This design comes from an exercise in tuning for small area on the open sky130 flow, not from production work.
Only simulation tests tie the RTL to the original design; equivalence was not proved.
Not every run is shown, and edits may drop behaviour that the tests do not exercise.

## design/flow/config.mk

```make
export PLATFORM = sky130hd
export DESIGN_NAME = STDPmodel
export DESIGN_NICKNAME = STDPmodel
export VERILOG_FILES = /design/flow/design.v
export SDC_FILE = /design/flow/constraint.sdc
export NUM_CORES = 4
export LEC_CHECK = 0
export ABC_AREA = 1
export CAP_MARGIN = 20
export CORE_MARGIN = 2
export CORE_UTILIZATION = 40
export SLEW_MARGIN = 20
export SYNTH_HIERARCHICAL = 1
export SYNTH_MINIMUM_KEEP_SIZE = 0
```

## design/flow/run.sh

```bash
#!/bin/bash
# synth_recipe.tcl (not shown) runs the flow's synth.tcl, then flattens the netlist and writes it again
# the make line also repeats each setting of config.mk as NAME=value (left out here)
make -C /OpenROAD-flow-scripts/flow DESIGN_CONFIG=/design/flow/config.mk WORK_HOME=/design/flow/orfs CLKGATE_MAP_FILE= SYNTH_SCRIPT=/design/flow/synth_recipe.tcl finish
```

## design/flow/constraint.sdc

```tcl
create_clock -name core_clock -period 25.0 [get_ports {clk}]
set_input_delay 5.0000 -clock core_clock [delete_from_list [all_inputs] [get_ports {clk}]]
set_output_delay 5.0000 -clock core_clock [all_outputs]
set_load 0.01 [all_outputs]
```

## design/flow/design.v

```verilog
module FA (a, b, c, s, co);
  input a, b, c;
  output s, co;
  assign s = a ^ b ^ c;
  assign co = (a & b) | (c & (a ^ b));
endmodule
module BPP (one, two, neg, a, b, pp);
  input one, two, neg, a, b;
  output pp;
  assign pp = ((one & a) | (two & b)) ^ neg;
endmodule
module HA (a, b, s, co);
  input a, b;
  output s, co;
  assign s = a ^ b;
  assign co = a & b;
endmodule
module STDP_multiplier
#(parameter n = 3)(a, b, result);
  input  [n-1:0] a;
  input  [n-1:0] b;
  output [n-1:0] result;
  wire [2*n-1:0] res = a * b;
  assign result = res[n/2 +: n];
endmodule
module STDPmodel (reset, clk, T_pre, T_post, W_previous, W_new);
  input reset;
  input clk;
  input [31:0] T_pre;
  input [31:0] T_post;
  input [31:0] W_previous;
  output [31:0] W_new;
  reg [22:0] r2;
  reg s;
  reg A;
  wire a0 = T_post[0] & ~T_pre[0];
  wire a1 = ~(T_post[0] ^ T_pre[0]);
  wire a2 = T_post[1] & ~T_pre[1];
  wire a3 = ~(T_post[1] ^ T_pre[1]);
  wire a4 = T_post[2] & ~T_pre[2];
  wire a5 = ~(T_post[2] ^ T_pre[2]);
  wire a6 = T_post[3] & ~T_pre[3];
  wire a7 = ~(T_post[3] ^ T_pre[3]);
  wire a8 = T_post[4] & ~T_pre[4];
  wire a9 = ~(T_post[4] ^ T_pre[4]);
  wire a10 = T_post[5] & ~T_pre[5];
  wire a11 = ~(T_post[5] ^ T_pre[5]);
  wire a12 = T_post[6] & ~T_pre[6];
  wire a13 = ~(T_post[6] ^ T_pre[6]);
  wire a14 = T_post[7] & ~T_pre[7];
  wire a15 = ~(T_post[7] ^ T_pre[7]);
  wire a16 = T_post[8] & ~T_pre[8];
  wire a17 = ~(T_post[8] ^ T_pre[8]);
  wire a18 = T_post[9] & ~T_pre[9];
  wire a19 = ~(T_post[9] ^ T_pre[9]);
  wire a20 = T_post[10] & ~T_pre[10];
  wire a21 = ~(T_post[10] ^ T_pre[10]);
  wire a22 = T_post[11] & ~T_pre[11];
  wire a23 = ~(T_post[11] ^ T_pre[11]);
  wire a24 = T_post[12] & ~T_pre[12];
  wire a25 = ~(T_post[12] ^ T_pre[12]);
  wire a26 = T_post[13] & ~T_pre[13];
  wire a27 = ~(T_post[13] ^ T_pre[13]);
  wire a28 = T_post[14] & ~T_pre[14];
  wire a29 = ~(T_post[14] ^ T_pre[14]);
  wire a30 = T_post[15] & ~T_pre[15];
  wire a31 = ~(T_post[15] ^ T_pre[15]);
  wire a32 = T_post[16] & ~T_pre[16];
  wire a33 = ~(T_post[16] ^ T_pre[16]);
  wire a34 = T_post[17] & ~T_pre[17];
  wire a35 = ~(T_post[17] ^ T_pre[17]);
  wire a36 = T_post[18] & ~T_pre[18];
  wire a37 = ~(T_post[18] ^ T_pre[18]);
  wire a38 = T_post[19] & ~T_pre[19];
  wire a39 = ~(T_post[19] ^ T_pre[19]);
  wire a40 = T_post[20] & ~T_pre[20];
  wire a41 = ~(T_post[20] ^ T_pre[20]);
  wire a42 = T_post[21] & ~T_pre[21];
  wire a43 = ~(T_post[21] ^ T_pre[21]);
  wire a44 = T_post[22] & ~T_pre[22];
  wire a45 = ~(T_post[22] ^ T_pre[22]);
  wire a46 = T_post[23] & ~T_pre[23];
  wire a47 = ~(T_post[23] ^ T_pre[23]);
  wire a48 = T_post[24] & ~T_pre[24];
  wire a49 = ~(T_post[24] ^ T_pre[24]);
  wire a50 = T_post[25] & ~T_pre[25];
  wire a51 = ~(T_post[25] ^ T_pre[25]);
  wire a52 = T_post[26] & ~T_pre[26];
  wire a53 = ~(T_post[26] ^ T_pre[26]);
  wire a54 = T_post[27] & ~T_pre[27];
  wire a55 = ~(T_post[27] ^ T_pre[27]);
  wire a56 = T_post[28] & ~T_pre[28];
  wire a57 = ~(T_post[28] ^ T_pre[28]);
  wire a58 = T_post[29] & ~T_pre[29];
  wire a59 = ~(T_post[29] ^ T_pre[29]);
  wire a60 = T_post[30] & ~T_pre[30];
  wire a61 = ~(T_post[30] ^ T_pre[30]);
  wire a62 = T_post[31] & ~T_pre[31];
  wire a63 = ~(T_post[31] ^ T_pre[31]);
  wire a64 = a3 & a0;
  wire a65 = a2 | a64;
  wire a66 = a3 & a1;
  wire a67 = a7 & a4;
  wire a68 = a6 | a67;
  wire a69 = a7 & a5;
  wire a70 = a11 & a8;
  wire a71 = a10 | a70;
  wire a72 = a11 & a9;
  wire a73 = a15 & a12;
  wire a74 = a14 | a73;
  wire a75 = a15 & a13;
  wire a76 = a19 & a16;
  wire a77 = a18 | a76;
  wire a78 = a19 & a17;
  wire a79 = a23 & a20;
  wire a80 = a22 | a79;
  wire a81 = a23 & a21;
  wire a82 = a27 & a24;
  wire a83 = a26 | a82;
  wire a84 = a27 & a25;
  wire a85 = a31 & a28;
  wire a86 = a30 | a85;
  wire a87 = a31 & a29;
  wire a88 = a35 & a32;
  wire a89 = a34 | a88;
  wire a90 = a35 & a33;
  wire a91 = a39 & a36;
  wire a92 = a38 | a91;
  wire a93 = a39 & a37;
  wire a94 = a43 & a40;
  wire a95 = a42 | a94;
  wire a96 = a43 & a41;
  wire a97 = a47 & a44;
  wire a98 = a46 | a97;
  wire a99 = a47 & a45;
  wire a100 = a51 & a48;
  wire a101 = a50 | a100;
  wire a102 = a51 & a49;
  wire a103 = a55 & a52;
  wire a104 = a54 | a103;
  wire a105 = a55 & a53;
  wire a106 = a59 & a56;
  wire a107 = a58 | a106;
  wire a108 = a59 & a57;
  wire a109 = a63 & a60;
  wire a110 = a62 | a109;
  wire a111 = a63 & a61;
  wire a112 = a69 & a65;
  wire a113 = a68 | a112;
  wire a114 = a69 & a66;
  wire a115 = a75 & a71;
  wire a116 = a74 | a115;
  wire a117 = a75 & a72;
  wire a118 = a81 & a77;
  wire a119 = a80 | a118;
  wire a120 = a81 & a78;
  wire a121 = a87 & a83;
  wire a122 = a86 | a121;
  wire a123 = a87 & a84;
  wire a124 = a93 & a89;
  wire a125 = a92 | a124;
  wire a126 = a93 & a90;
  wire a127 = a99 & a95;
  wire a128 = a98 | a127;
  wire a129 = a99 & a96;
  wire a130 = a105 & a101;
  wire a131 = a104 | a130;
  wire a132 = a105 & a102;
  wire a133 = a111 & a107;
  wire a134 = a110 | a133;
  wire a135 = a111 & a108;
  wire a136 = a117 & a113;
  wire a137 = a116 | a136;
  wire a138 = a117 & a114;
  wire a139 = a123 & a119;
  wire a140 = a122 | a139;
  wire a141 = a123 & a120;
  wire a142 = a129 & a125;
  wire a143 = a128 | a142;
  wire a144 = a129 & a126;
  wire a145 = a135 & a131;
  wire a146 = a134 | a145;
  wire a147 = a135 & a132;
  wire a148 = a141 & a137;
  wire a149 = a140 | a148;
  wire a150 = a141 & a138;
  wire a151 = a147 & a143;
  wire a152 = a146 | a151;
  wire a153 = a147 & a144;
  wire a154 = a153 & a149;
  wire a155 = a152 | a154;
  wire a156 = a153 & a150;
  wire a157 = a144 & a149;
  wire a158 = a143 | a157;
  wire a159 = a144 & a150;
  wire a160 = a120 & a137;
  wire a161 = a119 | a160;
  wire a162 = a120 & a138;
  wire a163 = a126 & a149;
  wire a164 = a125 | a163;
  wire a165 = a126 & a150;
  wire a166 = a132 & a158;
  wire a167 = a131 | a166;
  wire a168 = a132 & a159;
  wire a169 = a72 & a113;
  wire a170 = a71 | a169;
  wire a171 = a72 & a114;
  wire a172 = a78 & a137;
  wire a173 = a77 | a172;
  wire a174 = a78 & a138;
  wire a175 = a84 & a161;
  wire a176 = a83 | a175;
  wire a177 = a84 & a162;
  wire a178 = a90 & a149;
  wire a179 = a89 | a178;
  wire a180 = a90 & a150;
  wire a181 = a96 & a164;
  wire a182 = a95 | a181;
  wire a183 = a96 & a165;
  wire a184 = a102 & a158;
  wire a185 = a101 | a184;
  wire a186 = a102 & a159;
  wire a187 = a108 & a167;
  wire a188 = a107 | a187;
  wire a189 = a108 & a168;
  wire a190 = a5 & a65;
  wire a191 = a4 | a190;
  wire a192 = a5 & a66;
  wire a193 = a9 & a113;
  wire a194 = a8 | a193;
  wire a195 = a9 & a114;
  wire a196 = a13 & a170;
  wire a197 = a12 | a196;
  wire a198 = a13 & a171;
  wire a199 = a17 & a137;
  wire a200 = a16 | a199;
  wire a201 = a17 & a138;
  wire a202 = a21 & a173;
  wire a203 = a20 | a202;
  wire a204 = a21 & a174;
  wire a205 = a25 & a161;
  wire a206 = a24 | a205;
  wire a207 = a25 & a162;
  wire a208 = a29 & a176;
  wire a209 = a28 | a208;
  wire a210 = a29 & a177;
  wire a211 = a33 & a149;
  wire a212 = a32 | a211;
  wire a213 = a33 & a150;
  wire a214 = a37 & a179;
  wire a215 = a36 | a214;
  wire a216 = a37 & a180;
  wire a217 = a41 & a164;
  wire a218 = a40 | a217;
  wire a219 = a41 & a165;
  wire a220 = a45 & a182;
  wire a221 = a44 | a220;
  wire a222 = a45 & a183;
  wire a223 = a49 & a158;
  wire a224 = a48 | a223;
  wire a225 = a49 & a159;
  wire a226 = a53 & a185;
  wire a227 = a52 | a226;
  wire a228 = a53 & a186;
  wire a229 = a57 & a167;
  wire a230 = a56 | a229;
  wire a231 = a57 & a168;
  wire a232 = a61 & a188;
  wire a233 = a60 | a232;
  wire a234 = a61 & a189;
  wire a235 = a0 | a1;
  wire a236 = a5 & a2;
  wire a237 = a4 | a236;
  wire a238 = a5 & a3;
  wire a239 = a9 & a6;
  wire a240 = a8 | a239;
  wire a241 = a9 & a7;
  wire a242 = a13 & a10;
  wire a243 = a12 | a242;
  wire a244 = a13 & a11;
  wire a245 = a17 & a14;
  wire a246 = a16 | a245;
  wire a247 = a17 & a15;
  wire a248 = a21 & a18;
  wire a249 = a20 | a248;
  wire a250 = a21 & a19;
  wire a251 = a25 & a22;
  wire a252 = a24 | a251;
  wire a253 = a25 & a23;
  wire a254 = a29 & a26;
  wire a255 = a28 | a254;
  wire a256 = a29 & a27;
  wire a257 = a33 & a30;
  wire a258 = a32 | a257;
  wire a259 = a33 & a31;
  wire a260 = a37 & a34;
  wire a261 = a36 | a260;
  wire a262 = a37 & a35;
  wire a263 = a41 & a38;
  wire a264 = a40 | a263;
  wire a265 = a41 & a39;
  wire a266 = a45 & a42;
  wire a267 = a44 | a266;
  wire a268 = a45 & a43;
  wire a269 = a49 & a46;
  wire a270 = a48 | a269;
  wire a271 = a49 & a47;
  wire a272 = a53 & a50;
  wire a273 = a52 | a272;
  wire a274 = a53 & a51;
  wire a275 = a57 & a54;
  wire a276 = a56 | a275;
  wire a277 = a57 & a55;
  wire a278 = a61 & a58;
  wire a279 = a60 | a278;
  wire a280 = a61 & a59;
  wire a281 = a238 & a235;
  wire a282 = a237 | a281;
  wire a283 = a244 & a240;
  wire a284 = a243 | a283;
  wire a285 = a244 & a241;
  wire a286 = a250 & a246;
  wire a287 = a249 | a286;
  wire a288 = a250 & a247;
  wire a289 = a256 & a252;
  wire a290 = a255 | a289;
  wire a291 = a256 & a253;
  wire a292 = a262 & a258;
  wire a293 = a261 | a292;
  wire a294 = a262 & a259;
  wire a295 = a268 & a264;
  wire a296 = a267 | a295;
  wire a297 = a268 & a265;
  wire a298 = a274 & a270;
  wire a299 = a273 | a298;
  wire a300 = a274 & a271;
  wire a301 = a280 & a276;
  wire a302 = a279 | a301;
  wire a303 = a280 & a277;
  wire a304 = a285 & a282;
  wire a305 = a284 | a304;
  wire a306 = a291 & a287;
  wire a307 = a290 | a306;
  wire a308 = a291 & a288;
  wire a309 = a297 & a293;
  wire a310 = a296 | a309;
  wire a311 = a297 & a294;
  wire a312 = a303 & a299;
  wire a313 = a302 | a312;
  wire a314 = a303 & a300;
  wire a315 = a308 & a305;
  wire a316 = a307 | a315;
  wire a317 = a314 & a310;
  wire a318 = a313 | a317;
  wire a319 = a314 & a311;
  wire a320 = a319 & a316;
  wire a321 = a318 | a320;
  wire a322 = a311 & a316;
  wire a323 = a310 | a322;
  wire a324 = a288 & a305;
  wire a325 = a287 | a324;
  wire a326 = a294 & a316;
  wire a327 = a293 | a326;
  wire a328 = a300 & a323;
  wire a329 = a299 | a328;
  wire a330 = a241 & a282;
  wire a331 = a240 | a330;
  wire a332 = a247 & a305;
  wire a333 = a246 | a332;
  wire a334 = a253 & a325;
  wire a335 = a252 | a334;
  wire a336 = a259 & a316;
  wire a337 = a258 | a336;
  wire a338 = a265 & a327;
  wire a339 = a264 | a338;
  wire a340 = a271 & a323;
  wire a341 = a270 | a340;
  wire a342 = a277 & a329;
  wire a343 = a276 | a342;
  wire a344 = a3 & a235;
  wire a345 = a2 | a344;
  wire a346 = a7 & a282;
  wire a347 = a6 | a346;
  wire a348 = a11 & a331;
  wire a349 = a10 | a348;
  wire a350 = a15 & a305;
  wire a351 = a14 | a350;
  wire a352 = a19 & a333;
  wire a353 = a18 | a352;
  wire a354 = a23 & a325;
  wire a355 = a22 | a354;
  wire a356 = a27 & a335;
  wire a357 = a26 | a356;
  wire a358 = a31 & a316;
  wire a359 = a30 | a358;
  wire a360 = a35 & a337;
  wire a361 = a34 | a360;
  wire a362 = a39 & a327;
  wire a363 = a38 | a362;
  wire a364 = a43 & a339;
  wire a365 = a42 | a364;
  wire a366 = a47 & a323;
  wire a367 = a46 | a366;
  wire a368 = a51 & a341;
  wire a369 = a50 | a368;
  wire a370 = a55 & a329;
  wire a371 = a54 | a370;
  wire a372 = a59 & a343;
  wire a373 = a58 | a372;
  wire a374 = a63 & a321;
  wire a375 = a62 | a374;
  wire a376 = ~a1;
  wire a377 = a3 ^ a235;
  wire a378 = a5 ^ a345;
  wire a379 = a7 ^ a282;
  wire a380 = a9 ^ a347;
  wire a381 = a11 ^ a331;
  wire a382 = a13 ^ a349;
  wire a383 = a15 ^ a305;
  wire a384 = a17 ^ a351;
  wire a385 = a19 ^ a333;
  wire a386 = a21 ^ a353;
  wire a387 = a23 ^ a325;
  wire a388 = a25 ^ a355;
  wire a389 = a27 ^ a335;
  wire a390 = a29 ^ a357;
  wire a391 = a31 ^ a316;
  wire a392 = a33 ^ a359;
  wire a393 = a35 ^ a337;
  wire a394 = a37 ^ a361;
  wire a395 = a39 ^ a327;
  wire a396 = a41 ^ a363;
  wire a397 = a43 ^ a339;
  wire a398 = a45 ^ a365;
  wire a399 = a47 ^ a323;
  wire a400 = a49 ^ a367;
  wire a401 = a51 ^ a341;
  wire a402 = a53 ^ a369;
  wire a403 = a55 ^ a329;
  wire a404 = a57 ^ a371;
  wire a405 = a59 ^ a343;
  wire a406 = a61 ^ a373;
  wire a407 = a63 ^ a321;
  wire a408 = ~a407;
  wire a409 = a407 ? ({a407, a406, a405, a404, a403, a402, a401, a400, a399, a398, a397, a396, a395, a394, a393, a392, a391, a390, a389, a388, a387, a386, a385, a384, a383, a382, a381, a380, a379, a378, a377, a376} < 32'hFFD80000) : ({a407, a406, a405, a404, a403, a402, a401, a400, a399, a398, a397, a396, a395, a394, a393, a392, a391, a390, a389, a388, a387, a386, a385, a384, a383, a382, a381, a380, a379, a378, a377, a376} > 32'h00280000);
  wire a410 = a407 & a376;
  wire a411 = ~a410;
  wire a412 = a407 & a377;
  wire a413 = ~a412;
  wire a414 = a407 & a378;
  wire a415 = ~a414;
  wire a416 = a408 & a376;
  wire a417 = a407 & a379;
  wire a418 = ~a417;
  wire a419 = a408 & a377;
  wire a420 = a407 & a380;
  wire a421 = ~a420;
  wire a422 = a408 & a378;
  wire a423 = a407 & a381;
  wire a424 = ~a423;
  wire a425 = a408 & a379;
  wire a426 = a407 & a382;
  wire a427 = ~a426;
  wire a428 = a408 & a380;
  wire a429 = a407 ? a383 : a376;
  wire a430 = ~a429;
  wire a431 = a408 & a381;
  wire a432 = a407 ? a384 : a377;
  wire a433 = ~a432;
  wire a434 = a408 & a382;
  wire a435 = a407 ? a385 : a378;
  wire a436 = ~a435;
  wire a437 = a408 & a383;
  wire a438 = a407 ? a386 : a379;
  wire a439 = ~a438;
  wire a440 = a408 & a384;
  wire a441 = a407 ? a387 : a380;
  wire a442 = ~a441;
  wire a443 = a408 & a385;
  wire a444 = a407 ? a388 : a381;
  wire a445 = ~a444;
  wire a446 = a408 & a386;
  wire a447 = a407 ? a389 : a382;
  wire a448 = ~a447;
  wire a449 = a408 & a387;
  wire a450 = a407 ? a390 : a383;
  wire a451 = ~a450;
  wire a452 = a408 & a388;
  wire a453 = a407 ? a391 : a384;
  wire a454 = ~a453;
  wire a455 = a408 & a389;
  wire a456 = a407 ? a392 : a385;
  wire a457 = ~a456;
  wire a458 = a408 & a390;
  wire a459 = a407 ? a393 : a386;
  wire a460 = ~a459;
  wire a461 = a408 & a391;
  wire a462 = a407 ? a394 : a387;
  wire a463 = ~a462;
  wire a464 = a408 & a392;
  wire a465 = a407 ? a395 : a388;
  wire a466 = ~a465;
  wire a467 = a408 & a393;
  wire a468 = a407 ? a396 : a389;
  wire a469 = ~a468;
  wire a470 = a408 & a394;
  wire a471 = a407 ? a397 : a390;
  wire a472 = ~a471;
  wire a473 = a408 & a395;
  wire a474 = a407 ? a398 : a391;
  wire a475 = ~a474;
  wire a476 = a408 & a396;
  wire a477 = a407 ? a399 : a392;
  wire a478 = ~a477;
  wire a479 = a408 & a397;
  wire a480 = a407 ? a400 : a393;
  wire a481 = ~a480;
  wire a482 = a408 & a398;
  wire a483 = a407 ? a401 : a394;
  wire a484 = ~a483;
  wire a485 = a408 & a399;
  wire a486 = a407 ? a402 : a395;
  wire a487 = ~a486;
  wire a488 = a408 & a400;
  wire a489 = a407 ? a403 : a396;
  wire a490 = ~a489;
  wire a491 = a408 & a401;
  wire a492 = a407 ? a404 : a397;
  wire a493 = ~a492;
  wire a494 = a408 & a402;
  wire a495 = a407 ? a405 : a398;
  wire a496 = ~a495;
  wire a497 = a408 & a403;
  wire a498 = a407 ? a406 : a399;
  wire a499 = ~a498;
  wire a500 = a408 & a404;
  wire a501 = a407 ? a407 : a400;
  wire a502 = ~a501;
  wire a503 = a408 & a405;
  wire a504 = ~a401;
  wire a505 = a407 | a504;
  wire a506 = a408 & a406;
  wire a507 = ~a402;
  wire a508 = a407 | a507;
  wire a509 = a408 & a407;
  wire a510 = ~a403;
  wire a511 = a407 | a510;
  wire a512 = ~a404;
  wire a513 = a407 | a512;
  wire a514 = ~a405;
  wire a515 = a407 | a514;
  wire a516 = ~a406;
  wire a517 = a407 | a516;
  wire a518 = ~a407;
  wire a519 = a407 | a518;
  wire a520 = ~a409;
  wire a521 = a407 & a520;
  wire a522 = a408 & a409;
  wire a523 = a408 & a409;
  wire a524 = a408 & a409;
  wire a525 = ~a409;
  wire a526 = a407 & a525;
  wire a527 = ~a409;
  wire a528 = a407 & a527;
  wire a529 = a408 & a409;
  wire a530 = a528 | a529;
  wire a531;
  wire a532;
  HA aha533 (a407, a467, a531, a532);
  wire a534;
  wire a535;
  FA afa536 (a391, a407, a470, a534, a535);
  wire a537;
  wire a538;
  FA afa539 (a392, a408, a473, a537, a538);
  wire a540 = ~(a393 ^ a476);
  wire a541 = a393 | a476;
  wire a542;
  wire a543;
  FA afa544 (a407, a478, a394, a542, a543);
  wire a545;
  wire a546;
  HA aha547 (a395, a481, a545, a546);
  wire a548;
  wire a549;
  FA afa550 (a408, a485, a396, a548, a549);
  wire a551 = ~(a397 ^ a488);
  wire a552 = a397 | a488;
  wire a553;
  wire a554;
  FA afa555 (a408, a491, a490, a553, a554);
  wire a556;
  wire a557;
  HA aha558 (a399, a494, a556, a557);
  wire a559;
  wire a560;
  HA aha561 (a400, a497, a559, a560);
  wire a562;
  wire a563;
  HA aha564 (a401, a500, a562, a563);
  wire a565;
  wire a566;
  HA aha567 (a502, a402, a565, a566);
  wire a568;
  wire a569;
  FA afa570 (a403, a505, a521, a568, a569);
  wire a571;
  wire a572;
  HA aha573 (a509, a404, a571, a572);
  wire a574;
  wire a575;
  HA aha576 (a511, a405, a574, a575);
  wire a577;
  wire a578;
  HA aha579 (a513, a523, a577, a578);
  wire a580;
  wire a581;
  HA aha582 (a407, a515, a580, a581);
  wire a583;
  wire a584;
  HA aha585 (a376, a424, a583, a584);
  wire a586;
  wire a587;
  FA afa588 (a377, a427, a428, a586, a587);
  wire a589;
  wire a590;
  FA afa591 (a378, a431, a430, a589, a590);
  wire a592;
  wire a593;
  FA afa594 (a379, a434, a433, a592, a593);
  wire a595;
  wire a596;
  FA afa597 (a380, a437, a436, a595, a596);
  wire a598;
  wire a599;
  FA afa600 (a381, a440, a439, a598, a599);
  wire a601;
  wire a602;
  FA afa603 (a382, a443, a442, a601, a602);
  wire a604;
  wire a605;
  FA afa606 (a383, a446, a445, a604, a605);
  wire a607;
  wire a608;
  FA afa609 (a384, a449, a448, a607, a608);
  wire a610;
  wire a611;
  FA afa612 (a385, a452, a451, a610, a611);
  wire a613;
  wire a614;
  FA afa615 (a386, a455, a454, a613, a614);
  wire a616;
  wire a617;
  FA afa618 (a387, a457, a458, a616, a617);
  wire a619;
  wire a620;
  FA afa621 (a388, a461, a460, a619, a620);
  wire a622;
  wire a623;
  FA afa624 (a389, a464, a463, a622, a623);
  wire a625;
  wire a626;
  FA afa627 (a466, a390, a531, a625, a626);
  wire a628;
  wire a629;
  FA afa630 (a532, a469, a534, a628, a629);
  wire a631;
  wire a632;
  FA afa633 (a537, a472, a535, a631, a632);
  wire a634;
  wire a635;
  FA afa636 (a538, a540, a475, a634, a635);
  wire a637;
  wire a638;
  FA afa639 (a479, a541, a542, a637, a638);
  wire a640;
  wire a641;
  FA afa642 (a543, a482, a545, a640, a641);
  wire a643;
  wire a644;
  FA afa645 (a548, a484, a546, a643, a644);
  wire a646;
  wire a647;
  FA afa648 (a549, a551, a487, a646, a647);
  wire a649;
  wire a650;
  FA afa651 (a552, a398, a553, a649, a650);
  wire a652;
  wire a653;
  FA afa654 (a554, a493, a556, a652, a653);
  wire a655;
  wire a656;
  FA afa657 (a559, a496, a557, a655, a656);
  wire a658;
  wire a659;
  FA afa660 (a560, a562, a499, a658, a659);
  wire a661;
  wire a662;
  FA afa663 (a503, a565, a563, a661, a662);
  wire a664;
  wire a665;
  FA afa666 (a566, a506, a568, a664, a665);
  wire a667;
  wire a668;
  FA afa669 (a571, a508, a569, a667, a668);
  wire a670;
  wire a671;
  FA afa672 (a572, a574, a522, a670, a671);
  wire a673;
  wire a674;
  FA afa675 (a575, a406, a577, a673, a674);
  wire a676;
  wire a677;
  FA afa678 (a524, a578, a580, a676, a677);
  wire a679;
  wire a680;
  FA afa681 (a526, a581, a517, a679, a680);
  wire a682;
  wire a683;
  HA aha684 (a519, a530, a682, a683);
  wire a685 = ~a411;
  wire a686;
  wire a687;
  HA aha688 (a413, a411, a686, a687);
  wire a689 = (a415 & a416) | (a687 & (a415 | a416));
  wire a690 = (a418 & a419) | (a689 & (a418 | a419));
  wire a691 = (a421 & a422) | (a690 & (a421 | a422));
  wire a692 = (a583 & a425) | (a691 & (a583 | a425));
  wire a693 = (a584 & a586) | (a692 & (a584 | a586));
  wire a694 = (a587 & a589) | (a693 & (a587 | a589));
  wire a695 = (a590 & a592) | (a694 & (a590 | a592));
  wire a696 = (a593 & a595) | (a695 & (a593 | a595));
  wire a697 = (a596 & a598) | (a696 & (a596 | a598));
  wire a698 = (a599 & a601) | (a697 & (a599 | a601));
  wire a699 = (a602 & a604) | (a698 & (a602 | a604));
  wire a700 = (a605 & a607) | (a699 & (a605 | a607));
  wire a701 = (a608 & a610) | (a700 & (a608 | a610));
  wire a702 = (a611 & a613) | (a701 & (a611 | a613));
  wire a703;
  wire a704;
  FA afa705 (a614, a616, a702, a703, a704);
  wire a706;
  wire a707;
  FA afa708 (a617, a619, a704, a706, a707);
  wire a709;
  wire a710;
  FA afa711 (a620, a622, a707, a709, a710);
  wire a712;
  wire a713;
  FA afa714 (a623, a625, a710, a712, a713);
  wire a715;
  wire a716;
  FA afa717 (a626, a628, a713, a715, a716);
  wire a718;
  wire a719;
  FA afa720 (a629, a631, a716, a718, a719);
  wire a721;
  wire a722;
  FA afa723 (a632, a634, a719, a721, a722);
  wire a724;
  wire a725;
  FA afa726 (a635, a637, a722, a724, a725);
  wire a727;
  wire a728;
  FA afa729 (a638, a640, a725, a727, a728);
  wire a730;
  wire a731;
  FA afa732 (a641, a643, a728, a730, a731);
  wire a733;
  wire a734;
  FA afa735 (a644, a646, a731, a733, a734);
  wire a736;
  wire a737;
  FA afa738 (a647, a649, a734, a736, a737);
  wire a739;
  wire a740;
  FA afa741 (a650, a652, a737, a739, a740);
  wire a742;
  wire a743;
  FA afa744 (a653, a655, a740, a742, a743);
  wire a745;
  wire a746;
  FA afa747 (a656, a658, a743, a745, a746);
  wire a748;
  wire a749;
  FA afa750 (a659, a661, a746, a748, a749);
  wire a751;
  wire a752;
  FA afa753 (a662, a664, a749, a751, a752);
  wire a754;
  wire a755;
  FA afa756 (a665, a667, a752, a754, a755);
  wire a757;
  wire a758;
  FA afa759 (a668, a670, a755, a757, a758);
  wire a760;
  wire a761;
  FA afa762 (a671, a673, a758, a760, a761);
  wire a763;
  wire a764;
  FA afa765 (a674, a676, a761, a763, a764);
  wire a766;
  wire a767;
  FA afa768 (a677, a679, a764, a766, a767);
  wire a769;
  wire a770;
  FA afa771 (a680, a682, a767, a769, a770);
  wire a772 = T_pre[0] | T_pre[1];
  wire a773 = T_pre[2] | T_pre[3];
  wire a774 = T_pre[4] | T_pre[5];
  wire a775 = T_pre[6] | T_pre[7];
  wire a776 = T_pre[8] | T_pre[9];
  wire a777 = T_pre[10] | T_pre[11];
  wire a778 = T_pre[12] | T_pre[13];
  wire a779 = T_pre[14] | T_pre[15];
  wire a780 = T_pre[16] | T_pre[17];
  wire a781 = T_pre[18] | T_pre[19];
  wire a782 = T_pre[20] | T_pre[21];
  wire a783 = T_pre[22] | T_pre[23];
  wire a784 = T_pre[24] | T_pre[25];
  wire a785 = T_pre[26] | T_pre[27];
  wire a786 = T_pre[28] | T_pre[29];
  wire a787 = T_pre[30] | T_pre[31];
  wire a788 = a787 | a786;
  wire a789 = a785 | a784;
  wire a790 = a783 | a782;
  wire a791 = a781 | a780;
  wire a792 = a779 | a778;
  wire a793 = a777 | a776;
  wire a794 = a775 | a774;
  wire a795 = a773 | a772;
  wire a796 = a795 | a794;
  wire a797 = a793 | a792;
  wire a798 = a791 | a790;
  wire a799 = a789 | a788;
  wire a800 = a799 | a798;
  wire a801 = a797 | a796;
  wire a802 = a801 | a800;
  wire a803 = T_post[0] | T_post[1];
  wire a804 = T_post[2] | T_post[3];
  wire a805 = T_post[4] | T_post[5];
  wire a806 = T_post[6] | T_post[7];
  wire a807 = T_post[8] | T_post[9];
  wire a808 = T_post[10] | T_post[11];
  wire a809 = T_post[12] | T_post[13];
  wire a810 = T_post[14] | T_post[15];
  wire a811 = T_post[16] | T_post[17];
  wire a812 = T_post[18] | T_post[19];
  wire a813 = T_post[20] | T_post[21];
  wire a814 = T_post[22] | T_post[23];
  wire a815 = T_post[24] | T_post[25];
  wire a816 = T_post[26] | T_post[27];
  wire a817 = T_post[28] | T_post[29];
  wire a818 = T_post[30] | T_post[31];
  wire a819 = a818 | a817;
  wire a820 = a816 | a815;
  wire a821 = a814 | a813;
  wire a822 = a812 | a811;
  wire a823 = a810 | a809;
  wire a824 = a808 | a807;
  wire a825 = a806 | a805;
  wire a826 = a804 | a803;
  wire a827 = a826 | a825;
  wire a828 = a824 | a823;
  wire a829 = a822 | a821;
  wire a830 = a820 | a819;
  wire a831 = a830 | a829;
  wire a832 = a828 | a827;
  wire a833 = a832 | a831;
  wire a834 = a802 & a833;
  wire [22:0] r2_next = {a769, a766, a763, a760, a757, a754, a751, a748, a745, a742, a739, a736, a733, a730, a727, a724, a721, a718, a715, a712, a709, a706, a703};
  wire s_next = a407;
  wire both = a834;
  always @(posedge clk) begin
    r2 <= r2_next;
    s <= s_next;
    A <= both & ~reset;
  end
  wire b0 = ~s;
  wire b1 = ~W_previous[31];
  wire b2 = b0 & b1;
  wire b3 = s & W_previous[31];
  wire b4 = r2[0] ? b2 : b3;
  wire b5 = r2[1] ? b2 : b3;
  wire b6 = r2[2] ? b2 : b3;
  wire b7 = r2[3] ? b2 : b3;
  wire b8 = r2[4] ? b2 : b3;
  wire b9 = r2[5] ? b2 : b3;
  wire b10 = r2[6] ? b2 : b3;
  wire b11 = r2[7] ? b2 : b3;
  wire b12 = r2[8] ? b2 : b3;
  wire b13 = r2[9] ? b2 : b3;
  wire b14 = r2[10] ? b2 : b3;
  wire b15 = r2[11] ? b2 : b3;
  wire b16 = r2[12] ? b2 : b3;
  wire b17 = r2[13] ? b2 : b3;
  wire b18 = r2[14] ? b2 : b3;
  wire b19 = r2[15] ? b2 : b3;
  wire b20 = r2[16] ? b2 : b3;
  wire b21 = ~W_previous[16];
  wire b22 = W_previous[17] & b21;
  wire b23 = ~W_previous[17];
  wire b24 = ~W_previous[17];
  wire b25 = W_previous[16] & r2[0];
  wire b26 = b25 ^ b24;
  wire b27 = W_previous[16] & r2[1];
  wire b28 = b22 & r2[0];
  wire b29 = b27 | b28;
  wire b30 = b29 ^ b24;
  wire b31 = W_previous[16] & r2[2];
  wire b32 = b22 & r2[1];
  wire b33 = b31 | b32;
  wire b34 = b33 ^ b24;
  wire b35 = W_previous[16] & r2[3];
  wire b36 = b22 & r2[2];
  wire b37 = b35 | b36;
  wire b38 = b37 ^ b24;
  wire b39 = W_previous[16] & r2[4];
  wire b40 = b22 & r2[3];
  wire b41 = b39 | b40;
  wire b42 = b41 ^ b24;
  wire b43 = W_previous[16] & r2[5];
  wire b44 = b22 & r2[4];
  wire b45 = b43 | b44;
  wire b46 = b45 ^ b24;
  wire b47 = W_previous[16] & r2[6];
  wire b48 = b22 & r2[5];
  wire b49 = b47 | b48;
  wire b50 = b49 ^ b24;
  wire b51 = W_previous[16] & r2[7];
  wire b52 = b22 & r2[6];
  wire b53 = b51 | b52;
  wire b54 = b53 ^ b24;
  wire b55 = W_previous[16] & r2[8];
  wire b56 = b22 & r2[7];
  wire b57 = b55 | b56;
  wire b58 = b57 ^ b24;
  wire b59 = W_previous[16] & r2[9];
  wire b60 = b22 & r2[8];
  wire b61 = b59 | b60;
  wire b62 = b61 ^ b24;
  wire b63 = W_previous[16] & r2[10];
  wire b64 = b22 & r2[9];
  wire b65 = b63 | b64;
  wire b66 = b65 ^ b24;
  wire b67 = W_previous[16] & r2[11];
  wire b68 = b22 & r2[10];
  wire b69 = b67 | b68;
  wire b70 = b69 ^ b24;
  wire b71 = W_previous[16] & r2[12];
  wire b72 = b22 & r2[11];
  wire b73 = b71 | b72;
  wire b74 = b73 ^ b24;
  wire b75 = W_previous[16] & r2[13];
  wire b76 = b22 & r2[12];
  wire b77 = b75 | b76;
  wire b78 = b77 ^ b24;
  wire b79 = W_previous[16] & r2[14];
  wire b80 = b22 & r2[13];
  wire b81 = b79 | b80;
  wire b82 = b81 ^ b24;
  wire b83 = W_previous[16] & r2[15];
  wire b84 = b22 & r2[14];
  wire b85 = b83 | b84;
  wire b86 = b85 ^ b24;
  wire b87 = W_previous[16] & r2[16];
  wire b88 = b22 & r2[15];
  wire b89 = b87 | b88;
  wire b90 = b89 ^ b24;
  wire b91 = W_previous[16] & r2[17];
  wire b92 = b22 & r2[16];
  wire b93 = b91 | b92;
  wire b94 = b93 ^ b24;
  wire b95 = W_previous[16] & r2[18];
  wire b96 = b22 & r2[17];
  wire b97 = b95 | b96;
  wire b98 = b97 ^ b24;
  wire b99 = W_previous[16] & r2[19];
  wire b100 = b22 & r2[18];
  wire b101 = b99 | b100;
  wire b102 = b101 ^ b24;
  wire b103 = W_previous[16] & r2[20];
  wire b104 = b22 & r2[19];
  wire b105 = b103 | b104;
  wire b106 = b105 ^ b24;
  wire b107 = W_previous[16] & r2[21];
  wire b108 = b22 & r2[20];
  wire b109 = b107 | b108;
  wire b110 = b109 ^ b24;
  wire b111 = W_previous[16] & r2[22];
  wire b112 = b22 & r2[21];
  wire b113 = b111 | b112;
  wire b114 = b113 ^ b24;
  wire b115 = b22 & r2[22];
  wire b116 = b115 ^ b24;
  wire b117 = ~b24;
  wire b118 = W_previous[18] ^ W_previous[17];
  wire b119 = ~W_previous[18];
  wire b120 = ~W_previous[17];
  wire b121 = b119 & b120;
  wire b122 = W_previous[19] & b121;
  wire b123 = ~W_previous[19];
  wire b124 = W_previous[18] & W_previous[17];
  wire b125 = b123 & b124;
  wire b126 = b122 | b125;
  wire b127 = ~W_previous[19];
  wire b128 = b118 & r2[0];
  wire b129 = b128 ^ b127;
  wire b130 = b118 & r2[1];
  wire b131 = b126 & r2[0];
  wire b132 = b130 | b131;
  wire b133 = b132 ^ b127;
  wire b134 = b118 & r2[2];
  wire b135 = b126 & r2[1];
  wire b136 = b134 | b135;
  wire b137 = b136 ^ b127;
  wire b138 = b118 & r2[3];
  wire b139 = b126 & r2[2];
  wire b140 = b138 | b139;
  wire b141 = b140 ^ b127;
  wire b142 = b118 & r2[4];
  wire b143 = b126 & r2[3];
  wire b144 = b142 | b143;
  wire b145 = b144 ^ b127;
  wire b146 = b118 & r2[5];
  wire b147 = b126 & r2[4];
  wire b148 = b146 | b147;
  wire b149 = b148 ^ b127;
  wire b150 = b118 & r2[6];
  wire b151 = b126 & r2[5];
  wire b152 = b150 | b151;
  wire b153 = b152 ^ b127;
  wire b154 = b118 & r2[7];
  wire b155 = b126 & r2[6];
  wire b156 = b154 | b155;
  wire b157 = b156 ^ b127;
  wire b158 = b118 & r2[8];
  wire b159 = b126 & r2[7];
  wire b160 = b158 | b159;
  wire b161 = b160 ^ b127;
  wire b162 = b118 & r2[9];
  wire b163 = b126 & r2[8];
  wire b164 = b162 | b163;
  wire b165 = b164 ^ b127;
  wire b166 = b118 & r2[10];
  wire b167 = b126 & r2[9];
  wire b168 = b166 | b167;
  wire b169 = b168 ^ b127;
  wire b170 = b118 & r2[11];
  wire b171 = b126 & r2[10];
  wire b172 = b170 | b171;
  wire b173 = b172 ^ b127;
  wire b174 = b118 & r2[12];
  wire b175 = b126 & r2[11];
  wire b176 = b174 | b175;
  wire b177 = b176 ^ b127;
  wire b178 = b118 & r2[13];
  wire b179 = b126 & r2[12];
  wire b180 = b178 | b179;
  wire b181 = b180 ^ b127;
  wire b182 = b118 & r2[14];
  wire b183 = b126 & r2[13];
  wire b184 = b182 | b183;
  wire b185 = b184 ^ b127;
  wire b186 = b118 & r2[15];
  wire b187 = b126 & r2[14];
  wire b188 = b186 | b187;
  wire b189 = b188 ^ b127;
  wire b190 = b118 & r2[16];
  wire b191 = b126 & r2[15];
  wire b192 = b190 | b191;
  wire b193 = b192 ^ b127;
  wire b194 = b118 & r2[17];
  wire b195 = b126 & r2[16];
  wire b196 = b194 | b195;
  wire b197 = b196 ^ b127;
  wire b198 = b118 & r2[18];
  wire b199 = b126 & r2[17];
  wire b200 = b198 | b199;
  wire b201 = b200 ^ b127;
  wire b202 = b118 & r2[19];
  wire b203 = b126 & r2[18];
  wire b204 = b202 | b203;
  wire b205 = b204 ^ b127;
  wire b206 = b118 & r2[20];
  wire b207 = b126 & r2[19];
  wire b208 = b206 | b207;
  wire b209 = b208 ^ b127;
  wire b210 = b118 & r2[21];
  wire b211 = b126 & r2[20];
  wire b212 = b210 | b211;
  wire b213 = b212 ^ b127;
  wire b214 = b118 & r2[22];
  wire b215 = b126 & r2[21];
  wire b216 = b214 | b215;
  wire b217 = b216 ^ b127;
  wire b218 = b126 & r2[22];
  wire b219 = b218 ^ b127;
  wire b220 = ~b127;
  wire b221 = W_previous[20] ^ W_previous[19];
  wire b222 = ~W_previous[20];
  wire b223 = ~W_previous[19];
  wire b224 = b222 & b223;
  wire b225 = W_previous[21] & b224;
  wire b226 = ~W_previous[21];
  wire b227 = W_previous[20] & W_previous[19];
  wire b228 = b226 & b227;
  wire b229 = b225 | b228;
  wire b230 = ~W_previous[21];
  wire b231 = b221 & r2[0];
  wire b232 = b231 ^ b230;
  wire b233 = b221 & r2[1];
  wire b234 = b229 & r2[0];
  wire b235 = b233 | b234;
  wire b236 = b235 ^ b230;
  wire b237 = b221 & r2[2];
  wire b238 = b229 & r2[1];
  wire b239 = b237 | b238;
  wire b240 = b239 ^ b230;
  wire b241 = b221 & r2[3];
  wire b242 = b229 & r2[2];
  wire b243 = b241 | b242;
  wire b244 = b243 ^ b230;
  wire b245 = b221 & r2[4];
  wire b246 = b229 & r2[3];
  wire b247 = b245 | b246;
  wire b248 = b247 ^ b230;
  wire b249 = b221 & r2[5];
  wire b250 = b229 & r2[4];
  wire b251 = b249 | b250;
  wire b252 = b251 ^ b230;
  wire b253 = b221 & r2[6];
  wire b254 = b229 & r2[5];
  wire b255 = b253 | b254;
  wire b256 = b255 ^ b230;
  wire b257 = b221 & r2[7];
  wire b258 = b229 & r2[6];
  wire b259 = b257 | b258;
  wire b260 = b259 ^ b230;
  wire b261 = b221 & r2[8];
  wire b262 = b229 & r2[7];
  wire b263 = b261 | b262;
  wire b264 = b263 ^ b230;
  wire b265 = b221 & r2[9];
  wire b266 = b229 & r2[8];
  wire b267 = b265 | b266;
  wire b268 = b267 ^ b230;
  wire b269 = b221 & r2[10];
  wire b270 = b229 & r2[9];
  wire b271 = b269 | b270;
  wire b272 = b271 ^ b230;
  wire b273 = b221 & r2[11];
  wire b274 = b229 & r2[10];
  wire b275 = b273 | b274;
  wire b276 = b275 ^ b230;
  wire b277 = b221 & r2[12];
  wire b278 = b229 & r2[11];
  wire b279 = b277 | b278;
  wire b280 = b279 ^ b230;
  wire b281 = b221 & r2[13];
  wire b282 = b229 & r2[12];
  wire b283 = b281 | b282;
  wire b284 = b283 ^ b230;
  wire b285 = b221 & r2[14];
  wire b286 = b229 & r2[13];
  wire b287 = b285 | b286;
  wire b288 = b287 ^ b230;
  wire b289 = b221 & r2[15];
  wire b290 = b229 & r2[14];
  wire b291 = b289 | b290;
  wire b292 = b291 ^ b230;
  wire b293 = b221 & r2[16];
  wire b294 = b229 & r2[15];
  wire b295 = b293 | b294;
  wire b296 = b295 ^ b230;
  wire b297 = b221 & r2[17];
  wire b298 = b229 & r2[16];
  wire b299 = b297 | b298;
  wire b300 = b299 ^ b230;
  wire b301 = b221 & r2[18];
  wire b302 = b229 & r2[17];
  wire b303 = b301 | b302;
  wire b304 = b303 ^ b230;
  wire b305 = b221 & r2[19];
  wire b306 = b229 & r2[18];
  wire b307 = b305 | b306;
  wire b308 = b307 ^ b230;
  wire b309 = b221 & r2[20];
  wire b310 = b229 & r2[19];
  wire b311 = b309 | b310;
  wire b312 = b311 ^ b230;
  wire b313 = b221 & r2[21];
  wire b314 = b229 & r2[20];
  wire b315 = b313 | b314;
  wire b316 = b315 ^ b230;
  wire b317 = b221 & r2[22];
  wire b318 = b229 & r2[21];
  wire b319 = b317 | b318;
  wire b320 = b319 ^ b230;
  wire b321 = b229 & r2[22];
  wire b322 = b321 ^ b230;
  wire b323 = ~b230;
  wire b324 = W_previous[22] ^ W_previous[21];
  wire b325 = ~W_previous[22];
  wire b326 = ~W_previous[21];
  wire b327 = b325 & b326;
  wire b328 = W_previous[23] & b327;
  wire b329 = ~W_previous[23];
  wire b330 = W_previous[22] & W_previous[21];
  wire b331 = b329 & b330;
  wire b332 = b328 | b331;
  wire b333 = ~W_previous[23];
  wire b334 = b324 & r2[0];
  wire b335 = b334 ^ b333;
  wire b336 = b324 & r2[1];
  wire b337 = b332 & r2[0];
  wire b338 = b336 | b337;
  wire b339 = b338 ^ b333;
  wire b340 = b324 & r2[2];
  wire b341 = b332 & r2[1];
  wire b342 = b340 | b341;
  wire b343 = b342 ^ b333;
  wire b344 = b324 & r2[3];
  wire b345 = b332 & r2[2];
  wire b346 = b344 | b345;
  wire b347 = b346 ^ b333;
  wire b348 = b324 & r2[4];
  wire b349 = b332 & r2[3];
  wire b350 = b348 | b349;
  wire b351 = b350 ^ b333;
  wire b352 = b324 & r2[5];
  wire b353 = b332 & r2[4];
  wire b354 = b352 | b353;
  wire b355 = b354 ^ b333;
  wire b356 = b324 & r2[6];
  wire b357 = b332 & r2[5];
  wire b358 = b356 | b357;
  wire b359 = b358 ^ b333;
  wire b360 = b324 & r2[7];
  wire b361 = b332 & r2[6];
  wire b362 = b360 | b361;
  wire b363 = b362 ^ b333;
  wire b364 = b324 & r2[8];
  wire b365 = b332 & r2[7];
  wire b366 = b364 | b365;
  wire b367 = b366 ^ b333;
  wire b368 = b324 & r2[9];
  wire b369 = b332 & r2[8];
  wire b370 = b368 | b369;
  wire b371 = b370 ^ b333;
  wire b372 = b324 & r2[10];
  wire b373 = b332 & r2[9];
  wire b374 = b372 | b373;
  wire b375 = b374 ^ b333;
  wire b376 = b324 & r2[11];
  wire b377 = b332 & r2[10];
  wire b378 = b376 | b377;
  wire b379 = b378 ^ b333;
  wire b380 = b324 & r2[12];
  wire b381 = b332 & r2[11];
  wire b382 = b380 | b381;
  wire b383 = b382 ^ b333;
  wire b384 = b324 & r2[13];
  wire b385 = b332 & r2[12];
  wire b386 = b384 | b385;
  wire b387 = b386 ^ b333;
  wire b388 = b324 & r2[14];
  wire b389 = b332 & r2[13];
  wire b390 = b388 | b389;
  wire b391 = b390 ^ b333;
  wire b392 = b324 & r2[15];
  wire b393 = b332 & r2[14];
  wire b394 = b392 | b393;
  wire b395 = b394 ^ b333;
  wire b396 = b324 & r2[16];
  wire b397 = b332 & r2[15];
  wire b398 = b396 | b397;
  wire b399 = b398 ^ b333;
  wire b400 = b324 & r2[17];
  wire b401 = b332 & r2[16];
  wire b402 = b400 | b401;
  wire b403 = b402 ^ b333;
  wire b404 = b324 & r2[18];
  wire b405 = b332 & r2[17];
  wire b406 = b404 | b405;
  wire b407 = b406 ^ b333;
  wire b408 = b324 & r2[19];
  wire b409 = b332 & r2[18];
  wire b410 = b408 | b409;
  wire b411 = b410 ^ b333;
  wire b412 = b324 & r2[20];
  wire b413 = b332 & r2[19];
  wire b414 = b412 | b413;
  wire b415 = b414 ^ b333;
  wire b416 = b324 & r2[21];
  wire b417 = b332 & r2[20];
  wire b418 = b416 | b417;
  wire b419 = b418 ^ b333;
  wire b420 = b324 & r2[22];
  wire b421 = b332 & r2[21];
  wire b422 = b420 | b421;
  wire b423 = b422 ^ b333;
  wire b424 = b332 & r2[22];
  wire b425 = b424 ^ b333;
  wire b426 = ~b333;
  wire b427 = W_previous[24] ^ W_previous[23];
  wire b428 = ~W_previous[24];
  wire b429 = ~W_previous[23];
  wire b430 = b428 & b429;
  wire b431 = W_previous[25] & b430;
  wire b432 = ~W_previous[25];
  wire b433 = W_previous[24] & W_previous[23];
  wire b434 = b432 & b433;
  wire b435 = b431 | b434;
  wire b436 = ~W_previous[25];
  wire b437 = b427 & r2[0];
  wire b438 = b437 ^ b436;
  wire b439 = b427 & r2[1];
  wire b440 = b435 & r2[0];
  wire b441 = b439 | b440;
  wire b442 = b441 ^ b436;
  wire b443 = b427 & r2[2];
  wire b444 = b435 & r2[1];
  wire b445 = b443 | b444;
  wire b446 = b445 ^ b436;
  wire b447 = b427 & r2[3];
  wire b448 = b435 & r2[2];
  wire b449 = b447 | b448;
  wire b450 = b449 ^ b436;
  wire b451 = b427 & r2[4];
  wire b452 = b435 & r2[3];
  wire b453 = b451 | b452;
  wire b454 = b453 ^ b436;
  wire b455 = b427 & r2[5];
  wire b456 = b435 & r2[4];
  wire b457 = b455 | b456;
  wire b458 = b457 ^ b436;
  wire b459 = b427 & r2[6];
  wire b460 = b435 & r2[5];
  wire b461 = b459 | b460;
  wire b462 = b461 ^ b436;
  wire b463 = b427 & r2[7];
  wire b464 = b435 & r2[6];
  wire b465 = b463 | b464;
  wire b466 = b465 ^ b436;
  wire b467 = b427 & r2[8];
  wire b468 = b435 & r2[7];
  wire b469 = b467 | b468;
  wire b470 = b469 ^ b436;
  wire b471 = b427 & r2[9];
  wire b472 = b435 & r2[8];
  wire b473 = b471 | b472;
  wire b474 = b473 ^ b436;
  wire b475 = b427 & r2[10];
  wire b476 = b435 & r2[9];
  wire b477 = b475 | b476;
  wire b478 = b477 ^ b436;
  wire b479 = b427 & r2[11];
  wire b480 = b435 & r2[10];
  wire b481 = b479 | b480;
  wire b482 = b481 ^ b436;
  wire b483 = b427 & r2[12];
  wire b484 = b435 & r2[11];
  wire b485 = b483 | b484;
  wire b486 = b485 ^ b436;
  wire b487 = b427 & r2[13];
  wire b488 = b435 & r2[12];
  wire b489 = b487 | b488;
  wire b490 = b489 ^ b436;
  wire b491 = b427 & r2[14];
  wire b492 = b435 & r2[13];
  wire b493 = b491 | b492;
  wire b494 = b493 ^ b436;
  wire b495 = b427 & r2[15];
  wire b496 = b435 & r2[14];
  wire b497 = b495 | b496;
  wire b498 = b497 ^ b436;
  wire b499 = b427 & r2[16];
  wire b500 = b435 & r2[15];
  wire b501 = b499 | b500;
  wire b502 = b501 ^ b436;
  wire b503 = b427 & r2[17];
  wire b504 = b435 & r2[16];
  wire b505 = b503 | b504;
  wire b506 = b505 ^ b436;
  wire b507 = b427 & r2[18];
  wire b508 = b435 & r2[17];
  wire b509 = b507 | b508;
  wire b510 = b509 ^ b436;
  wire b511 = b427 & r2[19];
  wire b512 = b435 & r2[18];
  wire b513 = b511 | b512;
  wire b514 = b513 ^ b436;
  wire b515 = b427 & r2[20];
  wire b516 = b435 & r2[19];
  wire b517 = b515 | b516;
  wire b518 = b517 ^ b436;
  wire b519 = b427 & r2[21];
  wire b520 = b435 & r2[20];
  wire b521 = b519 | b520;
  wire b522 = b521 ^ b436;
  wire b523 = b427 & r2[22];
  wire b524 = b435 & r2[21];
  wire b525 = b523 | b524;
  wire b526 = b525 ^ b436;
  wire b527 = b435 & r2[22];
  wire b528 = b527 ^ b436;
  wire b529 = ~b436;
  wire b530 = W_previous[26] ^ W_previous[25];
  wire b531 = ~W_previous[26];
  wire b532 = ~W_previous[25];
  wire b533 = b531 & b532;
  wire b534 = W_previous[27] & b533;
  wire b535 = ~W_previous[27];
  wire b536 = W_previous[26] & W_previous[25];
  wire b537 = b535 & b536;
  wire b538 = b534 | b537;
  wire b539 = ~W_previous[27];
  wire b540 = b530 & r2[0];
  wire b541 = b540 ^ b539;
  wire b542 = b530 & r2[1];
  wire b543 = b538 & r2[0];
  wire b544 = b542 | b543;
  wire b545 = b544 ^ b539;
  wire b546 = b530 & r2[2];
  wire b547 = b538 & r2[1];
  wire b548 = b546 | b547;
  wire b549 = b548 ^ b539;
  wire b550 = b530 & r2[3];
  wire b551 = b538 & r2[2];
  wire b552 = b550 | b551;
  wire b553 = b552 ^ b539;
  wire b554 = b530 & r2[4];
  wire b555 = b538 & r2[3];
  wire b556 = b554 | b555;
  wire b557 = b556 ^ b539;
  wire b558 = b530 & r2[5];
  wire b559 = b538 & r2[4];
  wire b560 = b558 | b559;
  wire b561 = b560 ^ b539;
  wire b562 = b530 & r2[6];
  wire b563 = b538 & r2[5];
  wire b564 = b562 | b563;
  wire b565 = b564 ^ b539;
  wire b566 = b530 & r2[7];
  wire b567 = b538 & r2[6];
  wire b568 = b566 | b567;
  wire b569 = b568 ^ b539;
  wire b570 = b530 & r2[8];
  wire b571 = b538 & r2[7];
  wire b572 = b570 | b571;
  wire b573 = b572 ^ b539;
  wire b574 = b530 & r2[9];
  wire b575 = b538 & r2[8];
  wire b576 = b574 | b575;
  wire b577 = b576 ^ b539;
  wire b578 = b530 & r2[10];
  wire b579 = b538 & r2[9];
  wire b580 = b578 | b579;
  wire b581 = b580 ^ b539;
  wire b582 = b530 & r2[11];
  wire b583 = b538 & r2[10];
  wire b584 = b582 | b583;
  wire b585 = b584 ^ b539;
  wire b586 = b530 & r2[12];
  wire b587 = b538 & r2[11];
  wire b588 = b586 | b587;
  wire b589 = b588 ^ b539;
  wire b590 = b530 & r2[13];
  wire b591 = b538 & r2[12];
  wire b592 = b590 | b591;
  wire b593 = b592 ^ b539;
  wire b594 = b530 & r2[14];
  wire b595 = b538 & r2[13];
  wire b596 = b594 | b595;
  wire b597 = b596 ^ b539;
  wire b598 = b530 & r2[15];
  wire b599 = b538 & r2[14];
  wire b600 = b598 | b599;
  wire b601 = b600 ^ b539;
  wire b602 = b530 & r2[16];
  wire b603 = b538 & r2[15];
  wire b604 = b602 | b603;
  wire b605 = b604 ^ b539;
  wire b606 = b530 & r2[17];
  wire b607 = b538 & r2[16];
  wire b608 = b606 | b607;
  wire b609 = b608 ^ b539;
  wire b610 = b530 & r2[18];
  wire b611 = b538 & r2[17];
  wire b612 = b610 | b611;
  wire b613 = b612 ^ b539;
  wire b614 = b530 & r2[19];
  wire b615 = b538 & r2[18];
  wire b616 = b614 | b615;
  wire b617 = b616 ^ b539;
  wire b618 = b530 & r2[20];
  wire b619 = b538 & r2[19];
  wire b620 = b618 | b619;
  wire b621 = b620 ^ b539;
  wire b622 = b530 & r2[21];
  wire b623 = b538 & r2[20];
  wire b624 = b622 | b623;
  wire b625 = b624 ^ b539;
  wire b626 = b530 & r2[22];
  wire b627 = b538 & r2[21];
  wire b628 = b626 | b627;
  wire b629 = b628 ^ b539;
  wire b630 = b538 & r2[22];
  wire b631 = b630 ^ b539;
  wire b632 = ~b539;
  wire b633 = W_previous[28] ^ W_previous[27];
  wire b634 = ~W_previous[28];
  wire b635 = ~W_previous[27];
  wire b636 = b634 & b635;
  wire b637 = W_previous[29] & b636;
  wire b638 = ~W_previous[29];
  wire b639 = W_previous[28] & W_previous[27];
  wire b640 = b638 & b639;
  wire b641 = b637 | b640;
  wire b642 = ~W_previous[29];
  wire b643 = b633 & r2[0];
  wire b644 = b643 ^ b642;
  wire b645 = b633 & r2[1];
  wire b646 = b641 & r2[0];
  wire b647 = b645 | b646;
  wire b648 = b647 ^ b642;
  wire b649 = b633 & r2[2];
  wire b650 = b641 & r2[1];
  wire b651 = b649 | b650;
  wire b652 = b651 ^ b642;
  wire b653 = b633 & r2[3];
  wire b654 = b641 & r2[2];
  wire b655 = b653 | b654;
  wire b656 = b655 ^ b642;
  wire b657 = b633 & r2[4];
  wire b658 = b641 & r2[3];
  wire b659 = b657 | b658;
  wire b660 = b659 ^ b642;
  wire b661 = b633 & r2[5];
  wire b662 = b641 & r2[4];
  wire b663 = b661 | b662;
  wire b664 = b663 ^ b642;
  wire b665 = b633 & r2[6];
  wire b666 = b641 & r2[5];
  wire b667 = b665 | b666;
  wire b668 = b667 ^ b642;
  wire b669 = b633 & r2[7];
  wire b670 = b641 & r2[6];
  wire b671 = b669 | b670;
  wire b672 = b671 ^ b642;
  wire b673 = b633 & r2[8];
  wire b674 = b641 & r2[7];
  wire b675 = b673 | b674;
  wire b676 = b675 ^ b642;
  wire b677 = b633 & r2[9];
  wire b678 = b641 & r2[8];
  wire b679 = b677 | b678;
  wire b680 = b679 ^ b642;
  wire b681 = b633 & r2[10];
  wire b682 = b641 & r2[9];
  wire b683 = b681 | b682;
  wire b684 = b683 ^ b642;
  wire b685 = b633 & r2[11];
  wire b686 = b641 & r2[10];
  wire b687 = b685 | b686;
  wire b688 = b687 ^ b642;
  wire b689 = b633 & r2[12];
  wire b690 = b641 & r2[11];
  wire b691 = b689 | b690;
  wire b692 = b691 ^ b642;
  wire b693 = b633 & r2[13];
  wire b694 = b641 & r2[12];
  wire b695 = b693 | b694;
  wire b696 = b695 ^ b642;
  wire b697 = b633 & r2[14];
  wire b698 = b641 & r2[13];
  wire b699 = b697 | b698;
  wire b700 = b699 ^ b642;
  wire b701 = b633 & r2[15];
  wire b702 = b641 & r2[14];
  wire b703 = b701 | b702;
  wire b704 = b703 ^ b642;
  wire b705 = b633 & r2[16];
  wire b706 = b641 & r2[15];
  wire b707 = b705 | b706;
  wire b708 = b707 ^ b642;
  wire b709 = b633 & r2[17];
  wire b710 = b641 & r2[16];
  wire b711 = b709 | b710;
  wire b712 = b711 ^ b642;
  wire b713 = b633 & r2[18];
  wire b714 = b641 & r2[17];
  wire b715 = b713 | b714;
  wire b716 = b715 ^ b642;
  wire b717 = b633 & r2[19];
  wire b718 = b641 & r2[18];
  wire b719 = b717 | b718;
  wire b720 = b719 ^ b642;
  wire b721 = b633 & r2[20];
  wire b722 = b641 & r2[19];
  wire b723 = b721 | b722;
  wire b724 = b723 ^ b642;
  wire b725 = b633 & r2[21];
  wire b726 = b641 & r2[20];
  wire b727 = b725 | b726;
  wire b728 = b727 ^ b642;
  wire b729 = b633 & r2[22];
  wire b730 = b641 & r2[21];
  wire b731 = b729 | b730;
  wire b732 = b731 ^ b642;
  wire b733 = b641 & r2[22];
  wire b734 = b733 ^ b642;
  wire b735 = ~b642;
  wire b736 = W_previous[30] ^ W_previous[29];
  wire b737 = ~W_previous[30];
  wire b738 = ~W_previous[29];
  wire b739 = b737 & b738;
  wire b740 = W_previous[30] & W_previous[29];
  wire b741 = b736 & r2[0];
  wire b742 = ~b741;
  wire b743 = b736 & r2[1];
  wire b744 = b740 & r2[0];
  wire b745 = b743 | b744;
  wire b746 = ~b745;
  wire b747 = b736 & r2[2];
  wire b748 = b740 & r2[1];
  wire b749 = b747 | b748;
  wire b750 = ~b749;
  wire b751 = b736 & r2[3];
  wire b752 = b740 & r2[2];
  wire b753 = b751 | b752;
  wire b754 = ~b753;
  wire b755 = b736 & r2[4];
  wire b756 = b740 & r2[3];
  wire b757 = b755 | b756;
  wire b758 = ~b757;
  wire b759 = b736 & r2[5];
  wire b760 = b740 & r2[4];
  wire b761 = b759 | b760;
  wire b762 = ~b761;
  wire b763 = b736 & r2[6];
  wire b764 = b740 & r2[5];
  wire b765 = b763 | b764;
  wire b766 = ~b765;
  wire b767 = b736 & r2[7];
  wire b768 = b740 & r2[6];
  wire b769 = b767 | b768;
  wire b770 = ~b769;
  wire b771 = b736 & r2[8];
  wire b772 = b740 & r2[7];
  wire b773 = b771 | b772;
  wire b774 = ~b773;
  wire b775 = b736 & r2[9];
  wire b776 = b740 & r2[8];
  wire b777 = b775 | b776;
  wire b778 = ~b777;
  wire b779 = b736 & r2[10];
  wire b780 = b740 & r2[9];
  wire b781 = b779 | b780;
  wire b782 = ~b781;
  wire b783 = b736 & r2[11];
  wire b784 = b740 & r2[10];
  wire b785 = b783 | b784;
  wire b786 = ~b785;
  wire b787 = b736 & r2[12];
  wire b788 = b740 & r2[11];
  wire b789 = b787 | b788;
  wire b790 = ~b789;
  wire b791 = b736 & r2[13];
  wire b792 = b740 & r2[12];
  wire b793 = b791 | b792;
  wire b794 = ~b793;
  wire b795 = b736 & r2[14];
  wire b796 = b740 & r2[13];
  wire b797 = b795 | b796;
  wire b798 = ~b797;
  wire b799 = b736 & r2[15];
  wire b800 = b740 & r2[14];
  wire b801 = b799 | b800;
  wire b802 = ~b801;
  wire b803 = b736 & r2[16];
  wire b804 = b740 & r2[15];
  wire b805 = b803 | b804;
  wire b806 = ~b805;
  wire b807 = b736 & r2[17];
  wire b808 = b740 & r2[16];
  wire b809 = b807 | b808;
  wire b810 = ~b809;
  wire b811 = b736 & r2[18];
  wire b812 = b740 & r2[17];
  wire b813 = b811 | b812;
  wire b814 = ~b813;
  wire b815 = b736 & r2[19];
  wire b816 = b740 & r2[18];
  wire b817 = b815 | b816;
  wire b818 = ~b817;
  wire b819 = b736 & r2[20];
  wire b820 = b740 & r2[19];
  wire b821 = b819 | b820;
  wire b822 = ~b821;
  wire b823 = b736 & r2[21];
  wire b824 = b740 & r2[20];
  wire b825 = b823 | b824;
  wire b826 = ~b825;
  wire b827 = b736 & r2[22];
  wire b828 = b740 & r2[21];
  wire b829 = b827 | b828;
  wire b830 = ~b829;
  wire b831 = b740 & r2[22];
  wire b832 = ~b831;
  wire b833;
  wire b834;
  FA bfa835 (s, b3, b4, b833, b834);
  wire b836;
  wire b837;
  HA bha838 (b5, b750, b836, b837);
  wire b839;
  wire b840;
  HA bha841 (b6, b754, b839, b840);
  wire b842;
  wire b843;
  HA bha844 (b7, b758, b842, b843);
  wire b845;
  wire b846;
  HA bha847 (b8, b762, b845, b846);
  wire b848;
  wire b849;
  HA bha850 (b9, b766, b848, b849);
  wire b851;
  wire b852;
  HA bha853 (b10, b770, b851, b852);
  wire b854;
  wire b855;
  HA bha856 (b11, b774, b854, b855);
  wire b857;
  wire b858;
  HA bha859 (b12, b116, b857, b858);
  wire b860 = ~(b117 ^ b13);
  wire b861 = b117 | b13;
  wire b862 = ~b14;
  wire b863 = ~b436;
  wire b864 = ~b62;
  wire b865 = ~(b539 ^ b541);
  wire b866 = b539 | b541;
  wire b867;
  wire b868;
  HA bha869 (b66, b161, b867, b868);
  wire b870 = ~(b70 ^ b165);
  wire b871 = b70 | b165;
  wire b872;
  wire b873;
  HA bha874 (b260, b355, b872, b873);
  wire b875 = ~(b642 ^ b644);
  wire b876 = b642 | b644;
  wire b877;
  wire b878;
  FA bfa879 (b74, b169, b264, b877, b878);
  wire b880;
  wire b881;
  HA bha882 (b359, b454, b880, b881);
  wire b883 = ~(b78 ^ b173);
  wire b884 = b78 | b173;
  wire b885;
  wire b886;
  FA bfa887 (b268, b363, b458, b885, b886);
  wire b888;
  wire b889;
  HA bha890 (b553, b648, b888, b889);
  wire b891;
  wire b892;
  FA bfa893 (b742, b82, b177, b891, b892);
  wire b894;
  wire b895;
  FA bfa896 (b272, b367, b462, b894, b895);
  wire b897;
  wire b898;
  HA bha899 (b557, b652, b897, b898);
  wire b900;
  wire b901;
  FA bfa902 (b746, b86, b833, b900, b901);
  wire b903;
  wire b904;
  FA bfa905 (b181, b276, b371, b903, b904);
  wire b906;
  wire b907;
  FA bfa908 (b466, b561, b656, b906, b907);
  wire b909;
  wire b910;
  FA bfa911 (b834, b90, b836, b909, b910);
  wire b912;
  wire b913;
  FA bfa914 (b185, b280, b375, b912, b913);
  wire b915;
  wire b916;
  FA bfa917 (b470, b565, b660, b915, b916);
  wire b918;
  wire b919;
  FA bfa920 (b837, b94, b839, b918, b919);
  wire b921;
  wire b922;
  FA bfa923 (b189, b284, b379, b921, b922);
  wire b924;
  wire b925;
  FA bfa926 (b474, b569, b664, b924, b925);
  wire b927;
  wire b928;
  FA bfa929 (b840, b98, b842, b927, b928);
  wire b930;
  wire b931;
  FA bfa932 (b193, b288, b383, b930, b931);
  wire b933;
  wire b934;
  FA bfa935 (b478, b573, b668, b933, b934);
  wire b936;
  wire b937;
  FA bfa938 (b843, b102, b845, b936, b937);
  wire b939;
  wire b940;
  FA bfa941 (b197, b292, b387, b939, b940);
  wire b942;
  wire b943;
  FA bfa944 (b482, b577, b672, b942, b943);
  wire b945;
  wire b946;
  FA bfa947 (b846, b106, b848, b945, b946);
  wire b948;
  wire b949;
  FA bfa950 (b201, b296, b391, b948, b949);
  wire b951;
  wire b952;
  FA bfa953 (b486, b581, b676, b951, b952);
  wire b954;
  wire b955;
  FA bfa956 (b849, b110, b851, b954, b955);
  wire b957;
  wire b958;
  FA bfa959 (b205, b300, b395, b957, b958);
  wire b960;
  wire b961;
  FA bfa962 (b490, b585, b680, b960, b961);
  wire b963;
  wire b964;
  FA bfa965 (b852, b114, b854, b963, b964);
  wire b966;
  wire b967;
  FA bfa968 (b209, b304, b399, b966, b967);
  wire b969;
  wire b970;
  FA bfa971 (b494, b589, b684, b969, b970);
  wire b972;
  wire b973;
  FA bfa974 (b778, b855, b857, b972, b973);
  wire b975;
  wire b976;
  FA bfa977 (b213, b308, b403, b975, b976);
  wire b978;
  wire b979;
  FA bfa980 (b498, b593, b688, b978, b979);
  wire b981;
  wire b982;
  FA bfa983 (b782, b860, b858, b981, b982);
  wire b984;
  wire b985;
  FA bfa986 (b217, b312, b407, b984, b985);
  wire b987;
  wire b988;
  FA bfa989 (b502, b597, b692, b987, b988);
  wire b990;
  wire b991;
  FA bfa992 (b862, b786, b861, b990, b991);
  wire b993;
  wire b994;
  FA bfa995 (b219, b316, b411, b993, b994);
  wire b996;
  wire b997;
  FA bfa998 (b506, b601, b696, b996, b997);
  wire b999;
  wire b1000;
  FA bfa1001 (b220, b14, b15, b999, b1000);
  wire b1002;
  wire b1003;
  FA bfa1004 (b790, b320, b415, b1002, b1003);
  wire b1005;
  wire b1006;
  FA bfa1007 (b510, b605, b700, b1005, b1006);
  wire b1008 = ~(b16 ^ b794);
  wire b1009 = b16 | b794;
  wire b1010;
  wire b1011;
  FA bfa1012 (b322, b419, b514, b1010, b1011);
  wire b1013;
  wire b1014;
  HA bha1015 (b609, b704, b1013, b1014);
  wire b1016;
  wire b1017;
  FA bfa1018 (b323, b17, b798, b1016, b1017);
  wire b1019;
  wire b1020;
  FA bfa1021 (b423, b518, b613, b1019, b1020);
  wire b1022 = ~(b18 ^ b802);
  wire b1023 = b18 | b802;
  wire b1024;
  wire b1025;
  HA bha1026 (b425, b522, b1024, b1025);
  wire b1027;
  wire b1028;
  FA bfa1029 (b426, b19, b806, b1027, b1028);
  wire b1030 = ~b20;
  wire b1031 = ~b230;
  wire b1032 = ~b46;
  wire b1033 = ~(b333 ^ b335);
  wire b1034 = b333 | b335;
  wire b1035;
  wire b1036;
  HA bha1037 (b50, b145, b1035, b1036);
  wire b1038 = ~(b54 ^ b149);
  wire b1039 = b54 | b149;
  wire b1040;
  wire b1041;
  HA bha1042 (b244, b339, b1040, b1041);
  wire b1043;
  wire b1044;
  FA bfa1045 (b863, b438, b58, b1043, b1044);
  wire b1046;
  wire b1047;
  FA bfa1048 (b153, b248, b343, b1046, b1047);
  wire b1049;
  wire b1050;
  FA bfa1051 (b436, b864, b157, b1049, b1050);
  wire b1052;
  wire b1053;
  FA bfa1054 (b252, b347, b442, b1052, b1053);
  wire b1055;
  wire b1056;
  FA bfa1057 (b62, b865, b256, b1055, b1056);
  wire b1058;
  wire b1059;
  FA bfa1060 (b351, b446, b867, b1058, b1059);
  wire b1061;
  wire b1062;
  FA bfa1063 (b866, b450, b545, b1061, b1062);
  wire b1064;
  wire b1065;
  FA bfa1066 (b868, b870, b872, b1064, b1065);
  wire b1067;
  wire b1068;
  FA bfa1069 (b875, b549, b871, b1067, b1068);
  wire b1070;
  wire b1071;
  FA bfa1072 (b873, b880, b877, b1070, b1071);
  wire b1073;
  wire b1074;
  FA bfa1075 (b876, b881, b883, b1073, b1074);
  wire b1076;
  wire b1077;
  FA bfa1078 (b888, b878, b885, b1076, b1077);
  wire b1079;
  wire b1080;
  FA bfa1081 (b884, b889, b897, b1079, b1080);
  wire b1082;
  wire b1083;
  FA bfa1084 (b891, b886, b894, b1082, b1083);
  wire b1085;
  wire b1086;
  FA bfa1087 (b900, b898, b892, b1085, b1086);
  wire b1088;
  wire b1089;
  FA bfa1090 (b895, b903, b906, b1088, b1089);
  wire b1091;
  wire b1092;
  FA bfa1093 (b901, b909, b904, b1091, b1092);
  wire b1094;
  wire b1095;
  FA bfa1096 (b907, b912, b915, b1094, b1095);
  wire b1097;
  wire b1098;
  FA bfa1099 (b910, b918, b913, b1097, b1098);
  wire b1100;
  wire b1101;
  FA bfa1102 (b916, b921, b924, b1100, b1101);
  wire b1103;
  wire b1104;
  FA bfa1105 (b919, b927, b922, b1103, b1104);
  wire b1106;
  wire b1107;
  FA bfa1108 (b925, b930, b933, b1106, b1107);
  wire b1109;
  wire b1110;
  FA bfa1111 (b928, b936, b931, b1109, b1110);
  wire b1112;
  wire b1113;
  FA bfa1114 (b934, b939, b942, b1112, b1113);
  wire b1115;
  wire b1116;
  FA bfa1117 (b937, b945, b940, b1115, b1116);
  wire b1118;
  wire b1119;
  FA bfa1120 (b943, b948, b951, b1118, b1119);
  wire b1121;
  wire b1122;
  FA bfa1123 (b946, b954, b949, b1121, b1122);
  wire b1124;
  wire b1125;
  FA bfa1126 (b952, b957, b960, b1124, b1125);
  wire b1127;
  wire b1128;
  FA bfa1129 (b955, b963, b958, b1127, b1128);
  wire b1130;
  wire b1131;
  FA bfa1132 (b961, b966, b969, b1130, b1131);
  wire b1133;
  wire b1134;
  FA bfa1135 (b964, b972, b967, b1133, b1134);
  wire b1136;
  wire b1137;
  FA bfa1138 (b970, b975, b978, b1136, b1137);
  wire b1139;
  wire b1140;
  FA bfa1141 (b981, b973, b976, b1139, b1140);
  wire b1142;
  wire b1143;
  FA bfa1144 (b979, b984, b987, b1142, b1143);
  wire b1145;
  wire b1146;
  FA bfa1147 (b990, b982, b985, b1145, b1146);
  wire b1148;
  wire b1149;
  FA bfa1150 (b988, b993, b996, b1148, b1149);
  wire b1151;
  wire b1152;
  FA bfa1153 (b999, b991, b994, b1151, b1152);
  wire b1154;
  wire b1155;
  FA bfa1156 (b997, b1002, b1005, b1154, b1155);
  wire b1157;
  wire b1158;
  FA bfa1159 (b1000, b1008, b1013, b1157, b1158);
  wire b1160;
  wire b1161;
  FA bfa1162 (b1003, b1006, b1010, b1160, b1161);
  wire b1163;
  wire b1164;
  FA bfa1165 (b1009, b1016, b708, b1163, b1164);
  wire b1166;
  wire b1167;
  FA bfa1168 (b1014, b1011, b1019, b1166, b1167);
  wire b1169;
  wire b1170;
  FA bfa1171 (b1022, b1017, b617, b1169, b1170);
  wire b1172;
  wire b1173;
  FA bfa1174 (b712, b1024, b1020, b1172, b1173);
  wire b1175;
  wire b1176;
  FA bfa1177 (b1023, b1027, b526, b1175, b1176);
  wire b1178;
  wire b1179;
  FA bfa1180 (b621, b716, b1025, b1178, b1179);
  wire b1181;
  wire b1182;
  FA bfa1183 (b1030, b810, b1028, b1181, b1182);
  wire b1184;
  wire b1185;
  FA bfa1186 (b528, b625, b720, b1184, b1185);
  wire b1187;
  wire b1188;
  FA bfa1189 (b529, b20, b814, b1187, b1188);
  wire b1190;
  wire b1191;
  HA bha1192 (b629, b724, b1190, b1191);
  wire b1193 = ~(b818 ^ b631);
  wire b1194 = b818 | b631;
  wire b1195 = ~b0;
  wire b1196 = ~b127;
  wire b1197 = ~b38;
  wire b1198;
  wire b1199;
  FA bfa1200 (b1031, b232, b42, b1198, b1199);
  wire b1201;
  wire b1202;
  FA bfa1203 (b230, b1032, b141, b1201, b1202);
  wire b1204;
  wire b1205;
  FA bfa1206 (b46, b1033, b240, b1204, b1205);
  wire b1207;
  wire b1208;
  FA bfa1209 (b1034, b1036, b1038, b1207, b1208);
  wire b1210;
  wire b1211;
  FA bfa1212 (b1043, b1039, b1041, b1210, b1211);
  wire b1213;
  wire b1214;
  FA bfa1215 (b1044, b1049, b1047, b1213, b1214);
  wire b1216;
  wire b1217;
  FA bfa1218 (b1050, b1055, b1053, b1216, b1217);
  wire b1219;
  wire b1220;
  FA bfa1221 (b1056, b1061, b1059, b1219, b1220);
  wire b1222;
  wire b1223;
  FA bfa1224 (b1062, b1067, b1065, b1222, b1223);
  wire b1225;
  wire b1226;
  FA bfa1227 (b1068, b1073, b1071, b1225, b1226);
  wire b1228;
  wire b1229;
  FA bfa1230 (b1074, b1079, b1077, b1228, b1229);
  wire b1231;
  wire b1232;
  FA bfa1233 (b1080, b1085, b1083, b1231, b1232);
  wire b1234;
  wire b1235;
  FA bfa1236 (b1086, b1091, b1089, b1234, b1235);
  wire b1237;
  wire b1238;
  FA bfa1239 (b1092, b1097, b1095, b1237, b1238);
  wire b1240;
  wire b1241;
  FA bfa1242 (b1098, b1103, b1101, b1240, b1241);
  wire b1243;
  wire b1244;
  FA bfa1245 (b1104, b1109, b1107, b1243, b1244);
  wire b1246;
  wire b1247;
  FA bfa1248 (b1110, b1115, b1113, b1246, b1247);
  wire b1249;
  wire b1250;
  FA bfa1251 (b1116, b1121, b1119, b1249, b1250);
  wire b1252;
  wire b1253;
  FA bfa1254 (b1122, b1127, b1125, b1252, b1253);
  wire b1255;
  wire b1256;
  FA bfa1257 (b1128, b1133, b1131, b1255, b1256);
  wire b1258;
  wire b1259;
  FA bfa1260 (b1134, b1139, b1137, b1258, b1259);
  wire b1261;
  wire b1262;
  FA bfa1263 (b1140, b1145, b1143, b1261, b1262);
  wire b1264;
  wire b1265;
  FA bfa1266 (b1146, b1151, b1149, b1264, b1265);
  wire b1267;
  wire b1268;
  FA bfa1269 (b1157, b1152, b1155, b1267, b1268);
  wire b1270;
  wire b1271;
  FA bfa1272 (b1163, b1158, b1161, b1270, b1271);
  wire b1273;
  wire b1274;
  FA bfa1275 (b1164, b1169, b1172, b1273, b1274);
  wire b1276;
  wire b1277;
  FA bfa1278 (b1170, b1175, b1178, b1276, b1277);
  wire b1279;
  wire b1280;
  FA bfa1281 (b1181, b1176, b1184, b1279, b1280);
  wire b1282;
  wire b1283;
  FA bfa1284 (b1187, b1182, b1190, b1282, b1283);
  wire b1285;
  wire b1286;
  FA bfa1287 (b1188, b728, b1193, b1285, b1286);
  wire b1288;
  wire b1289;
  FA bfa1290 (b632, b822, b1194, b1288, b1289);
  wire b1291 = ~b826;
  wire b1292;
  wire b1293;
  HA bha1294 (b1195, b24, b1292, b1293);
  wire b1295 = ~(b0 ^ b30);
  wire b1296 = b0 | b30;
  wire b1297;
  wire b1298;
  FA bfa1299 (b1196, b129, b34, b1297, b1298);
  wire b1300;
  wire b1301;
  FA bfa1302 (b127, b1197, b133, b1300, b1301);
  wire b1303;
  wire b1304;
  FA bfa1305 (b38, b1198, b137, b1303, b1304);
  wire b1306;
  wire b1307;
  FA bfa1308 (b1199, b236, b1201, b1306, b1307);
  wire b1309;
  wire b1310;
  FA bfa1311 (b1035, b1202, b1204, b1309, b1310);
  wire b1312;
  wire b1313;
  FA bfa1314 (b1040, b1205, b1207, b1312, b1313);
  wire b1315;
  wire b1316;
  FA bfa1317 (b1046, b1208, b1210, b1315, b1316);
  wire b1318;
  wire b1319;
  FA bfa1320 (b1052, b1211, b1213, b1318, b1319);
  wire b1321;
  wire b1322;
  FA bfa1323 (b1058, b1214, b1216, b1321, b1322);
  wire b1324;
  wire b1325;
  FA bfa1326 (b1064, b1217, b1219, b1324, b1325);
  wire b1327;
  wire b1328;
  FA bfa1329 (b1070, b1220, b1222, b1327, b1328);
  wire b1330;
  wire b1331;
  FA bfa1332 (b1076, b1223, b1225, b1330, b1331);
  wire b1333;
  wire b1334;
  FA bfa1335 (b1082, b1226, b1228, b1333, b1334);
  wire b1336;
  wire b1337;
  FA bfa1338 (b1088, b1229, b1231, b1336, b1337);
  wire b1339;
  wire b1340;
  FA bfa1341 (b1094, b1232, b1234, b1339, b1340);
  wire b1342;
  wire b1343;
  FA bfa1344 (b1100, b1235, b1237, b1342, b1343);
  wire b1345;
  wire b1346;
  FA bfa1347 (b1106, b1238, b1240, b1345, b1346);
  wire b1348;
  wire b1349;
  FA bfa1350 (b1112, b1241, b1243, b1348, b1349);
  wire b1351;
  wire b1352;
  FA bfa1353 (b1118, b1244, b1246, b1351, b1352);
  wire b1354;
  wire b1355;
  FA bfa1356 (b1124, b1247, b1249, b1354, b1355);
  wire b1357;
  wire b1358;
  FA bfa1359 (b1130, b1250, b1252, b1357, b1358);
  wire b1360;
  wire b1361;
  FA bfa1362 (b1136, b1253, b1255, b1360, b1361);
  wire b1363;
  wire b1364;
  FA bfa1365 (b1142, b1256, b1258, b1363, b1364);
  wire b1366;
  wire b1367;
  FA bfa1368 (b1148, b1259, b1261, b1366, b1367);
  wire b1369;
  wire b1370;
  FA bfa1371 (b1154, b1262, b1264, b1369, b1370);
  wire b1372;
  wire b1373;
  FA bfa1374 (b1160, b1265, b1267, b1372, b1373);
  wire b1375;
  wire b1376;
  FA bfa1377 (b1166, b1270, b1268, b1375, b1376);
  wire b1378;
  wire b1379;
  FA bfa1380 (b1167, b1271, b1273, b1378, b1379);
  wire b1381;
  wire b1382;
  FA bfa1383 (b1173, b1276, b1274, b1381, b1382);
  wire b1384;
  wire b1385;
  FA bfa1386 (b1179, b1279, b1277, b1384, b1385);
  wire b1387;
  wire b1388;
  FA bfa1389 (b1185, b1282, b1280, b1387, b1388);
  wire b1390;
  wire b1391;
  FA bfa1392 (b1191, b1285, b1283, b1390, b1391);
  wire b1393;
  wire b1394;
  FA bfa1395 (b732, b1288, b1286, b1393, b1394);
  wire b1396;
  wire b1397;
  FA bfa1398 (b1291, b734, b1289, b1396, b1397);
  wire b1399;
  wire b1400;
  FA bfa1401 (b735, b826, b830, b1399, b1400);
  wire b1402 = ~b832;
  wire b1403 = b1292 & b26;
  wire b1404 = b1292 | b26;
  wire b1405 = b1293 & b1295;
  wire b1406 = b1293 | b1295;
  wire b1407 = b1296 & b1297;
  wire b1408 = b1296 | b1297;
  wire b1409 = b1298 & b1300;
  wire b1410 = b1298 | b1300;
  wire b1411 = b1301 & b1303;
  wire b1412 = b1301 | b1303;
  wire b1413 = b1304 & b1306;
  wire b1414 = b1304 | b1306;
  wire b1415 = b1307 & b1309;
  wire b1416 = b1307 | b1309;
  wire b1417 = b1310 & b1312;
  wire b1418 = b1310 | b1312;
  wire b1419 = b1313 & b1315;
  wire b1420 = b1313 | b1315;
  wire b1421 = b1316 & b1318;
  wire b1422 = b1316 | b1318;
  wire b1423 = b1319 & b1321;
  wire b1424 = b1319 | b1321;
  wire b1425 = b1322 & b1324;
  wire b1426 = b1322 | b1324;
  wire b1427 = b1325 & b1327;
  wire b1428 = b1325 | b1327;
  wire b1429 = b1328 & b1330;
  wire b1430 = b1328 | b1330;
  wire b1431 = b1331 & b1333;
  wire b1432 = b1331 | b1333;
  wire b1433 = b1408 & b1405;
  wire b1434 = b1407 | b1433;
  wire b1435 = b1408 & b1406;
  wire b1436 = b1412 & b1409;
  wire b1437 = b1411 | b1436;
  wire b1438 = b1412 & b1410;
  wire b1439 = b1416 & b1413;
  wire b1440 = b1415 | b1439;
  wire b1441 = b1416 & b1414;
  wire b1442 = b1420 & b1417;
  wire b1443 = b1419 | b1442;
  wire b1444 = b1420 & b1418;
  wire b1445 = b1424 & b1421;
  wire b1446 = b1423 | b1445;
  wire b1447 = b1424 & b1422;
  wire b1448 = b1428 & b1425;
  wire b1449 = b1427 | b1448;
  wire b1450 = b1428 & b1426;
  wire b1451 = b1432 & b1429;
  wire b1452 = b1431 | b1451;
  wire b1453 = b1432 & b1430;
  wire b1454 = b1435 & b1403;
  wire b1455 = b1434 | b1454;
  wire b1456 = b1441 & b1437;
  wire b1457 = b1440 | b1456;
  wire b1458 = b1441 & b1438;
  wire b1459 = b1447 & b1443;
  wire b1460 = b1446 | b1459;
  wire b1461 = b1447 & b1444;
  wire b1462 = b1453 & b1449;
  wire b1463 = b1452 | b1462;
  wire b1464 = b1453 & b1450;
  wire b1465 = b1458 & b1455;
  wire b1466 = b1457 | b1465;
  wire b1467 = b1464 & b1460;
  wire b1468 = b1463 | b1467;
  wire b1469 = b1464 & b1461;
  wire b1470 = b1469 & b1466;
  wire b1471 = b1468 | b1470;
  wire b1472;
  wire b1473;
  FA bfa1474 (b1334, b1336, b1471, b1472, b1473);
  wire b1475;
  wire b1476;
  FA bfa1477 (b1337, b1339, b1473, b1475, b1476);
  wire b1478;
  wire b1479;
  FA bfa1480 (b1340, b1342, b1476, b1478, b1479);
  wire b1481;
  wire b1482;
  FA bfa1483 (b1343, b1345, b1479, b1481, b1482);
  wire b1484;
  wire b1485;
  FA bfa1486 (b1346, b1348, b1482, b1484, b1485);
  wire b1487;
  wire b1488;
  FA bfa1489 (b1349, b1351, b1485, b1487, b1488);
  wire b1490;
  wire b1491;
  FA bfa1492 (b1352, b1354, b1488, b1490, b1491);
  wire b1493;
  wire b1494;
  FA bfa1495 (b1355, b1357, b1491, b1493, b1494);
  wire b1496;
  wire b1497;
  FA bfa1498 (b1358, b1360, b1494, b1496, b1497);
  wire b1499;
  wire b1500;
  FA bfa1501 (b1361, b1363, b1497, b1499, b1500);
  wire b1502;
  wire b1503;
  FA bfa1504 (b1364, b1366, b1500, b1502, b1503);
  wire b1505;
  wire b1506;
  FA bfa1507 (b1367, b1369, b1503, b1505, b1506);
  wire b1508;
  wire b1509;
  FA bfa1510 (b1370, b1372, b1506, b1508, b1509);
  wire b1511;
  wire b1512;
  FA bfa1513 (b1373, b1375, b1509, b1511, b1512);
  wire b1514;
  wire b1515;
  FA bfa1516 (b1376, b1378, b1512, b1514, b1515);
  wire b1517;
  wire b1518;
  FA bfa1519 (b1379, b1381, b1515, b1517, b1518);
  wire b1520;
  wire b1521;
  FA bfa1522 (b1382, b1384, b1518, b1520, b1521);
  wire b1523;
  wire b1524;
  HA bha1525 (b1382, b1384, b1523, b1524);
  wire b1526;
  wire b1527;
  FA bfa1528 (b1385, b1387, b1524, b1526, b1527);
  wire b1529;
  wire b1530;
  FA bfa1531 (b1388, b1390, b1527, b1529, b1530);
  wire b1532;
  wire b1533;
  FA bfa1534 (b1391, b1393, b1530, b1532, b1533);
  wire b1535;
  wire b1536;
  FA bfa1537 (b1394, b1396, b1533, b1535, b1536);
  wire b1538;
  wire b1539;
  FA bfa1540 (b1397, b1399, b1536, b1538, b1539);
  wire b1541;
  wire b1542;
  FA bfa1543 (b1400, b1402, b1539, b1541, b1542);
  wire b1544 = b1523 & r2[0];
  wire b1545 = b1523 | r2[0];
  wire b1546 = b1526 & r2[1];
  wire b1547 = b1526 | r2[1];
  wire b1548 = b1529 & r2[2];
  wire b1549 = b1529 | r2[2];
  wire b1550 = b1532 & r2[3];
  wire b1551 = b1532 | r2[3];
  wire b1552 = b1535 & r2[4];
  wire b1553 = b1535 | r2[4];
  wire b1554 = b1538 & r2[5];
  wire b1555 = b1538 | r2[5];
  wire b1556 = b1541 & r2[6];
  wire b1557 = b1541 | r2[6];
  wire b1558 = b1547 & b1544;
  wire b1559 = b1546 | b1558;
  wire b1560 = b1547 & b1545;
  wire b1561 = b1549 & b1559;
  wire b1562 = b1548 | b1561;
  wire b1563 = b1549 & b1560;
  wire b1564 = b1551 & b1562;
  wire b1565 = b1550 | b1564;
  wire b1566 = b1551 & b1563;
  wire b1567 = b1553 & b1565;
  wire b1568 = b1552 | b1567;
  wire b1569 = b1553 & b1566;
  wire b1570 = b1555 & b1568;
  wire b1571 = b1554 | b1570;
  wire b1572 = b1555 & b1569;
  wire b1573 = b1557 & b1571;
  wire b1574 = b1556 | b1573;
  wire b1575 = b1557 & b1572;
  wire b1576 = b1518 & b1575;
  wire b1577 = b1574 | b1576;
  wire b1578 = r2[7] | r2[8];
  wire b1579 = r2[9] | r2[10];
  wire b1580 = r2[11] | r2[12];
  wire b1581 = r2[13] | r2[14];
  wire b1582 = b1581 | b1580;
  wire b1583 = b1579 | b1578;
  wire b1584 = b1583 | b1582;
  wire b1585 = b1584 | b1577;
  wire b1586 = W_previous[16] | W_previous[17];
  wire b1587 = W_previous[18] | W_previous[19];
  wire b1588 = W_previous[20] | W_previous[21];
  wire b1589 = W_previous[22] | W_previous[23];
  wire b1590 = W_previous[24] | W_previous[25];
  wire b1591 = W_previous[26] | W_previous[27];
  wire b1592 = W_previous[28] | W_previous[29];
  wire b1593 = W_previous[30] | b1592;
  wire b1594 = b1591 | b1590;
  wire b1595 = b1589 | b1588;
  wire b1596 = b1587 | b1586;
  wire b1597 = b1596 | b1595;
  wire b1598 = b1594 | b1593;
  wire b1599 = b1598 | b1597;
  wire b1600 = r2[15] ^ b1585;
  wire b1601 = b1599 & b1600;
  wire b1602 = ~b1601;
  wire b1603 = b0 & W_previous[31];
  wire b1604 = b1603 & b1602;
  wire b1605 = ~b1604;
  wire b1606 = A & b1605;
  wire b1607 = b0 & W_previous[31];
  wire b1608 = r2[0] & b1607;
  wire b1609 = b1520 ^ b1608;
  wire b1610;
  wire b1611;
  HA bha1612 (W_previous[16], b1475, b1610, b1611);
  wire b1613;
  wire b1614;
  FA bfa1615 (W_previous[17], b1478, b1611, b1613, b1614);
  wire b1616;
  wire b1617;
  FA bfa1618 (W_previous[18], b1481, b1614, b1616, b1617);
  wire b1619;
  wire b1620;
  FA bfa1621 (W_previous[19], b1484, b1617, b1619, b1620);
  wire b1622;
  wire b1623;
  FA bfa1624 (W_previous[20], b1487, b1620, b1622, b1623);
  wire b1625;
  wire b1626;
  FA bfa1627 (W_previous[21], b1490, b1623, b1625, b1626);
  wire b1628;
  wire b1629;
  FA bfa1630 (W_previous[22], b1493, b1626, b1628, b1629);
  wire b1631;
  wire b1632;
  FA bfa1633 (W_previous[23], b1496, b1629, b1631, b1632);
  wire b1634;
  wire b1635;
  FA bfa1636 (W_previous[24], b1499, b1632, b1634, b1635);
  wire b1637;
  wire b1638;
  FA bfa1639 (W_previous[25], b1502, b1635, b1637, b1638);
  wire b1640;
  wire b1641;
  FA bfa1642 (W_previous[26], b1505, b1638, b1640, b1641);
  wire b1643;
  wire b1644;
  FA bfa1645 (W_previous[27], b1508, b1641, b1643, b1644);
  wire b1646;
  wire b1647;
  FA bfa1648 (W_previous[28], b1511, b1644, b1646, b1647);
  wire b1649;
  wire b1650;
  FA bfa1651 (W_previous[29], b1514, b1647, b1649, b1650);
  wire b1652;
  wire b1653;
  FA bfa1654 (W_previous[30], b1517, b1650, b1652, b1653);
  wire b1655;
  wire b1656;
  FA bfa1657 (W_previous[31], b1609, b1653, b1655, b1656);
  wire b1658 = b1606 & b1472;
  wire b1659 = b1606 ? b1610 : W_previous[16];
  wire b1660 = b1606 ? b1613 : W_previous[17];
  wire b1661 = b1606 ? b1616 : W_previous[18];
  wire b1662 = b1606 ? b1619 : W_previous[19];
  wire b1663 = b1606 ? b1622 : W_previous[20];
  wire b1664 = b1606 ? b1625 : W_previous[21];
  wire b1665 = b1606 ? b1628 : W_previous[22];
  wire b1666 = b1606 ? b1631 : W_previous[23];
  wire b1667 = b1606 ? b1634 : W_previous[24];
  wire b1668 = b1606 ? b1637 : W_previous[25];
  wire b1669 = b1606 ? b1640 : W_previous[26];
  wire b1670 = b1606 ? b1643 : W_previous[27];
  wire b1671 = b1606 ? b1646 : W_previous[28];
  wire b1672 = b1606 ? b1649 : W_previous[29];
  wire b1673 = b1606 ? b1652 : W_previous[30];
  wire b1674 = b1606 ? b1655 : W_previous[31];
  assign W_new = {b1674, b1673, b1672, b1671, b1670, b1669, b1668, b1667, b1666, b1665, b1664, b1663, b1662, b1661, b1660, b1659, b1658, 15'd0};
endmodule
```

**Run 1: pin map**

Pins as bars across the die edge, other pins in grey.
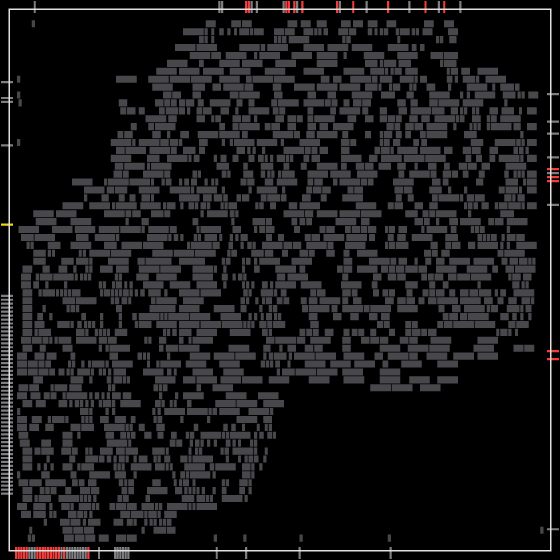
[`W_previous`] red | pins: 32 | direction: input | edge: 16 south, 11 north, 5 east
[`clk`] yellow | pins: 1 | direction: input | edge: west
all pins by edge: 56 west, 39 south, 23 north, 12 east
Die Wd: 185.6 um
die height: 185.6 um

**Run 1: gate families picked out**

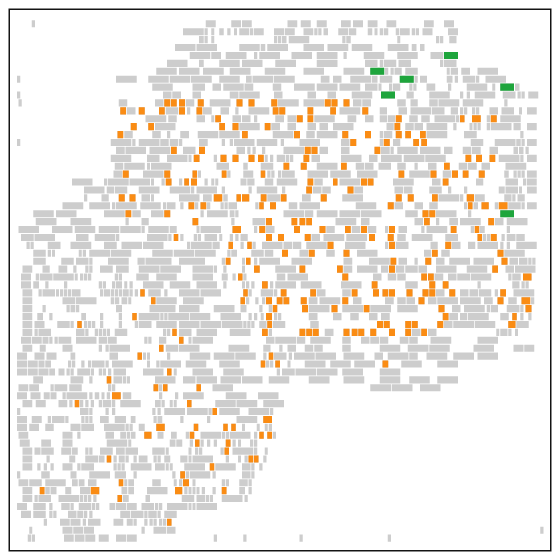
[aoi and oai cells] orange | cells: 254 | most used: o22ai_1
[mux cells] green | cells: 6 | most used: mux2i_2 | where: north-east
most common cell after layout, fill and taps aside: fa_1
final std cells w/o fill: 1956
fraction of area in multi-input gates: 78.42%

**Run 1: the clock network**

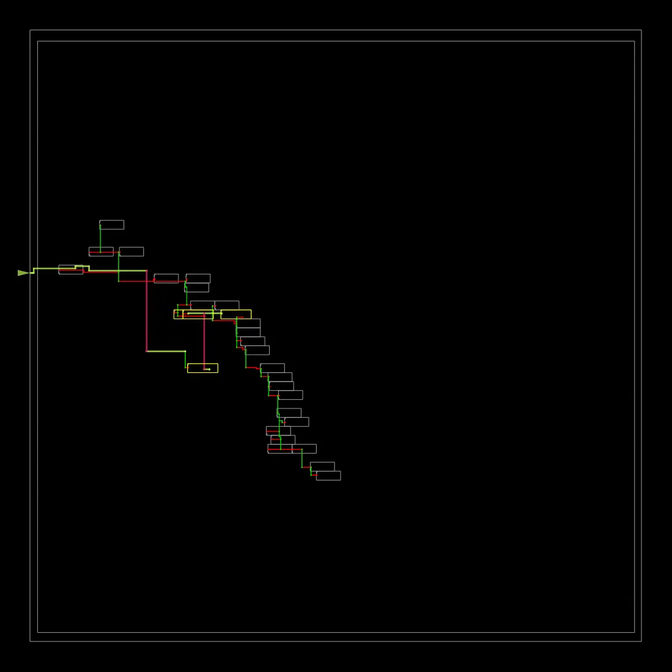
clock buffers: 3
CTS buffer count: 3
CTS sink cnt: 25
FF+latch count: 25

==> results.cfg, run 1 <==
[run_status]
status = finished clean

[synthesis]
netlist_top_cells_count = fa_1, inv_1, o22ai_1
mappedNetlistArea_um2 = 13200
synth_seq_cells = 25
synth_ff_type = dfxtp_1
synthTopCellsByArea = fa_1, xor2_1, ha_1
synthArstFlopShare_pct = 0
yosysSeqAreaShare_pct = 3.793
yosysWarningCount = 7
synth_top_area_share_pct = 41.57
synth_area_leader_cell = fa_1

[floorplanning]
io_pins = 130
die_area_um2 = 34460
core_um2 = 32540

[routing]
num_vias = 10830
drt-initial-drc-count = 782
drtPass1Iterations = 5
drc = 0
via_per_inst = 5.539

[timing]
rsz0062_at_grt = false
fin_crit_sh_pct = 93.05
final_max_slew_viol_count = 0
whs_ns = 5.342
setup_violations = 0
worstMarginPinSlew_ns = 0.9210
fin_tns_setup_ns = 0

[setup_path]
critPathMaxFanout = 16
max_stage_delay_ns = 0.68
cp-start-kind = input pin
end_kind = output port
cp_slowest_cell = clkdlybuf4s50_1
worstSetupPathType = input pin to output port
cp_num_buf_inv = 5

[global_routing]
grt.busiest_layer = met2
grt_util_met2_pct = 38.15
grt_pass1_vias = 11450
grt_overflow_total = 0
met3_usage_pct = 2.485
grt_max_degree = 58
grt_use_total_pct = 22.80

[clocking]
hold_buffers = 0
cts_max_level = 1
clkTransAtPathRegs_ns = 0.06

[layout]
fin_area_um2 = 14560
fillers = 3258
areaGrowthSynthToFinish_pct = 10.35
fin_nets = 1980

[placement]
place.detailed.hpwl_um = 30340
portBuffers = 98

[hold_path]
hold_path.class = input pin to register
[run 1: cell families after synthesis]
family,synth area share (%)
fa+ha+maj,50.39
buf+inv,10.26
simple gates,10.14
compound gates,12.76
xor+xnor,12.15
flops,3.793
mux,0.4552
other cells,0.05691
[run 1: final timing paths]
check	startpoint	endpoint	slack (ns)	depth (start not counted)
setup / recovery	W_previous[17]	W_new[30]	1.74	49
hold / removal	reset	A$_DFF_P_	5.34	2
[run 1: cell type report]
cell class / instances / area, um2 / area share [%]
well taps: 442 / 553.0 / 3.798
flip-flops and latches: 25 / 500.5 / 3.437
multi-input cells: 1148 / 11420 / 78.42
clock inverters: 1 / 7.507 / 0.05156
inverters: 205 / 769.5 / 5.284
clock buffers: 3 / 75.07 / 0.5156
repair buffers: 132 / 1236 / 8.489
[run 1: through the flow]
| stage | std cells | worst slack, ns |
|---|---|---|
| floorplan | 1498 | 3.047 |
| global placement | 1952 | 1.804 |
| detailed placement | 1952 | 1.761 |
| CTS | 1956 | 1.722 |
| global route | 1956 | 1.218 |
| finish | 1956 | 1.737 |
[run 1: flip-flops by register name, summed over array words and instances, names as in the netlist]
name and flops:
s 1, r2 23, A 1
[run 1: layer usage]
metal	vias up	routed length (um)
li1	4880	-
met1	5362	15910
met2	484	17910
met3	108	2511
met4	0	1674
met5	-	0
[run 1: cell usage in the layout (no fill, tap or decap), drive strengths merged, types with 2 or more instances in the layout]
cell type | synthesis | routed
xor2 | 166 | 166
or2 | 2 | 2
clkinv | 4 | 4
fa | 274 | 274
o22a | 3 | 3
nor4 | 25 | 25
conb | 2 | 17
nor2 | 65 | 65
ha | 93 | 93
o221ai | 3 | 3
clkdlybuf4s50 | 0 | 98
inv | 201 | 201
o21ai | 29 | 29
a21oi | 34 | 34
nand4 | 12 | 12
clkbuf | 69 | 3
mux2i | 6 | 6
buf | 51 | 34
o211ai | 3 | 3
nor3 | 3 | 3
nand3 | 30 | 30
o21a | 2 | 2
nand2 | 167 | 167
a22o | 2 | 2
xnor2 | 17 | 17
dfxtp | 25 | 25
o22ai | 177 | 177
a31o | 7 | 7
[run 1: Yosys stat by module (local to each module, per instance)]
| module | area (um2) | cells inside |
|---|---|---|
| STDPmodel | 7585 | 1190 |
| HA | 12.51 | 1 |
| FA | 20.02 | 1 |
==> run 1 -> run 2 <==
==> design/flow/flow/run.sh (new file) <==
#!/bin/bash
set -euo pipefail
export BUFFER_PORTS_ARGS="-buffer_cell sky130_fd_sc_hd__buf_1"
bash standard.sh finish > flow_make.log 2>&1 || { tail -50 flow_make.log; exit 1; }
tail -5 flow_make.log
==> design/flow/standard.sh (new file) <==
#!/bin/bash
# synth_recipe.tcl (not shown) runs the flow's synth.tcl, then flattens the netlist and writes it again
# the make line also repeats each setting of config.mk as NAME=value (left out here)
make -C /OpenROAD-flow-scripts/flow DESIGN_CONFIG=/design/flow/config.mk WORK_HOME=/design/flow/orfs CLKGATE_MAP_FILE= SYNTH_SCRIPT=/design/flow/synth_recipe.tcl "${@:-finish}"
--- a/design/flow/config.mk
+++ b/design/flow/config.mk
@@ -11,2 +11,3 @@
 export CORE_UTILIZATION = 40
+export CTS_BUF_LIST = sky130_fd_sc_hd__clkbuf_8
 export SLEW_MARGIN = 20
removed: design/flow/run.sh
**Run 2: the clock network**

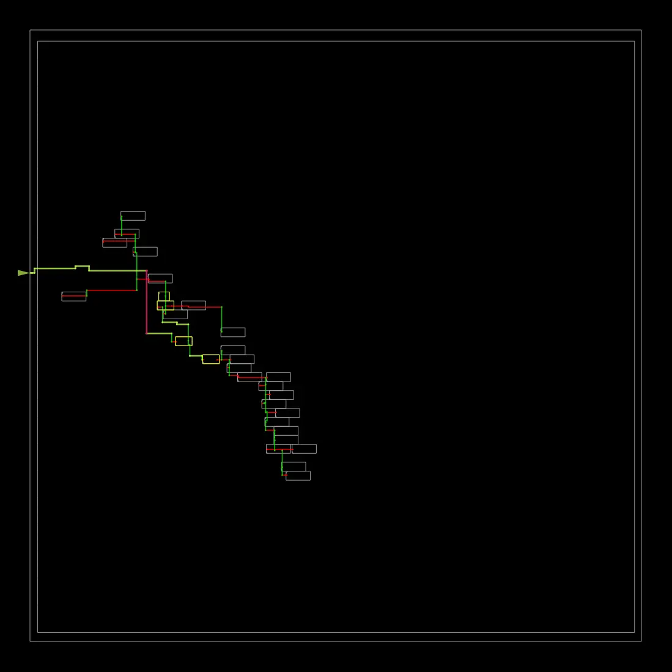

**Run 2: clock wires, drivers and flops**

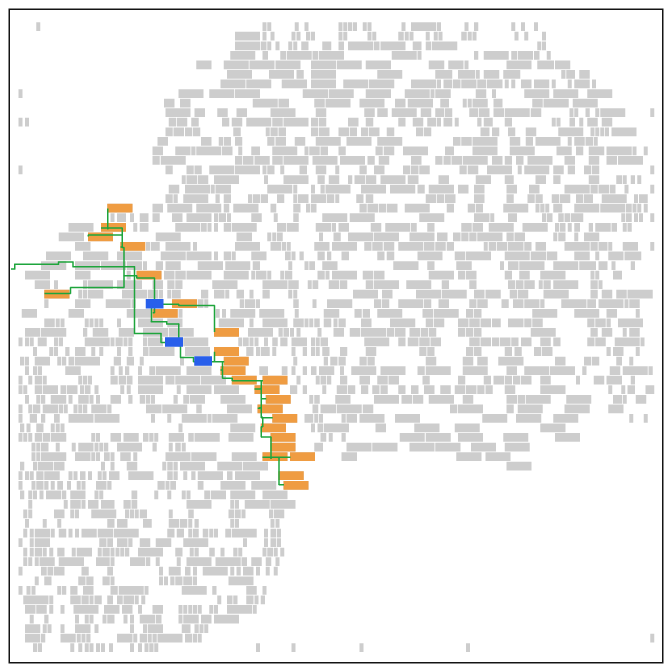
[clock wires] green | length: 283 um
[flip-flops] orange | count: 25
[clock-net drivers] blue | count: 3
routed clock nets: 4

**Run 2: pin map**

Pins as bars across the die edge, other pins in grey.
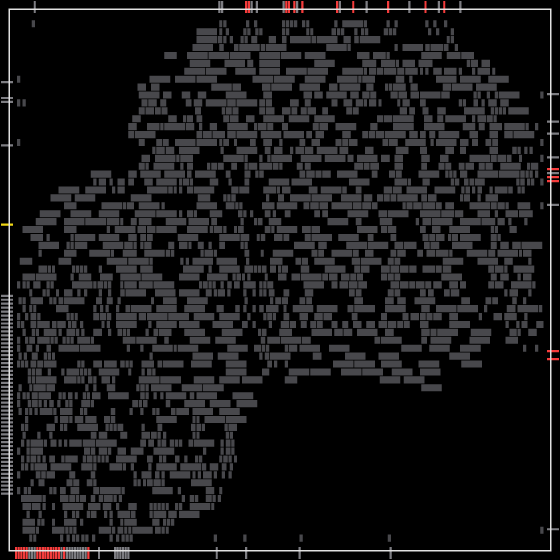
[`W_previous`] red | pins: 32 | direction: input | edge: 16 south, 11 north, 5 east
[`clk`] yellow | pins: 1 | direction: input | edge: west
all pins by edge: 56 west, 39 south, 23 north, 12 east
PortBufs: 98

==> run 2 against run 1 <==
  * Still clean
  * Utilization shrank 2.0 points
  * Fmax grew 0.48%
  * Wire length shrank 2.5%
  * Global-route usage shrank 0.75 points
  * Non-clock buffer count shrank 2
  * First-iteration DRC count grew 16%
  * Final cell count shrank 0.10%
  * Hold slack lost 0.39 ns
  * Critical endpoint is now W_new[21]
==> results.cfg, run 2 <==
[run_status]
status = finished clean

[timing]
fin_tns_setup_ns = 0
worstMarginPinSlew_ns = 0.9627
rsz0062_at_grt = false
final_max_slew_viol_count = 0
whs_ns = 4.949
fin_crit_sh_pct = 92.61
slew_headroom_pct = 35.66
setup_violations = 0

[global_routing]
grt_overflow_total = 0
grt_use_total_pct = 22.05
grt_max_degree = 58
grt_pass1_wl_um = 59530
grt_pass1_vias = 11270

[clocking]
post_cts_resized = 0
cts_max_level = 1
cts_setup_buffers = 0
clkTransAtPathRegs_ns = 0.08
hold_buffers = 0
cts_buffers = 3
cts_sinks = 25

[setup_path]
cp_num_buf_inv = 3
critPathMaxFanout = 24
max_stage_delay_ns = 0.84
cp.arrival_ns = 18.15
cp-start-kind = input pin
cp_slowest_cell = nand2_1
worstSetupPathType = input pin to output port
path_common_cell = fa_1
end_kind = output port

[synthesis]
synth_edf_count = 0
synth_top_area_share_pct = 41.57
yosysWarningCount = 7
synth_seq_cells = 25
yosysSeqAreaShare_pct = 3.793
synth_area_leader_cell = fa_1
synthArstFlopShare_pct = 0
mappedNetlistArea_um2 = 13200
synth_ff_type = dfxtp_1
synthTopCellsByArea = fa_1, xor2_1, ha_1
netlist_top_cells_count = fa_1, inv_1, o22ai_1
avgSynthCellArea_um2 = 8.898

[layout]
reg.largest.list = r2 (23), A (1), s (1)
largest_reg_flops = 23
mostFrequentLayoutCell = fa_1
areaGrowthSynthToFinish_pct = 5.348
regMostFlops = r2
fin_nets = 1978
layout_common_cells = fa_1, inv_1, o22ai_1
diodes = 0

[floorplanning]
io_pins = 130
die_area_um2 = 34460
num_rows = 66
die_w_um = 185.6
core_um2 = 32540
die_y_um = 185.6

[routing]
via_per_inst = 5.475
drtPass1Iterations = 5
ant_nets = 0
num_vias = 10700
drt-initial-drc-count = 911
finalWirelength_um = 37070
drc = 0

[hold_path]
hold_path.class = input pin to register

[placement]
place.detailed.hpwl_um = 29540
gp_congestion = 0.8704
==> run 2: through the flow <==
step	worst slack [ns]	area [um2]	cells
detailed placement	1.923	13850	1950
finish	1.847	13900	1954
global placement	1.987	13850	1950
CTS	1.878	13900	1954
global route	1.286	13900	1954
floorplan	3.047	13250	1498
==> run 2: logic make-up after synthesis <==
logic type	count (synthesis)	share of synthesized area [%]
xor gates and xnor gates	183	12.15
muxes	6	0.4552
adders and majority gates	367	50.39
and+or+nand+nor	305	10.14
DFF	25	3.793
AOI/OAI and AO/OA	270	12.76
buffers and inverters	325	10.26
other	2	0.05691
==> run 2: routing by layer <==
metal	routed length, um	global-route usage, %	vias to the layer above
met4	1094	6.866	0
met2	18020	38.66	426
met3	2572	3.013	78
met1	15380	28.20	5324
met5	0	0	-
li1	-	-	4871
==> run 2: area by class of cell <==
cell class                      count  area (um2)
Timing Repair Buffer              130       608.1
Sequential cell                    25       500.5
Fill cell                        3282       18640
Multi-Input combinational cell   1148       11420
Inverter                          205       769.5
Tap cell                          442       553.0
Clock inverter                      1       8.758
Clock buffer                        3       41.29
==> run 2: path summary, 6_finish.rpt <==
| path | slack (ns) | endpoint | cells after the start | from |
|---|---|---|---|---|
| min | 4.95 | A$_DFF_P_ | 2 | reset |
| max | 1.85 | W_new[21] | 46 | W_previous[16] |
==> run 2: per-module statistics from Yosys (local to each module, per instance) <==
| module | cell area [um2] | copies in the design |
|---|---|---|
| STDPmodel | 7585 | 1 |
| FA | 20.02 | 259 |
| HA | 12.51 | 34 |
==> run 2 -> run 3 <==
--- a/design/flow/config.mk
+++ b/design/flow/config.mk
@@ -11,3 +11,2 @@
 export CORE_UTILIZATION = 40
-export CTS_BUF_LIST = sky130_fd_sc_hd__clkbuf_8
 export SLEW_MARGIN = 20
**Run 3: the clock network**

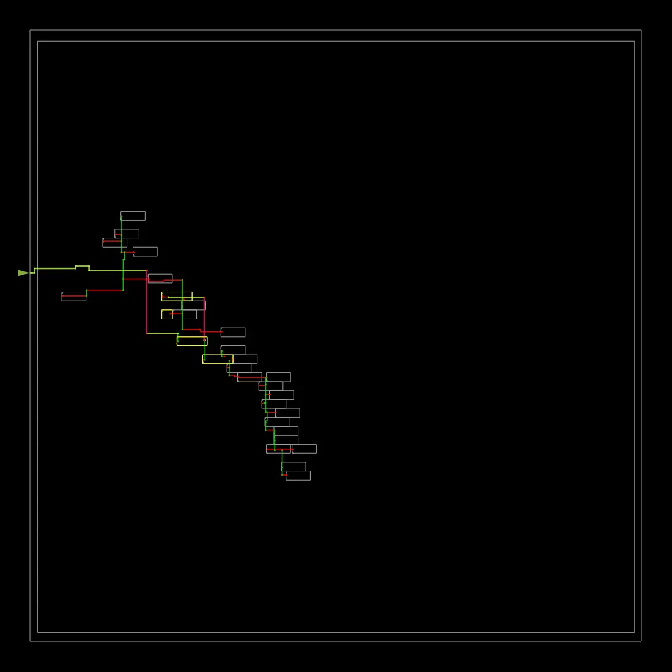

**Run 3: gate families picked out**

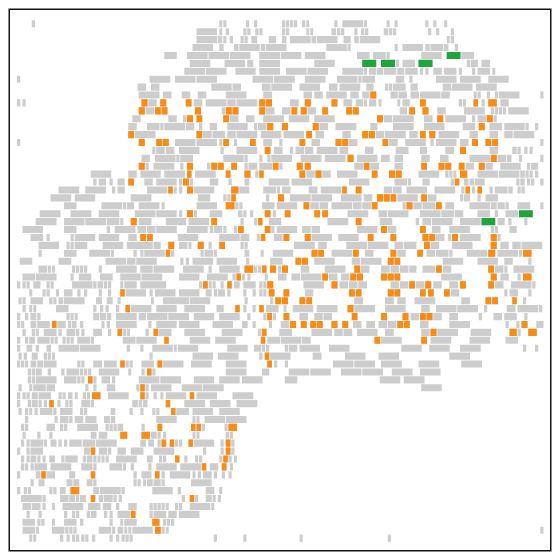
[aoi and oai cells] orange | cells: 254 | most used: o22ai_1
[mux cells] green | cells: 6 | most used: mux2i_2 | where: north-east
final std cells w/o fill: 1954
fraction of area in multi-input gates: 81.95%

**Run 3: clock wires, drivers and flops**

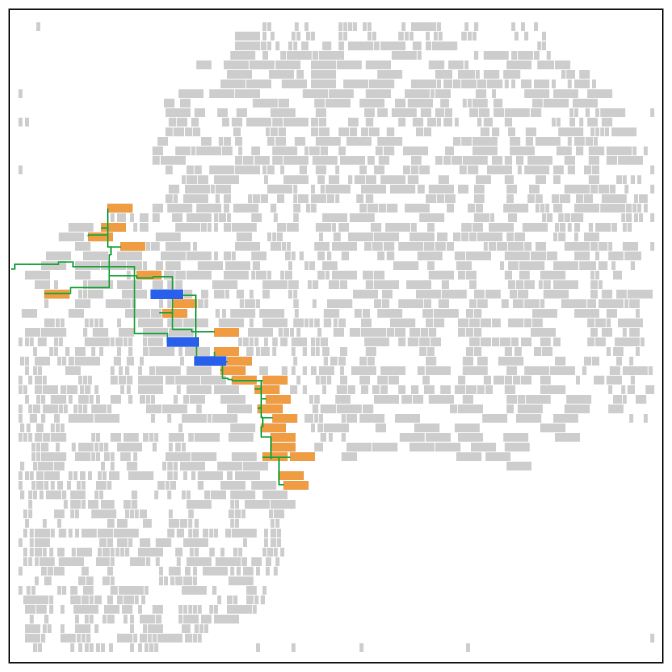
[flip-flops] orange | count: 25
[clock-net drivers] blue | count: 3
[clock wires] green | length: 279 um
routed clock nets: 4

==> run 3 against run 2 <==
  * Sequential share of layout area about the same
  * First-iteration DRC count is 3.1% higher
  * Utilization rose by 0.10 points
  * Synthesized cell count did not move
  * Fmax is essentially flat
  * Critical path depth stayed put
  * Die area unchanged
  * Worst setup slack lost 0.0056 ns
  * Highest routed layer unchanged
==> results.cfg, run 3 <==
[run_status]
status = finished clean

[timing]
hold_viol_final = 0
fin_tns_setup_ns = 0
worstMarginPinSlew_ns = 0.9814
fmax_mhz = 43.18
setup_violations = 0
rsz0062_at_grt = false
fin_crit_sh_pct = 92.64
final_max_slew_viol_count = 0
slew_headroom_pct = 34.57
min_period_ns = 23.16

[floorplanning]
floorplan.initialDensity_pct = 40.56
core_um2 = 32540
die_w_um = 185.6
io_pins = 130
num_rows = 66
die_area_um2 = 34460
die_y_um = 185.6

[global_routing]
grt_use_total_pct = 22.09
grt_pass1_wl_um = 59630
grt_overflow_total = 0
grt_max_degree = 58
grt_pass1_vias = 11290
antenna_found_initial = 0

[clocking]
clockBufferDepth = 2
cts_max_level = 1
cts_buffers = 3
cts_sinks = 25
cts_setup_buffers = 0
tritoncts = built
hold_buffers = 0
post_cts_resized = 0
clockRootBuffer = clkbuf_16
clkTransAtPathRegs_ns = 0.06

[synthesis]
mappedNetlistArea_um2 = 13200
synthAdderAreaFrac_pct = 50.39
synth-compound-area-share_pct = 12.76
syn_inst = 1483
avgSynthCellArea_um2 = 8.898
yosysWarningCount = 7
synth_top_area_share_pct = 41.57
synth-xor-area-share_pct = 12.15
yosysSeqAreaShare_pct = 3.793
synth_area_leader_cell = fa_1
synthMuxAreaShare_pct = 0.4551
netlist_top_cells_count = fa_1, inv_1, o22ai_1
synth_seq_cells = 25
yosysMostFrequentCell = fa_1
synth_ff_type = dfxtp_1
synth-simple-area-share_pct = 10.14
synthArstFlopShare_pct = 0
synth_top_family_by_area = adder cells
netlist-cell-type-count = 47
synth_edf_count = 0
synthTopCellsByArea = fa_1, xor2_1, ha_1

[routing]
drt-initial-drc-count = 939
finalWirelength_um = 37230
ant_nets = 0
via_per_inst = 5.497
drc = 0
drtPass1Iterations = 5
route.detailed.wl_per_inst_um = 19.05
num_vias = 10740

[setup_path]
cp.arrival_ns = 18.16
cp_slowest_cell = nand2_1
end_kind = output port
cp-start-kind = input pin
worstSetupPathType = input pin to output port
path_common_cell = fa_1
max_stage_delay_ns = 0.85
cp.required_ns = 20.00
critPathMaxFanout = 24

[hold_path]
hold_path.class = input pin to register

[layout]
diodes = 0
regMostFlops = r2
layout_common_cells = fa_1, inv_1, o22ai_1
fin_area_um2 = 13930
drive_gt1_share_pct = 4.894
mostFrequentLayoutCell = fa_1
reg.largest.list = r2 (23), A (1), s (1)
areaGrowthSynthToFinish_pct = 5.604
fin_nets = 1978
largest_reg_flops = 23

[job]
cap_violations = 0

[placement]
gp_congestion = 0.8704
place.detailed.hpwl_um = 29540
dpl_cell_area_um2 = 13850
portBuffers = 98
-- run 3: cell counts after synthesis --
Identical to the previous run, type by type.
-- run 3: cells by family (layout without fill, tap and decap cells) --
logic type | after synthesis | count (layout)
fa+ha+maj | 367 | 367
buf+inv | 325 | 339
simple gates | 305 | 305
compound gates | 270 | 270
xor+xnor | 183 | 183
flops | 25 | 25
mux | 6 | 6
other cells | 2 | 17
-- run 3: path summary, 6_finish.rpt --
path	from	end	slack, ns	cells after the start
hold / removal	reset	A$_DFF_P_	4.96	2
setup / recovery	W_previous[16]	W_new[21]	1.84	46
-- run 3: critical path, delay by kind of cell --
kind	cells	cell delay (ns)
xor+xnor	1	0.24
fa+ha+maj	20	8.28
buf+inv	3	1.07
compound gates	9	1.27
simple gates	13	2.30
-- run 3: layout make-up --
cell class                      count  area, um2
Clock buffer                        3      75.07
Clock inverter                      1      8.758
Fill cell                        3279      18600
Inverter                          205      769.5
Multi-Input combinational cell   1148      11420
Sequential cell                    25      500.5
Tap cell                          442      553.0
Timing Repair Buffer              130      608.1
-- run 3: per-module statistics from Yosys (local to each module, per instance) --
module	cell area (um2)	times used	flops+latches
STDPmodel	7585	1	25
FA	20.02	259	0
HA	12.51	34	0
-- run 3: per-layer routing --
metal | track usage [%] | wire length (um)
met5 | 0 | 0
met4 | 6.961 | 1073
met3 | 2.817 | 2606
met2 | 38.78 | 18040
met1 | 28.30 | 15510
-- run 3: per-stage QoR --
stage	hold slack [ns]	setup WS, ns	std cells	util (%)
2_1_floorplan	5.079	3.047	1498	-
3_3_place_gp	5.246	1.987	1950	42.57
3_5_place_dp	5.220	1.923	1950	42.57
4_1_cts	4.952	1.878	1954	42.83
5_1_grt	4.986	1.286	1954	42.83
6_report	4.963	1.841	1954	42.83
==> run 3 -> run 4 <==
--- a/design/flow/config.mk
+++ b/design/flow/config.mk
@@ -8,6 +8,7 @@
 export ABC_AREA = 1
-export CAP_MARGIN = 20
+export CAP_MARGIN = 0
 export CORE_MARGIN = 2
 export CORE_UTILIZATION = 40
-export SLEW_MARGIN = 20
+export CTS_BUF_LIST = sky130_fd_sc_hd__clkbuf_8
+export SLEW_MARGIN = 0
 export SYNTH_HIERARCHICAL = 1
**Run 4: I/O nets highlighted**

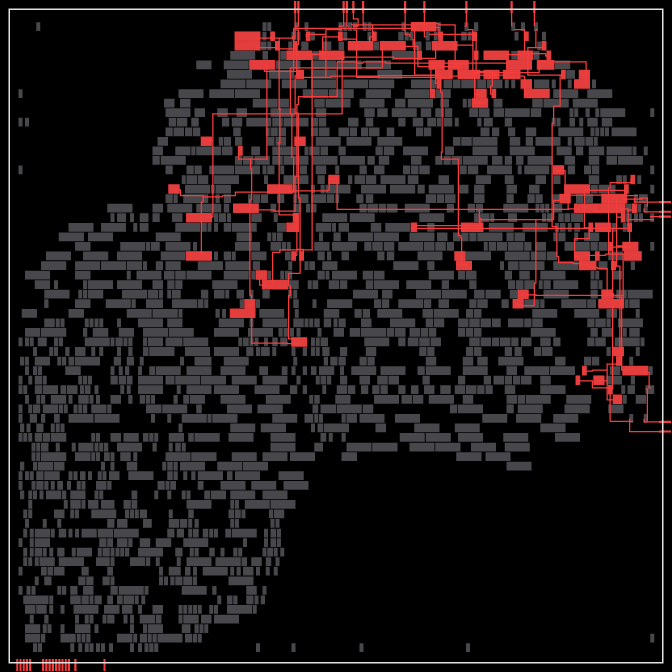
[`W_previous`] red | direction: input | end cells: 100 | wire: 2140 um
I/O Pins: 130

**Run 4: gate families picked out**

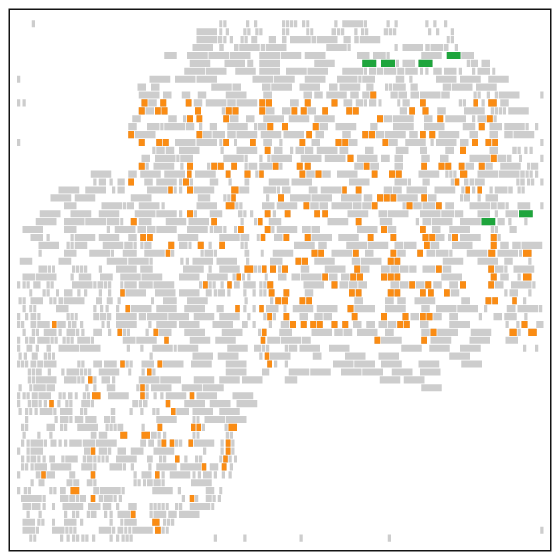
[aoi and oai cells] orange | cells: 254 | most used: o22ai_1
[mux cells] green | cells: 6 | most used: mux2i_2 | where: north-east
fraction of area in multi-input gates: 82.15%

==> run 4 against run 3 <==
  * Non-clock buffer count unchanged
  * Global-route usage about the same
  * Critical path type unchanged
  * Largest cell class unchanged
==> results.cfg, run 4 <==
[timing]
fin_crit_sh_pct = 92.61
final_max_slew_viol_count = 0
worstMarginPinSlew_ns = 0.9627
slew_headroom_pct = 35.66
min_period_ns = 23.15
setup_violations = 0
fin_tns_setup_ns = 0
hold_viol_final = 0
fmax_mhz = 43.19
rsz0062_at_grt = false

[clocking]
cts_sinks = 25
post_cts_resized = 0
cts_buffers = 3
tritoncts = built
clockRootBuffer = clkbuf_8
cts_max_level = 1
clockBufferDepth = 2
hold_buffers = 0
cts_setup_buffers = 0
clkTransAtPathRegs_ns = 0.08

[setup_path]
cp.required_ns = 20.00
path_common_cell = fa_1
worstSetupPathType = input pin to output port
cp_slowest_cell = nand2_1
critPathMaxFanout = 24
cp.arrival_ns = 18.15
end_kind = output port
max_stage_delay_ns = 0.84
cp-start-kind = input pin

[global_routing]
grt_max_degree = 58
grt_util_met2_pct = 38.66
grt_use_total_pct = 22.05
grt.busiest_layer = met2
grt_pass1_wl_um = 59530
antenna_found_initial = 0
met3_usage_pct = 3.013
use_met1_pct = 28.20
grt_pass1_vias = 11270
grt_overflow_total = 0

[synthesis]
yosysSeqAreaShare_pct = 3.793
netlist_top_cells_count = fa_1, inv_1, o22ai_1
yosysWarningCount = 7
synthMuxAreaShare_pct = 0.4551
synthArstFlopShare_pct = 0
synthAdderAreaFrac_pct = 50.39
syn_inst = 1483
synth_top_family_by_area = adder cells
synth-xor-area-share_pct = 12.15
synthTopCellsByArea = fa_1, xor2_1, ha_1
mappedNetlistArea_um2 = 13200
avgSynthCellArea_um2 = 8.898
synth_top_area_share_pct = 41.57
netlist-cell-type-count = 47
synth-compound-area-share_pct = 12.76
synth-simple-area-share_pct = 10.14
synth_area_leader_cell = fa_1
synth_edf_count = 0
synth_seq_cells = 25
synth_ff_type = dfxtp_1
yosysMostFrequentCell = fa_1

[routing]
via_per_inst = 5.475
drc = 0
num_vias = 10700
route.detailed.wl_per_inst_um = 18.97
drtPass1Iterations = 5
ant_nets = 0
drt-initial-drc-count = 911
finalWirelength_um = 37070

[layout]
reg.largest.list = r2 (23), A (1), s (1)
layout_common_cells = fa_1, inv_1, o22ai_1
largest_reg_flops = 23
mostFrequentLayoutCell = fa_1
drive_gt1_share_pct = 4.894
areaGrowthSynthToFinish_pct = 5.348
diodes = 0
fin_nets = 1978
fin_area_um2 = 13900
regMostFlops = r2

[job]
cap_violations = 0

[placement]
place.detailed.hpwl_um = 29540
gp_congestion = 0.8704
portBuffers = 98
dpl_cell_area_um2 = 13850

[floorplanning]
core_um2 = 32540
num_rows = 66
die_w_um = 185.6
die_area_um2 = 34460
die_y_um = 185.6
floorplan.initialDensity_pct = 40.56

[run_status]
status = finished clean

[hold_path]
hold_path.class = input pin to register
==> run 4: changes by cell type in the layout (fill, tap and decap cells not counted) <==
cell | before | now
clkbuf_8 | 0 | 3
clkbuf_16 | 3 | 0
==> run 4: logic make-up (layout without fill, tap and decap cells) <==
group | Yosys count | after routing
flops | 25 | 25
xor+xnor | 183 | 183
compound gates | 270 | 270
other cells | 2 | 17
buf+inv | 325 | 339
mux | 6 | 6
simple gates | 305 | 305
fa+ha+maj | 367 | 367
==> run 4: final cells by class <==
| type | instances | area [um2] |
|---|---|---|
| Multi-Input combinational cell | 1148 | 11420 |
| Fill cell | 3282 | 18640 |
| Timing Repair Buffer | 130 | 608.1 |
| Sequential cell | 25 | 500.5 |
| Clock buffer | 3 | 41.29 |
| Tap cell | 442 | 553.0 |
| Inverter | 205 | 769.5 |
| Clock inverter | 1 | 8.758 |
==> run 4: final timing paths <==
kind | to | cells past startpoint | slack, ns | startpoint
min | A$_DFF_P_ | 2 | 4.95 | reset
max | W_new[21] | 46 | 1.85 | W_previous[16]
==> run 4: Yosys stat by module (local to each module, per instance) <==
| module | copies in the design | cells inside | area, um2 |
|---|---|---|---|
| STDPmodel | 1 | 1190 | 7585 |
| HA | 34 | 1 | 12.51 |
| FA | 259 | 1 | 20.02 |
==> run 4: routing by layer <==
metal / vias up / part of all wire, % / routed length [um]
li1: 4871 / - / -
met1: 5324 / 41 / 15380
met2: 426 / 49 / 18020
met3: 78 / 6.9 / 2572
met4: 0 / 3.0 / 1094
met5: - / 0 / 0
==> run 4: critical path, delay by kind of cell <==
family,cells,cell delay (ns)
simple gates,13,2.28
xor+xnor,1,0.24
fa+ha+maj,20,8.26
buf+inv,3,1.09
compound gates,9,1.27
==> run 4: per-stage QoR <==
step           worst slack (ns)  hold WS [ns]  util (%)  cells
6_report                  1.847         4.949     42.72   1954
5_1_grt                   1.286         4.964     42.72   1954
4_1_cts                   1.878         4.934     42.72   1954
3_5_place_dp              1.923         5.220     42.57   1950
3_3_place_gp              1.987         5.246     42.57   1950
2_1_floorplan             3.047         5.079         -   1498

[afterwards: timing with drivers on the ports]
No port has a modelled driver above. Below, the same layouts with a new extraction and two added sets of constraints. Step 1 sets driving cells, clkbuf_16 on the clock port and buf_2 on the other inputs (assumed; they add their load-dependent delay and slew). Step 2, shift: input delay + t, output delay - t, t = (earliest + latest rising clock arrival at the registers) / 2. This alone moves slack from input paths to output paths. a / b / c = no drivers / after step 1 / after step 2; a / b = the first two.
run	t (ns)	setup WS [ns]	hold WS [ns]	worst setup path after step 2	worst register clock-pin slew, ns
run 1	0.290	1.737 / 1.708 / 1.708	5.342 / 5.342 / 5.632	input to output	0.06 / 0.06
run 2	0.292	1.847 / 1.822 / 1.822	4.949 / 4.950 / 5.243	input to output	0.09 / 0.09
run 3	0.287	1.841 / 1.816 / 1.816	4.963 / 4.959 / 5.247	input to output	0.07 / 0.07
run 4	0.292	1.847 / 1.822 / 1.822	4.949 / 4.950 / 5.243	input to output	0.09 / 0.09
After both steps setup and hold are still met in every run listed. For run 1, which loses most, drivers alone change the setup slack by -0.029 ns; drivers and shift together by -0.029 ns.
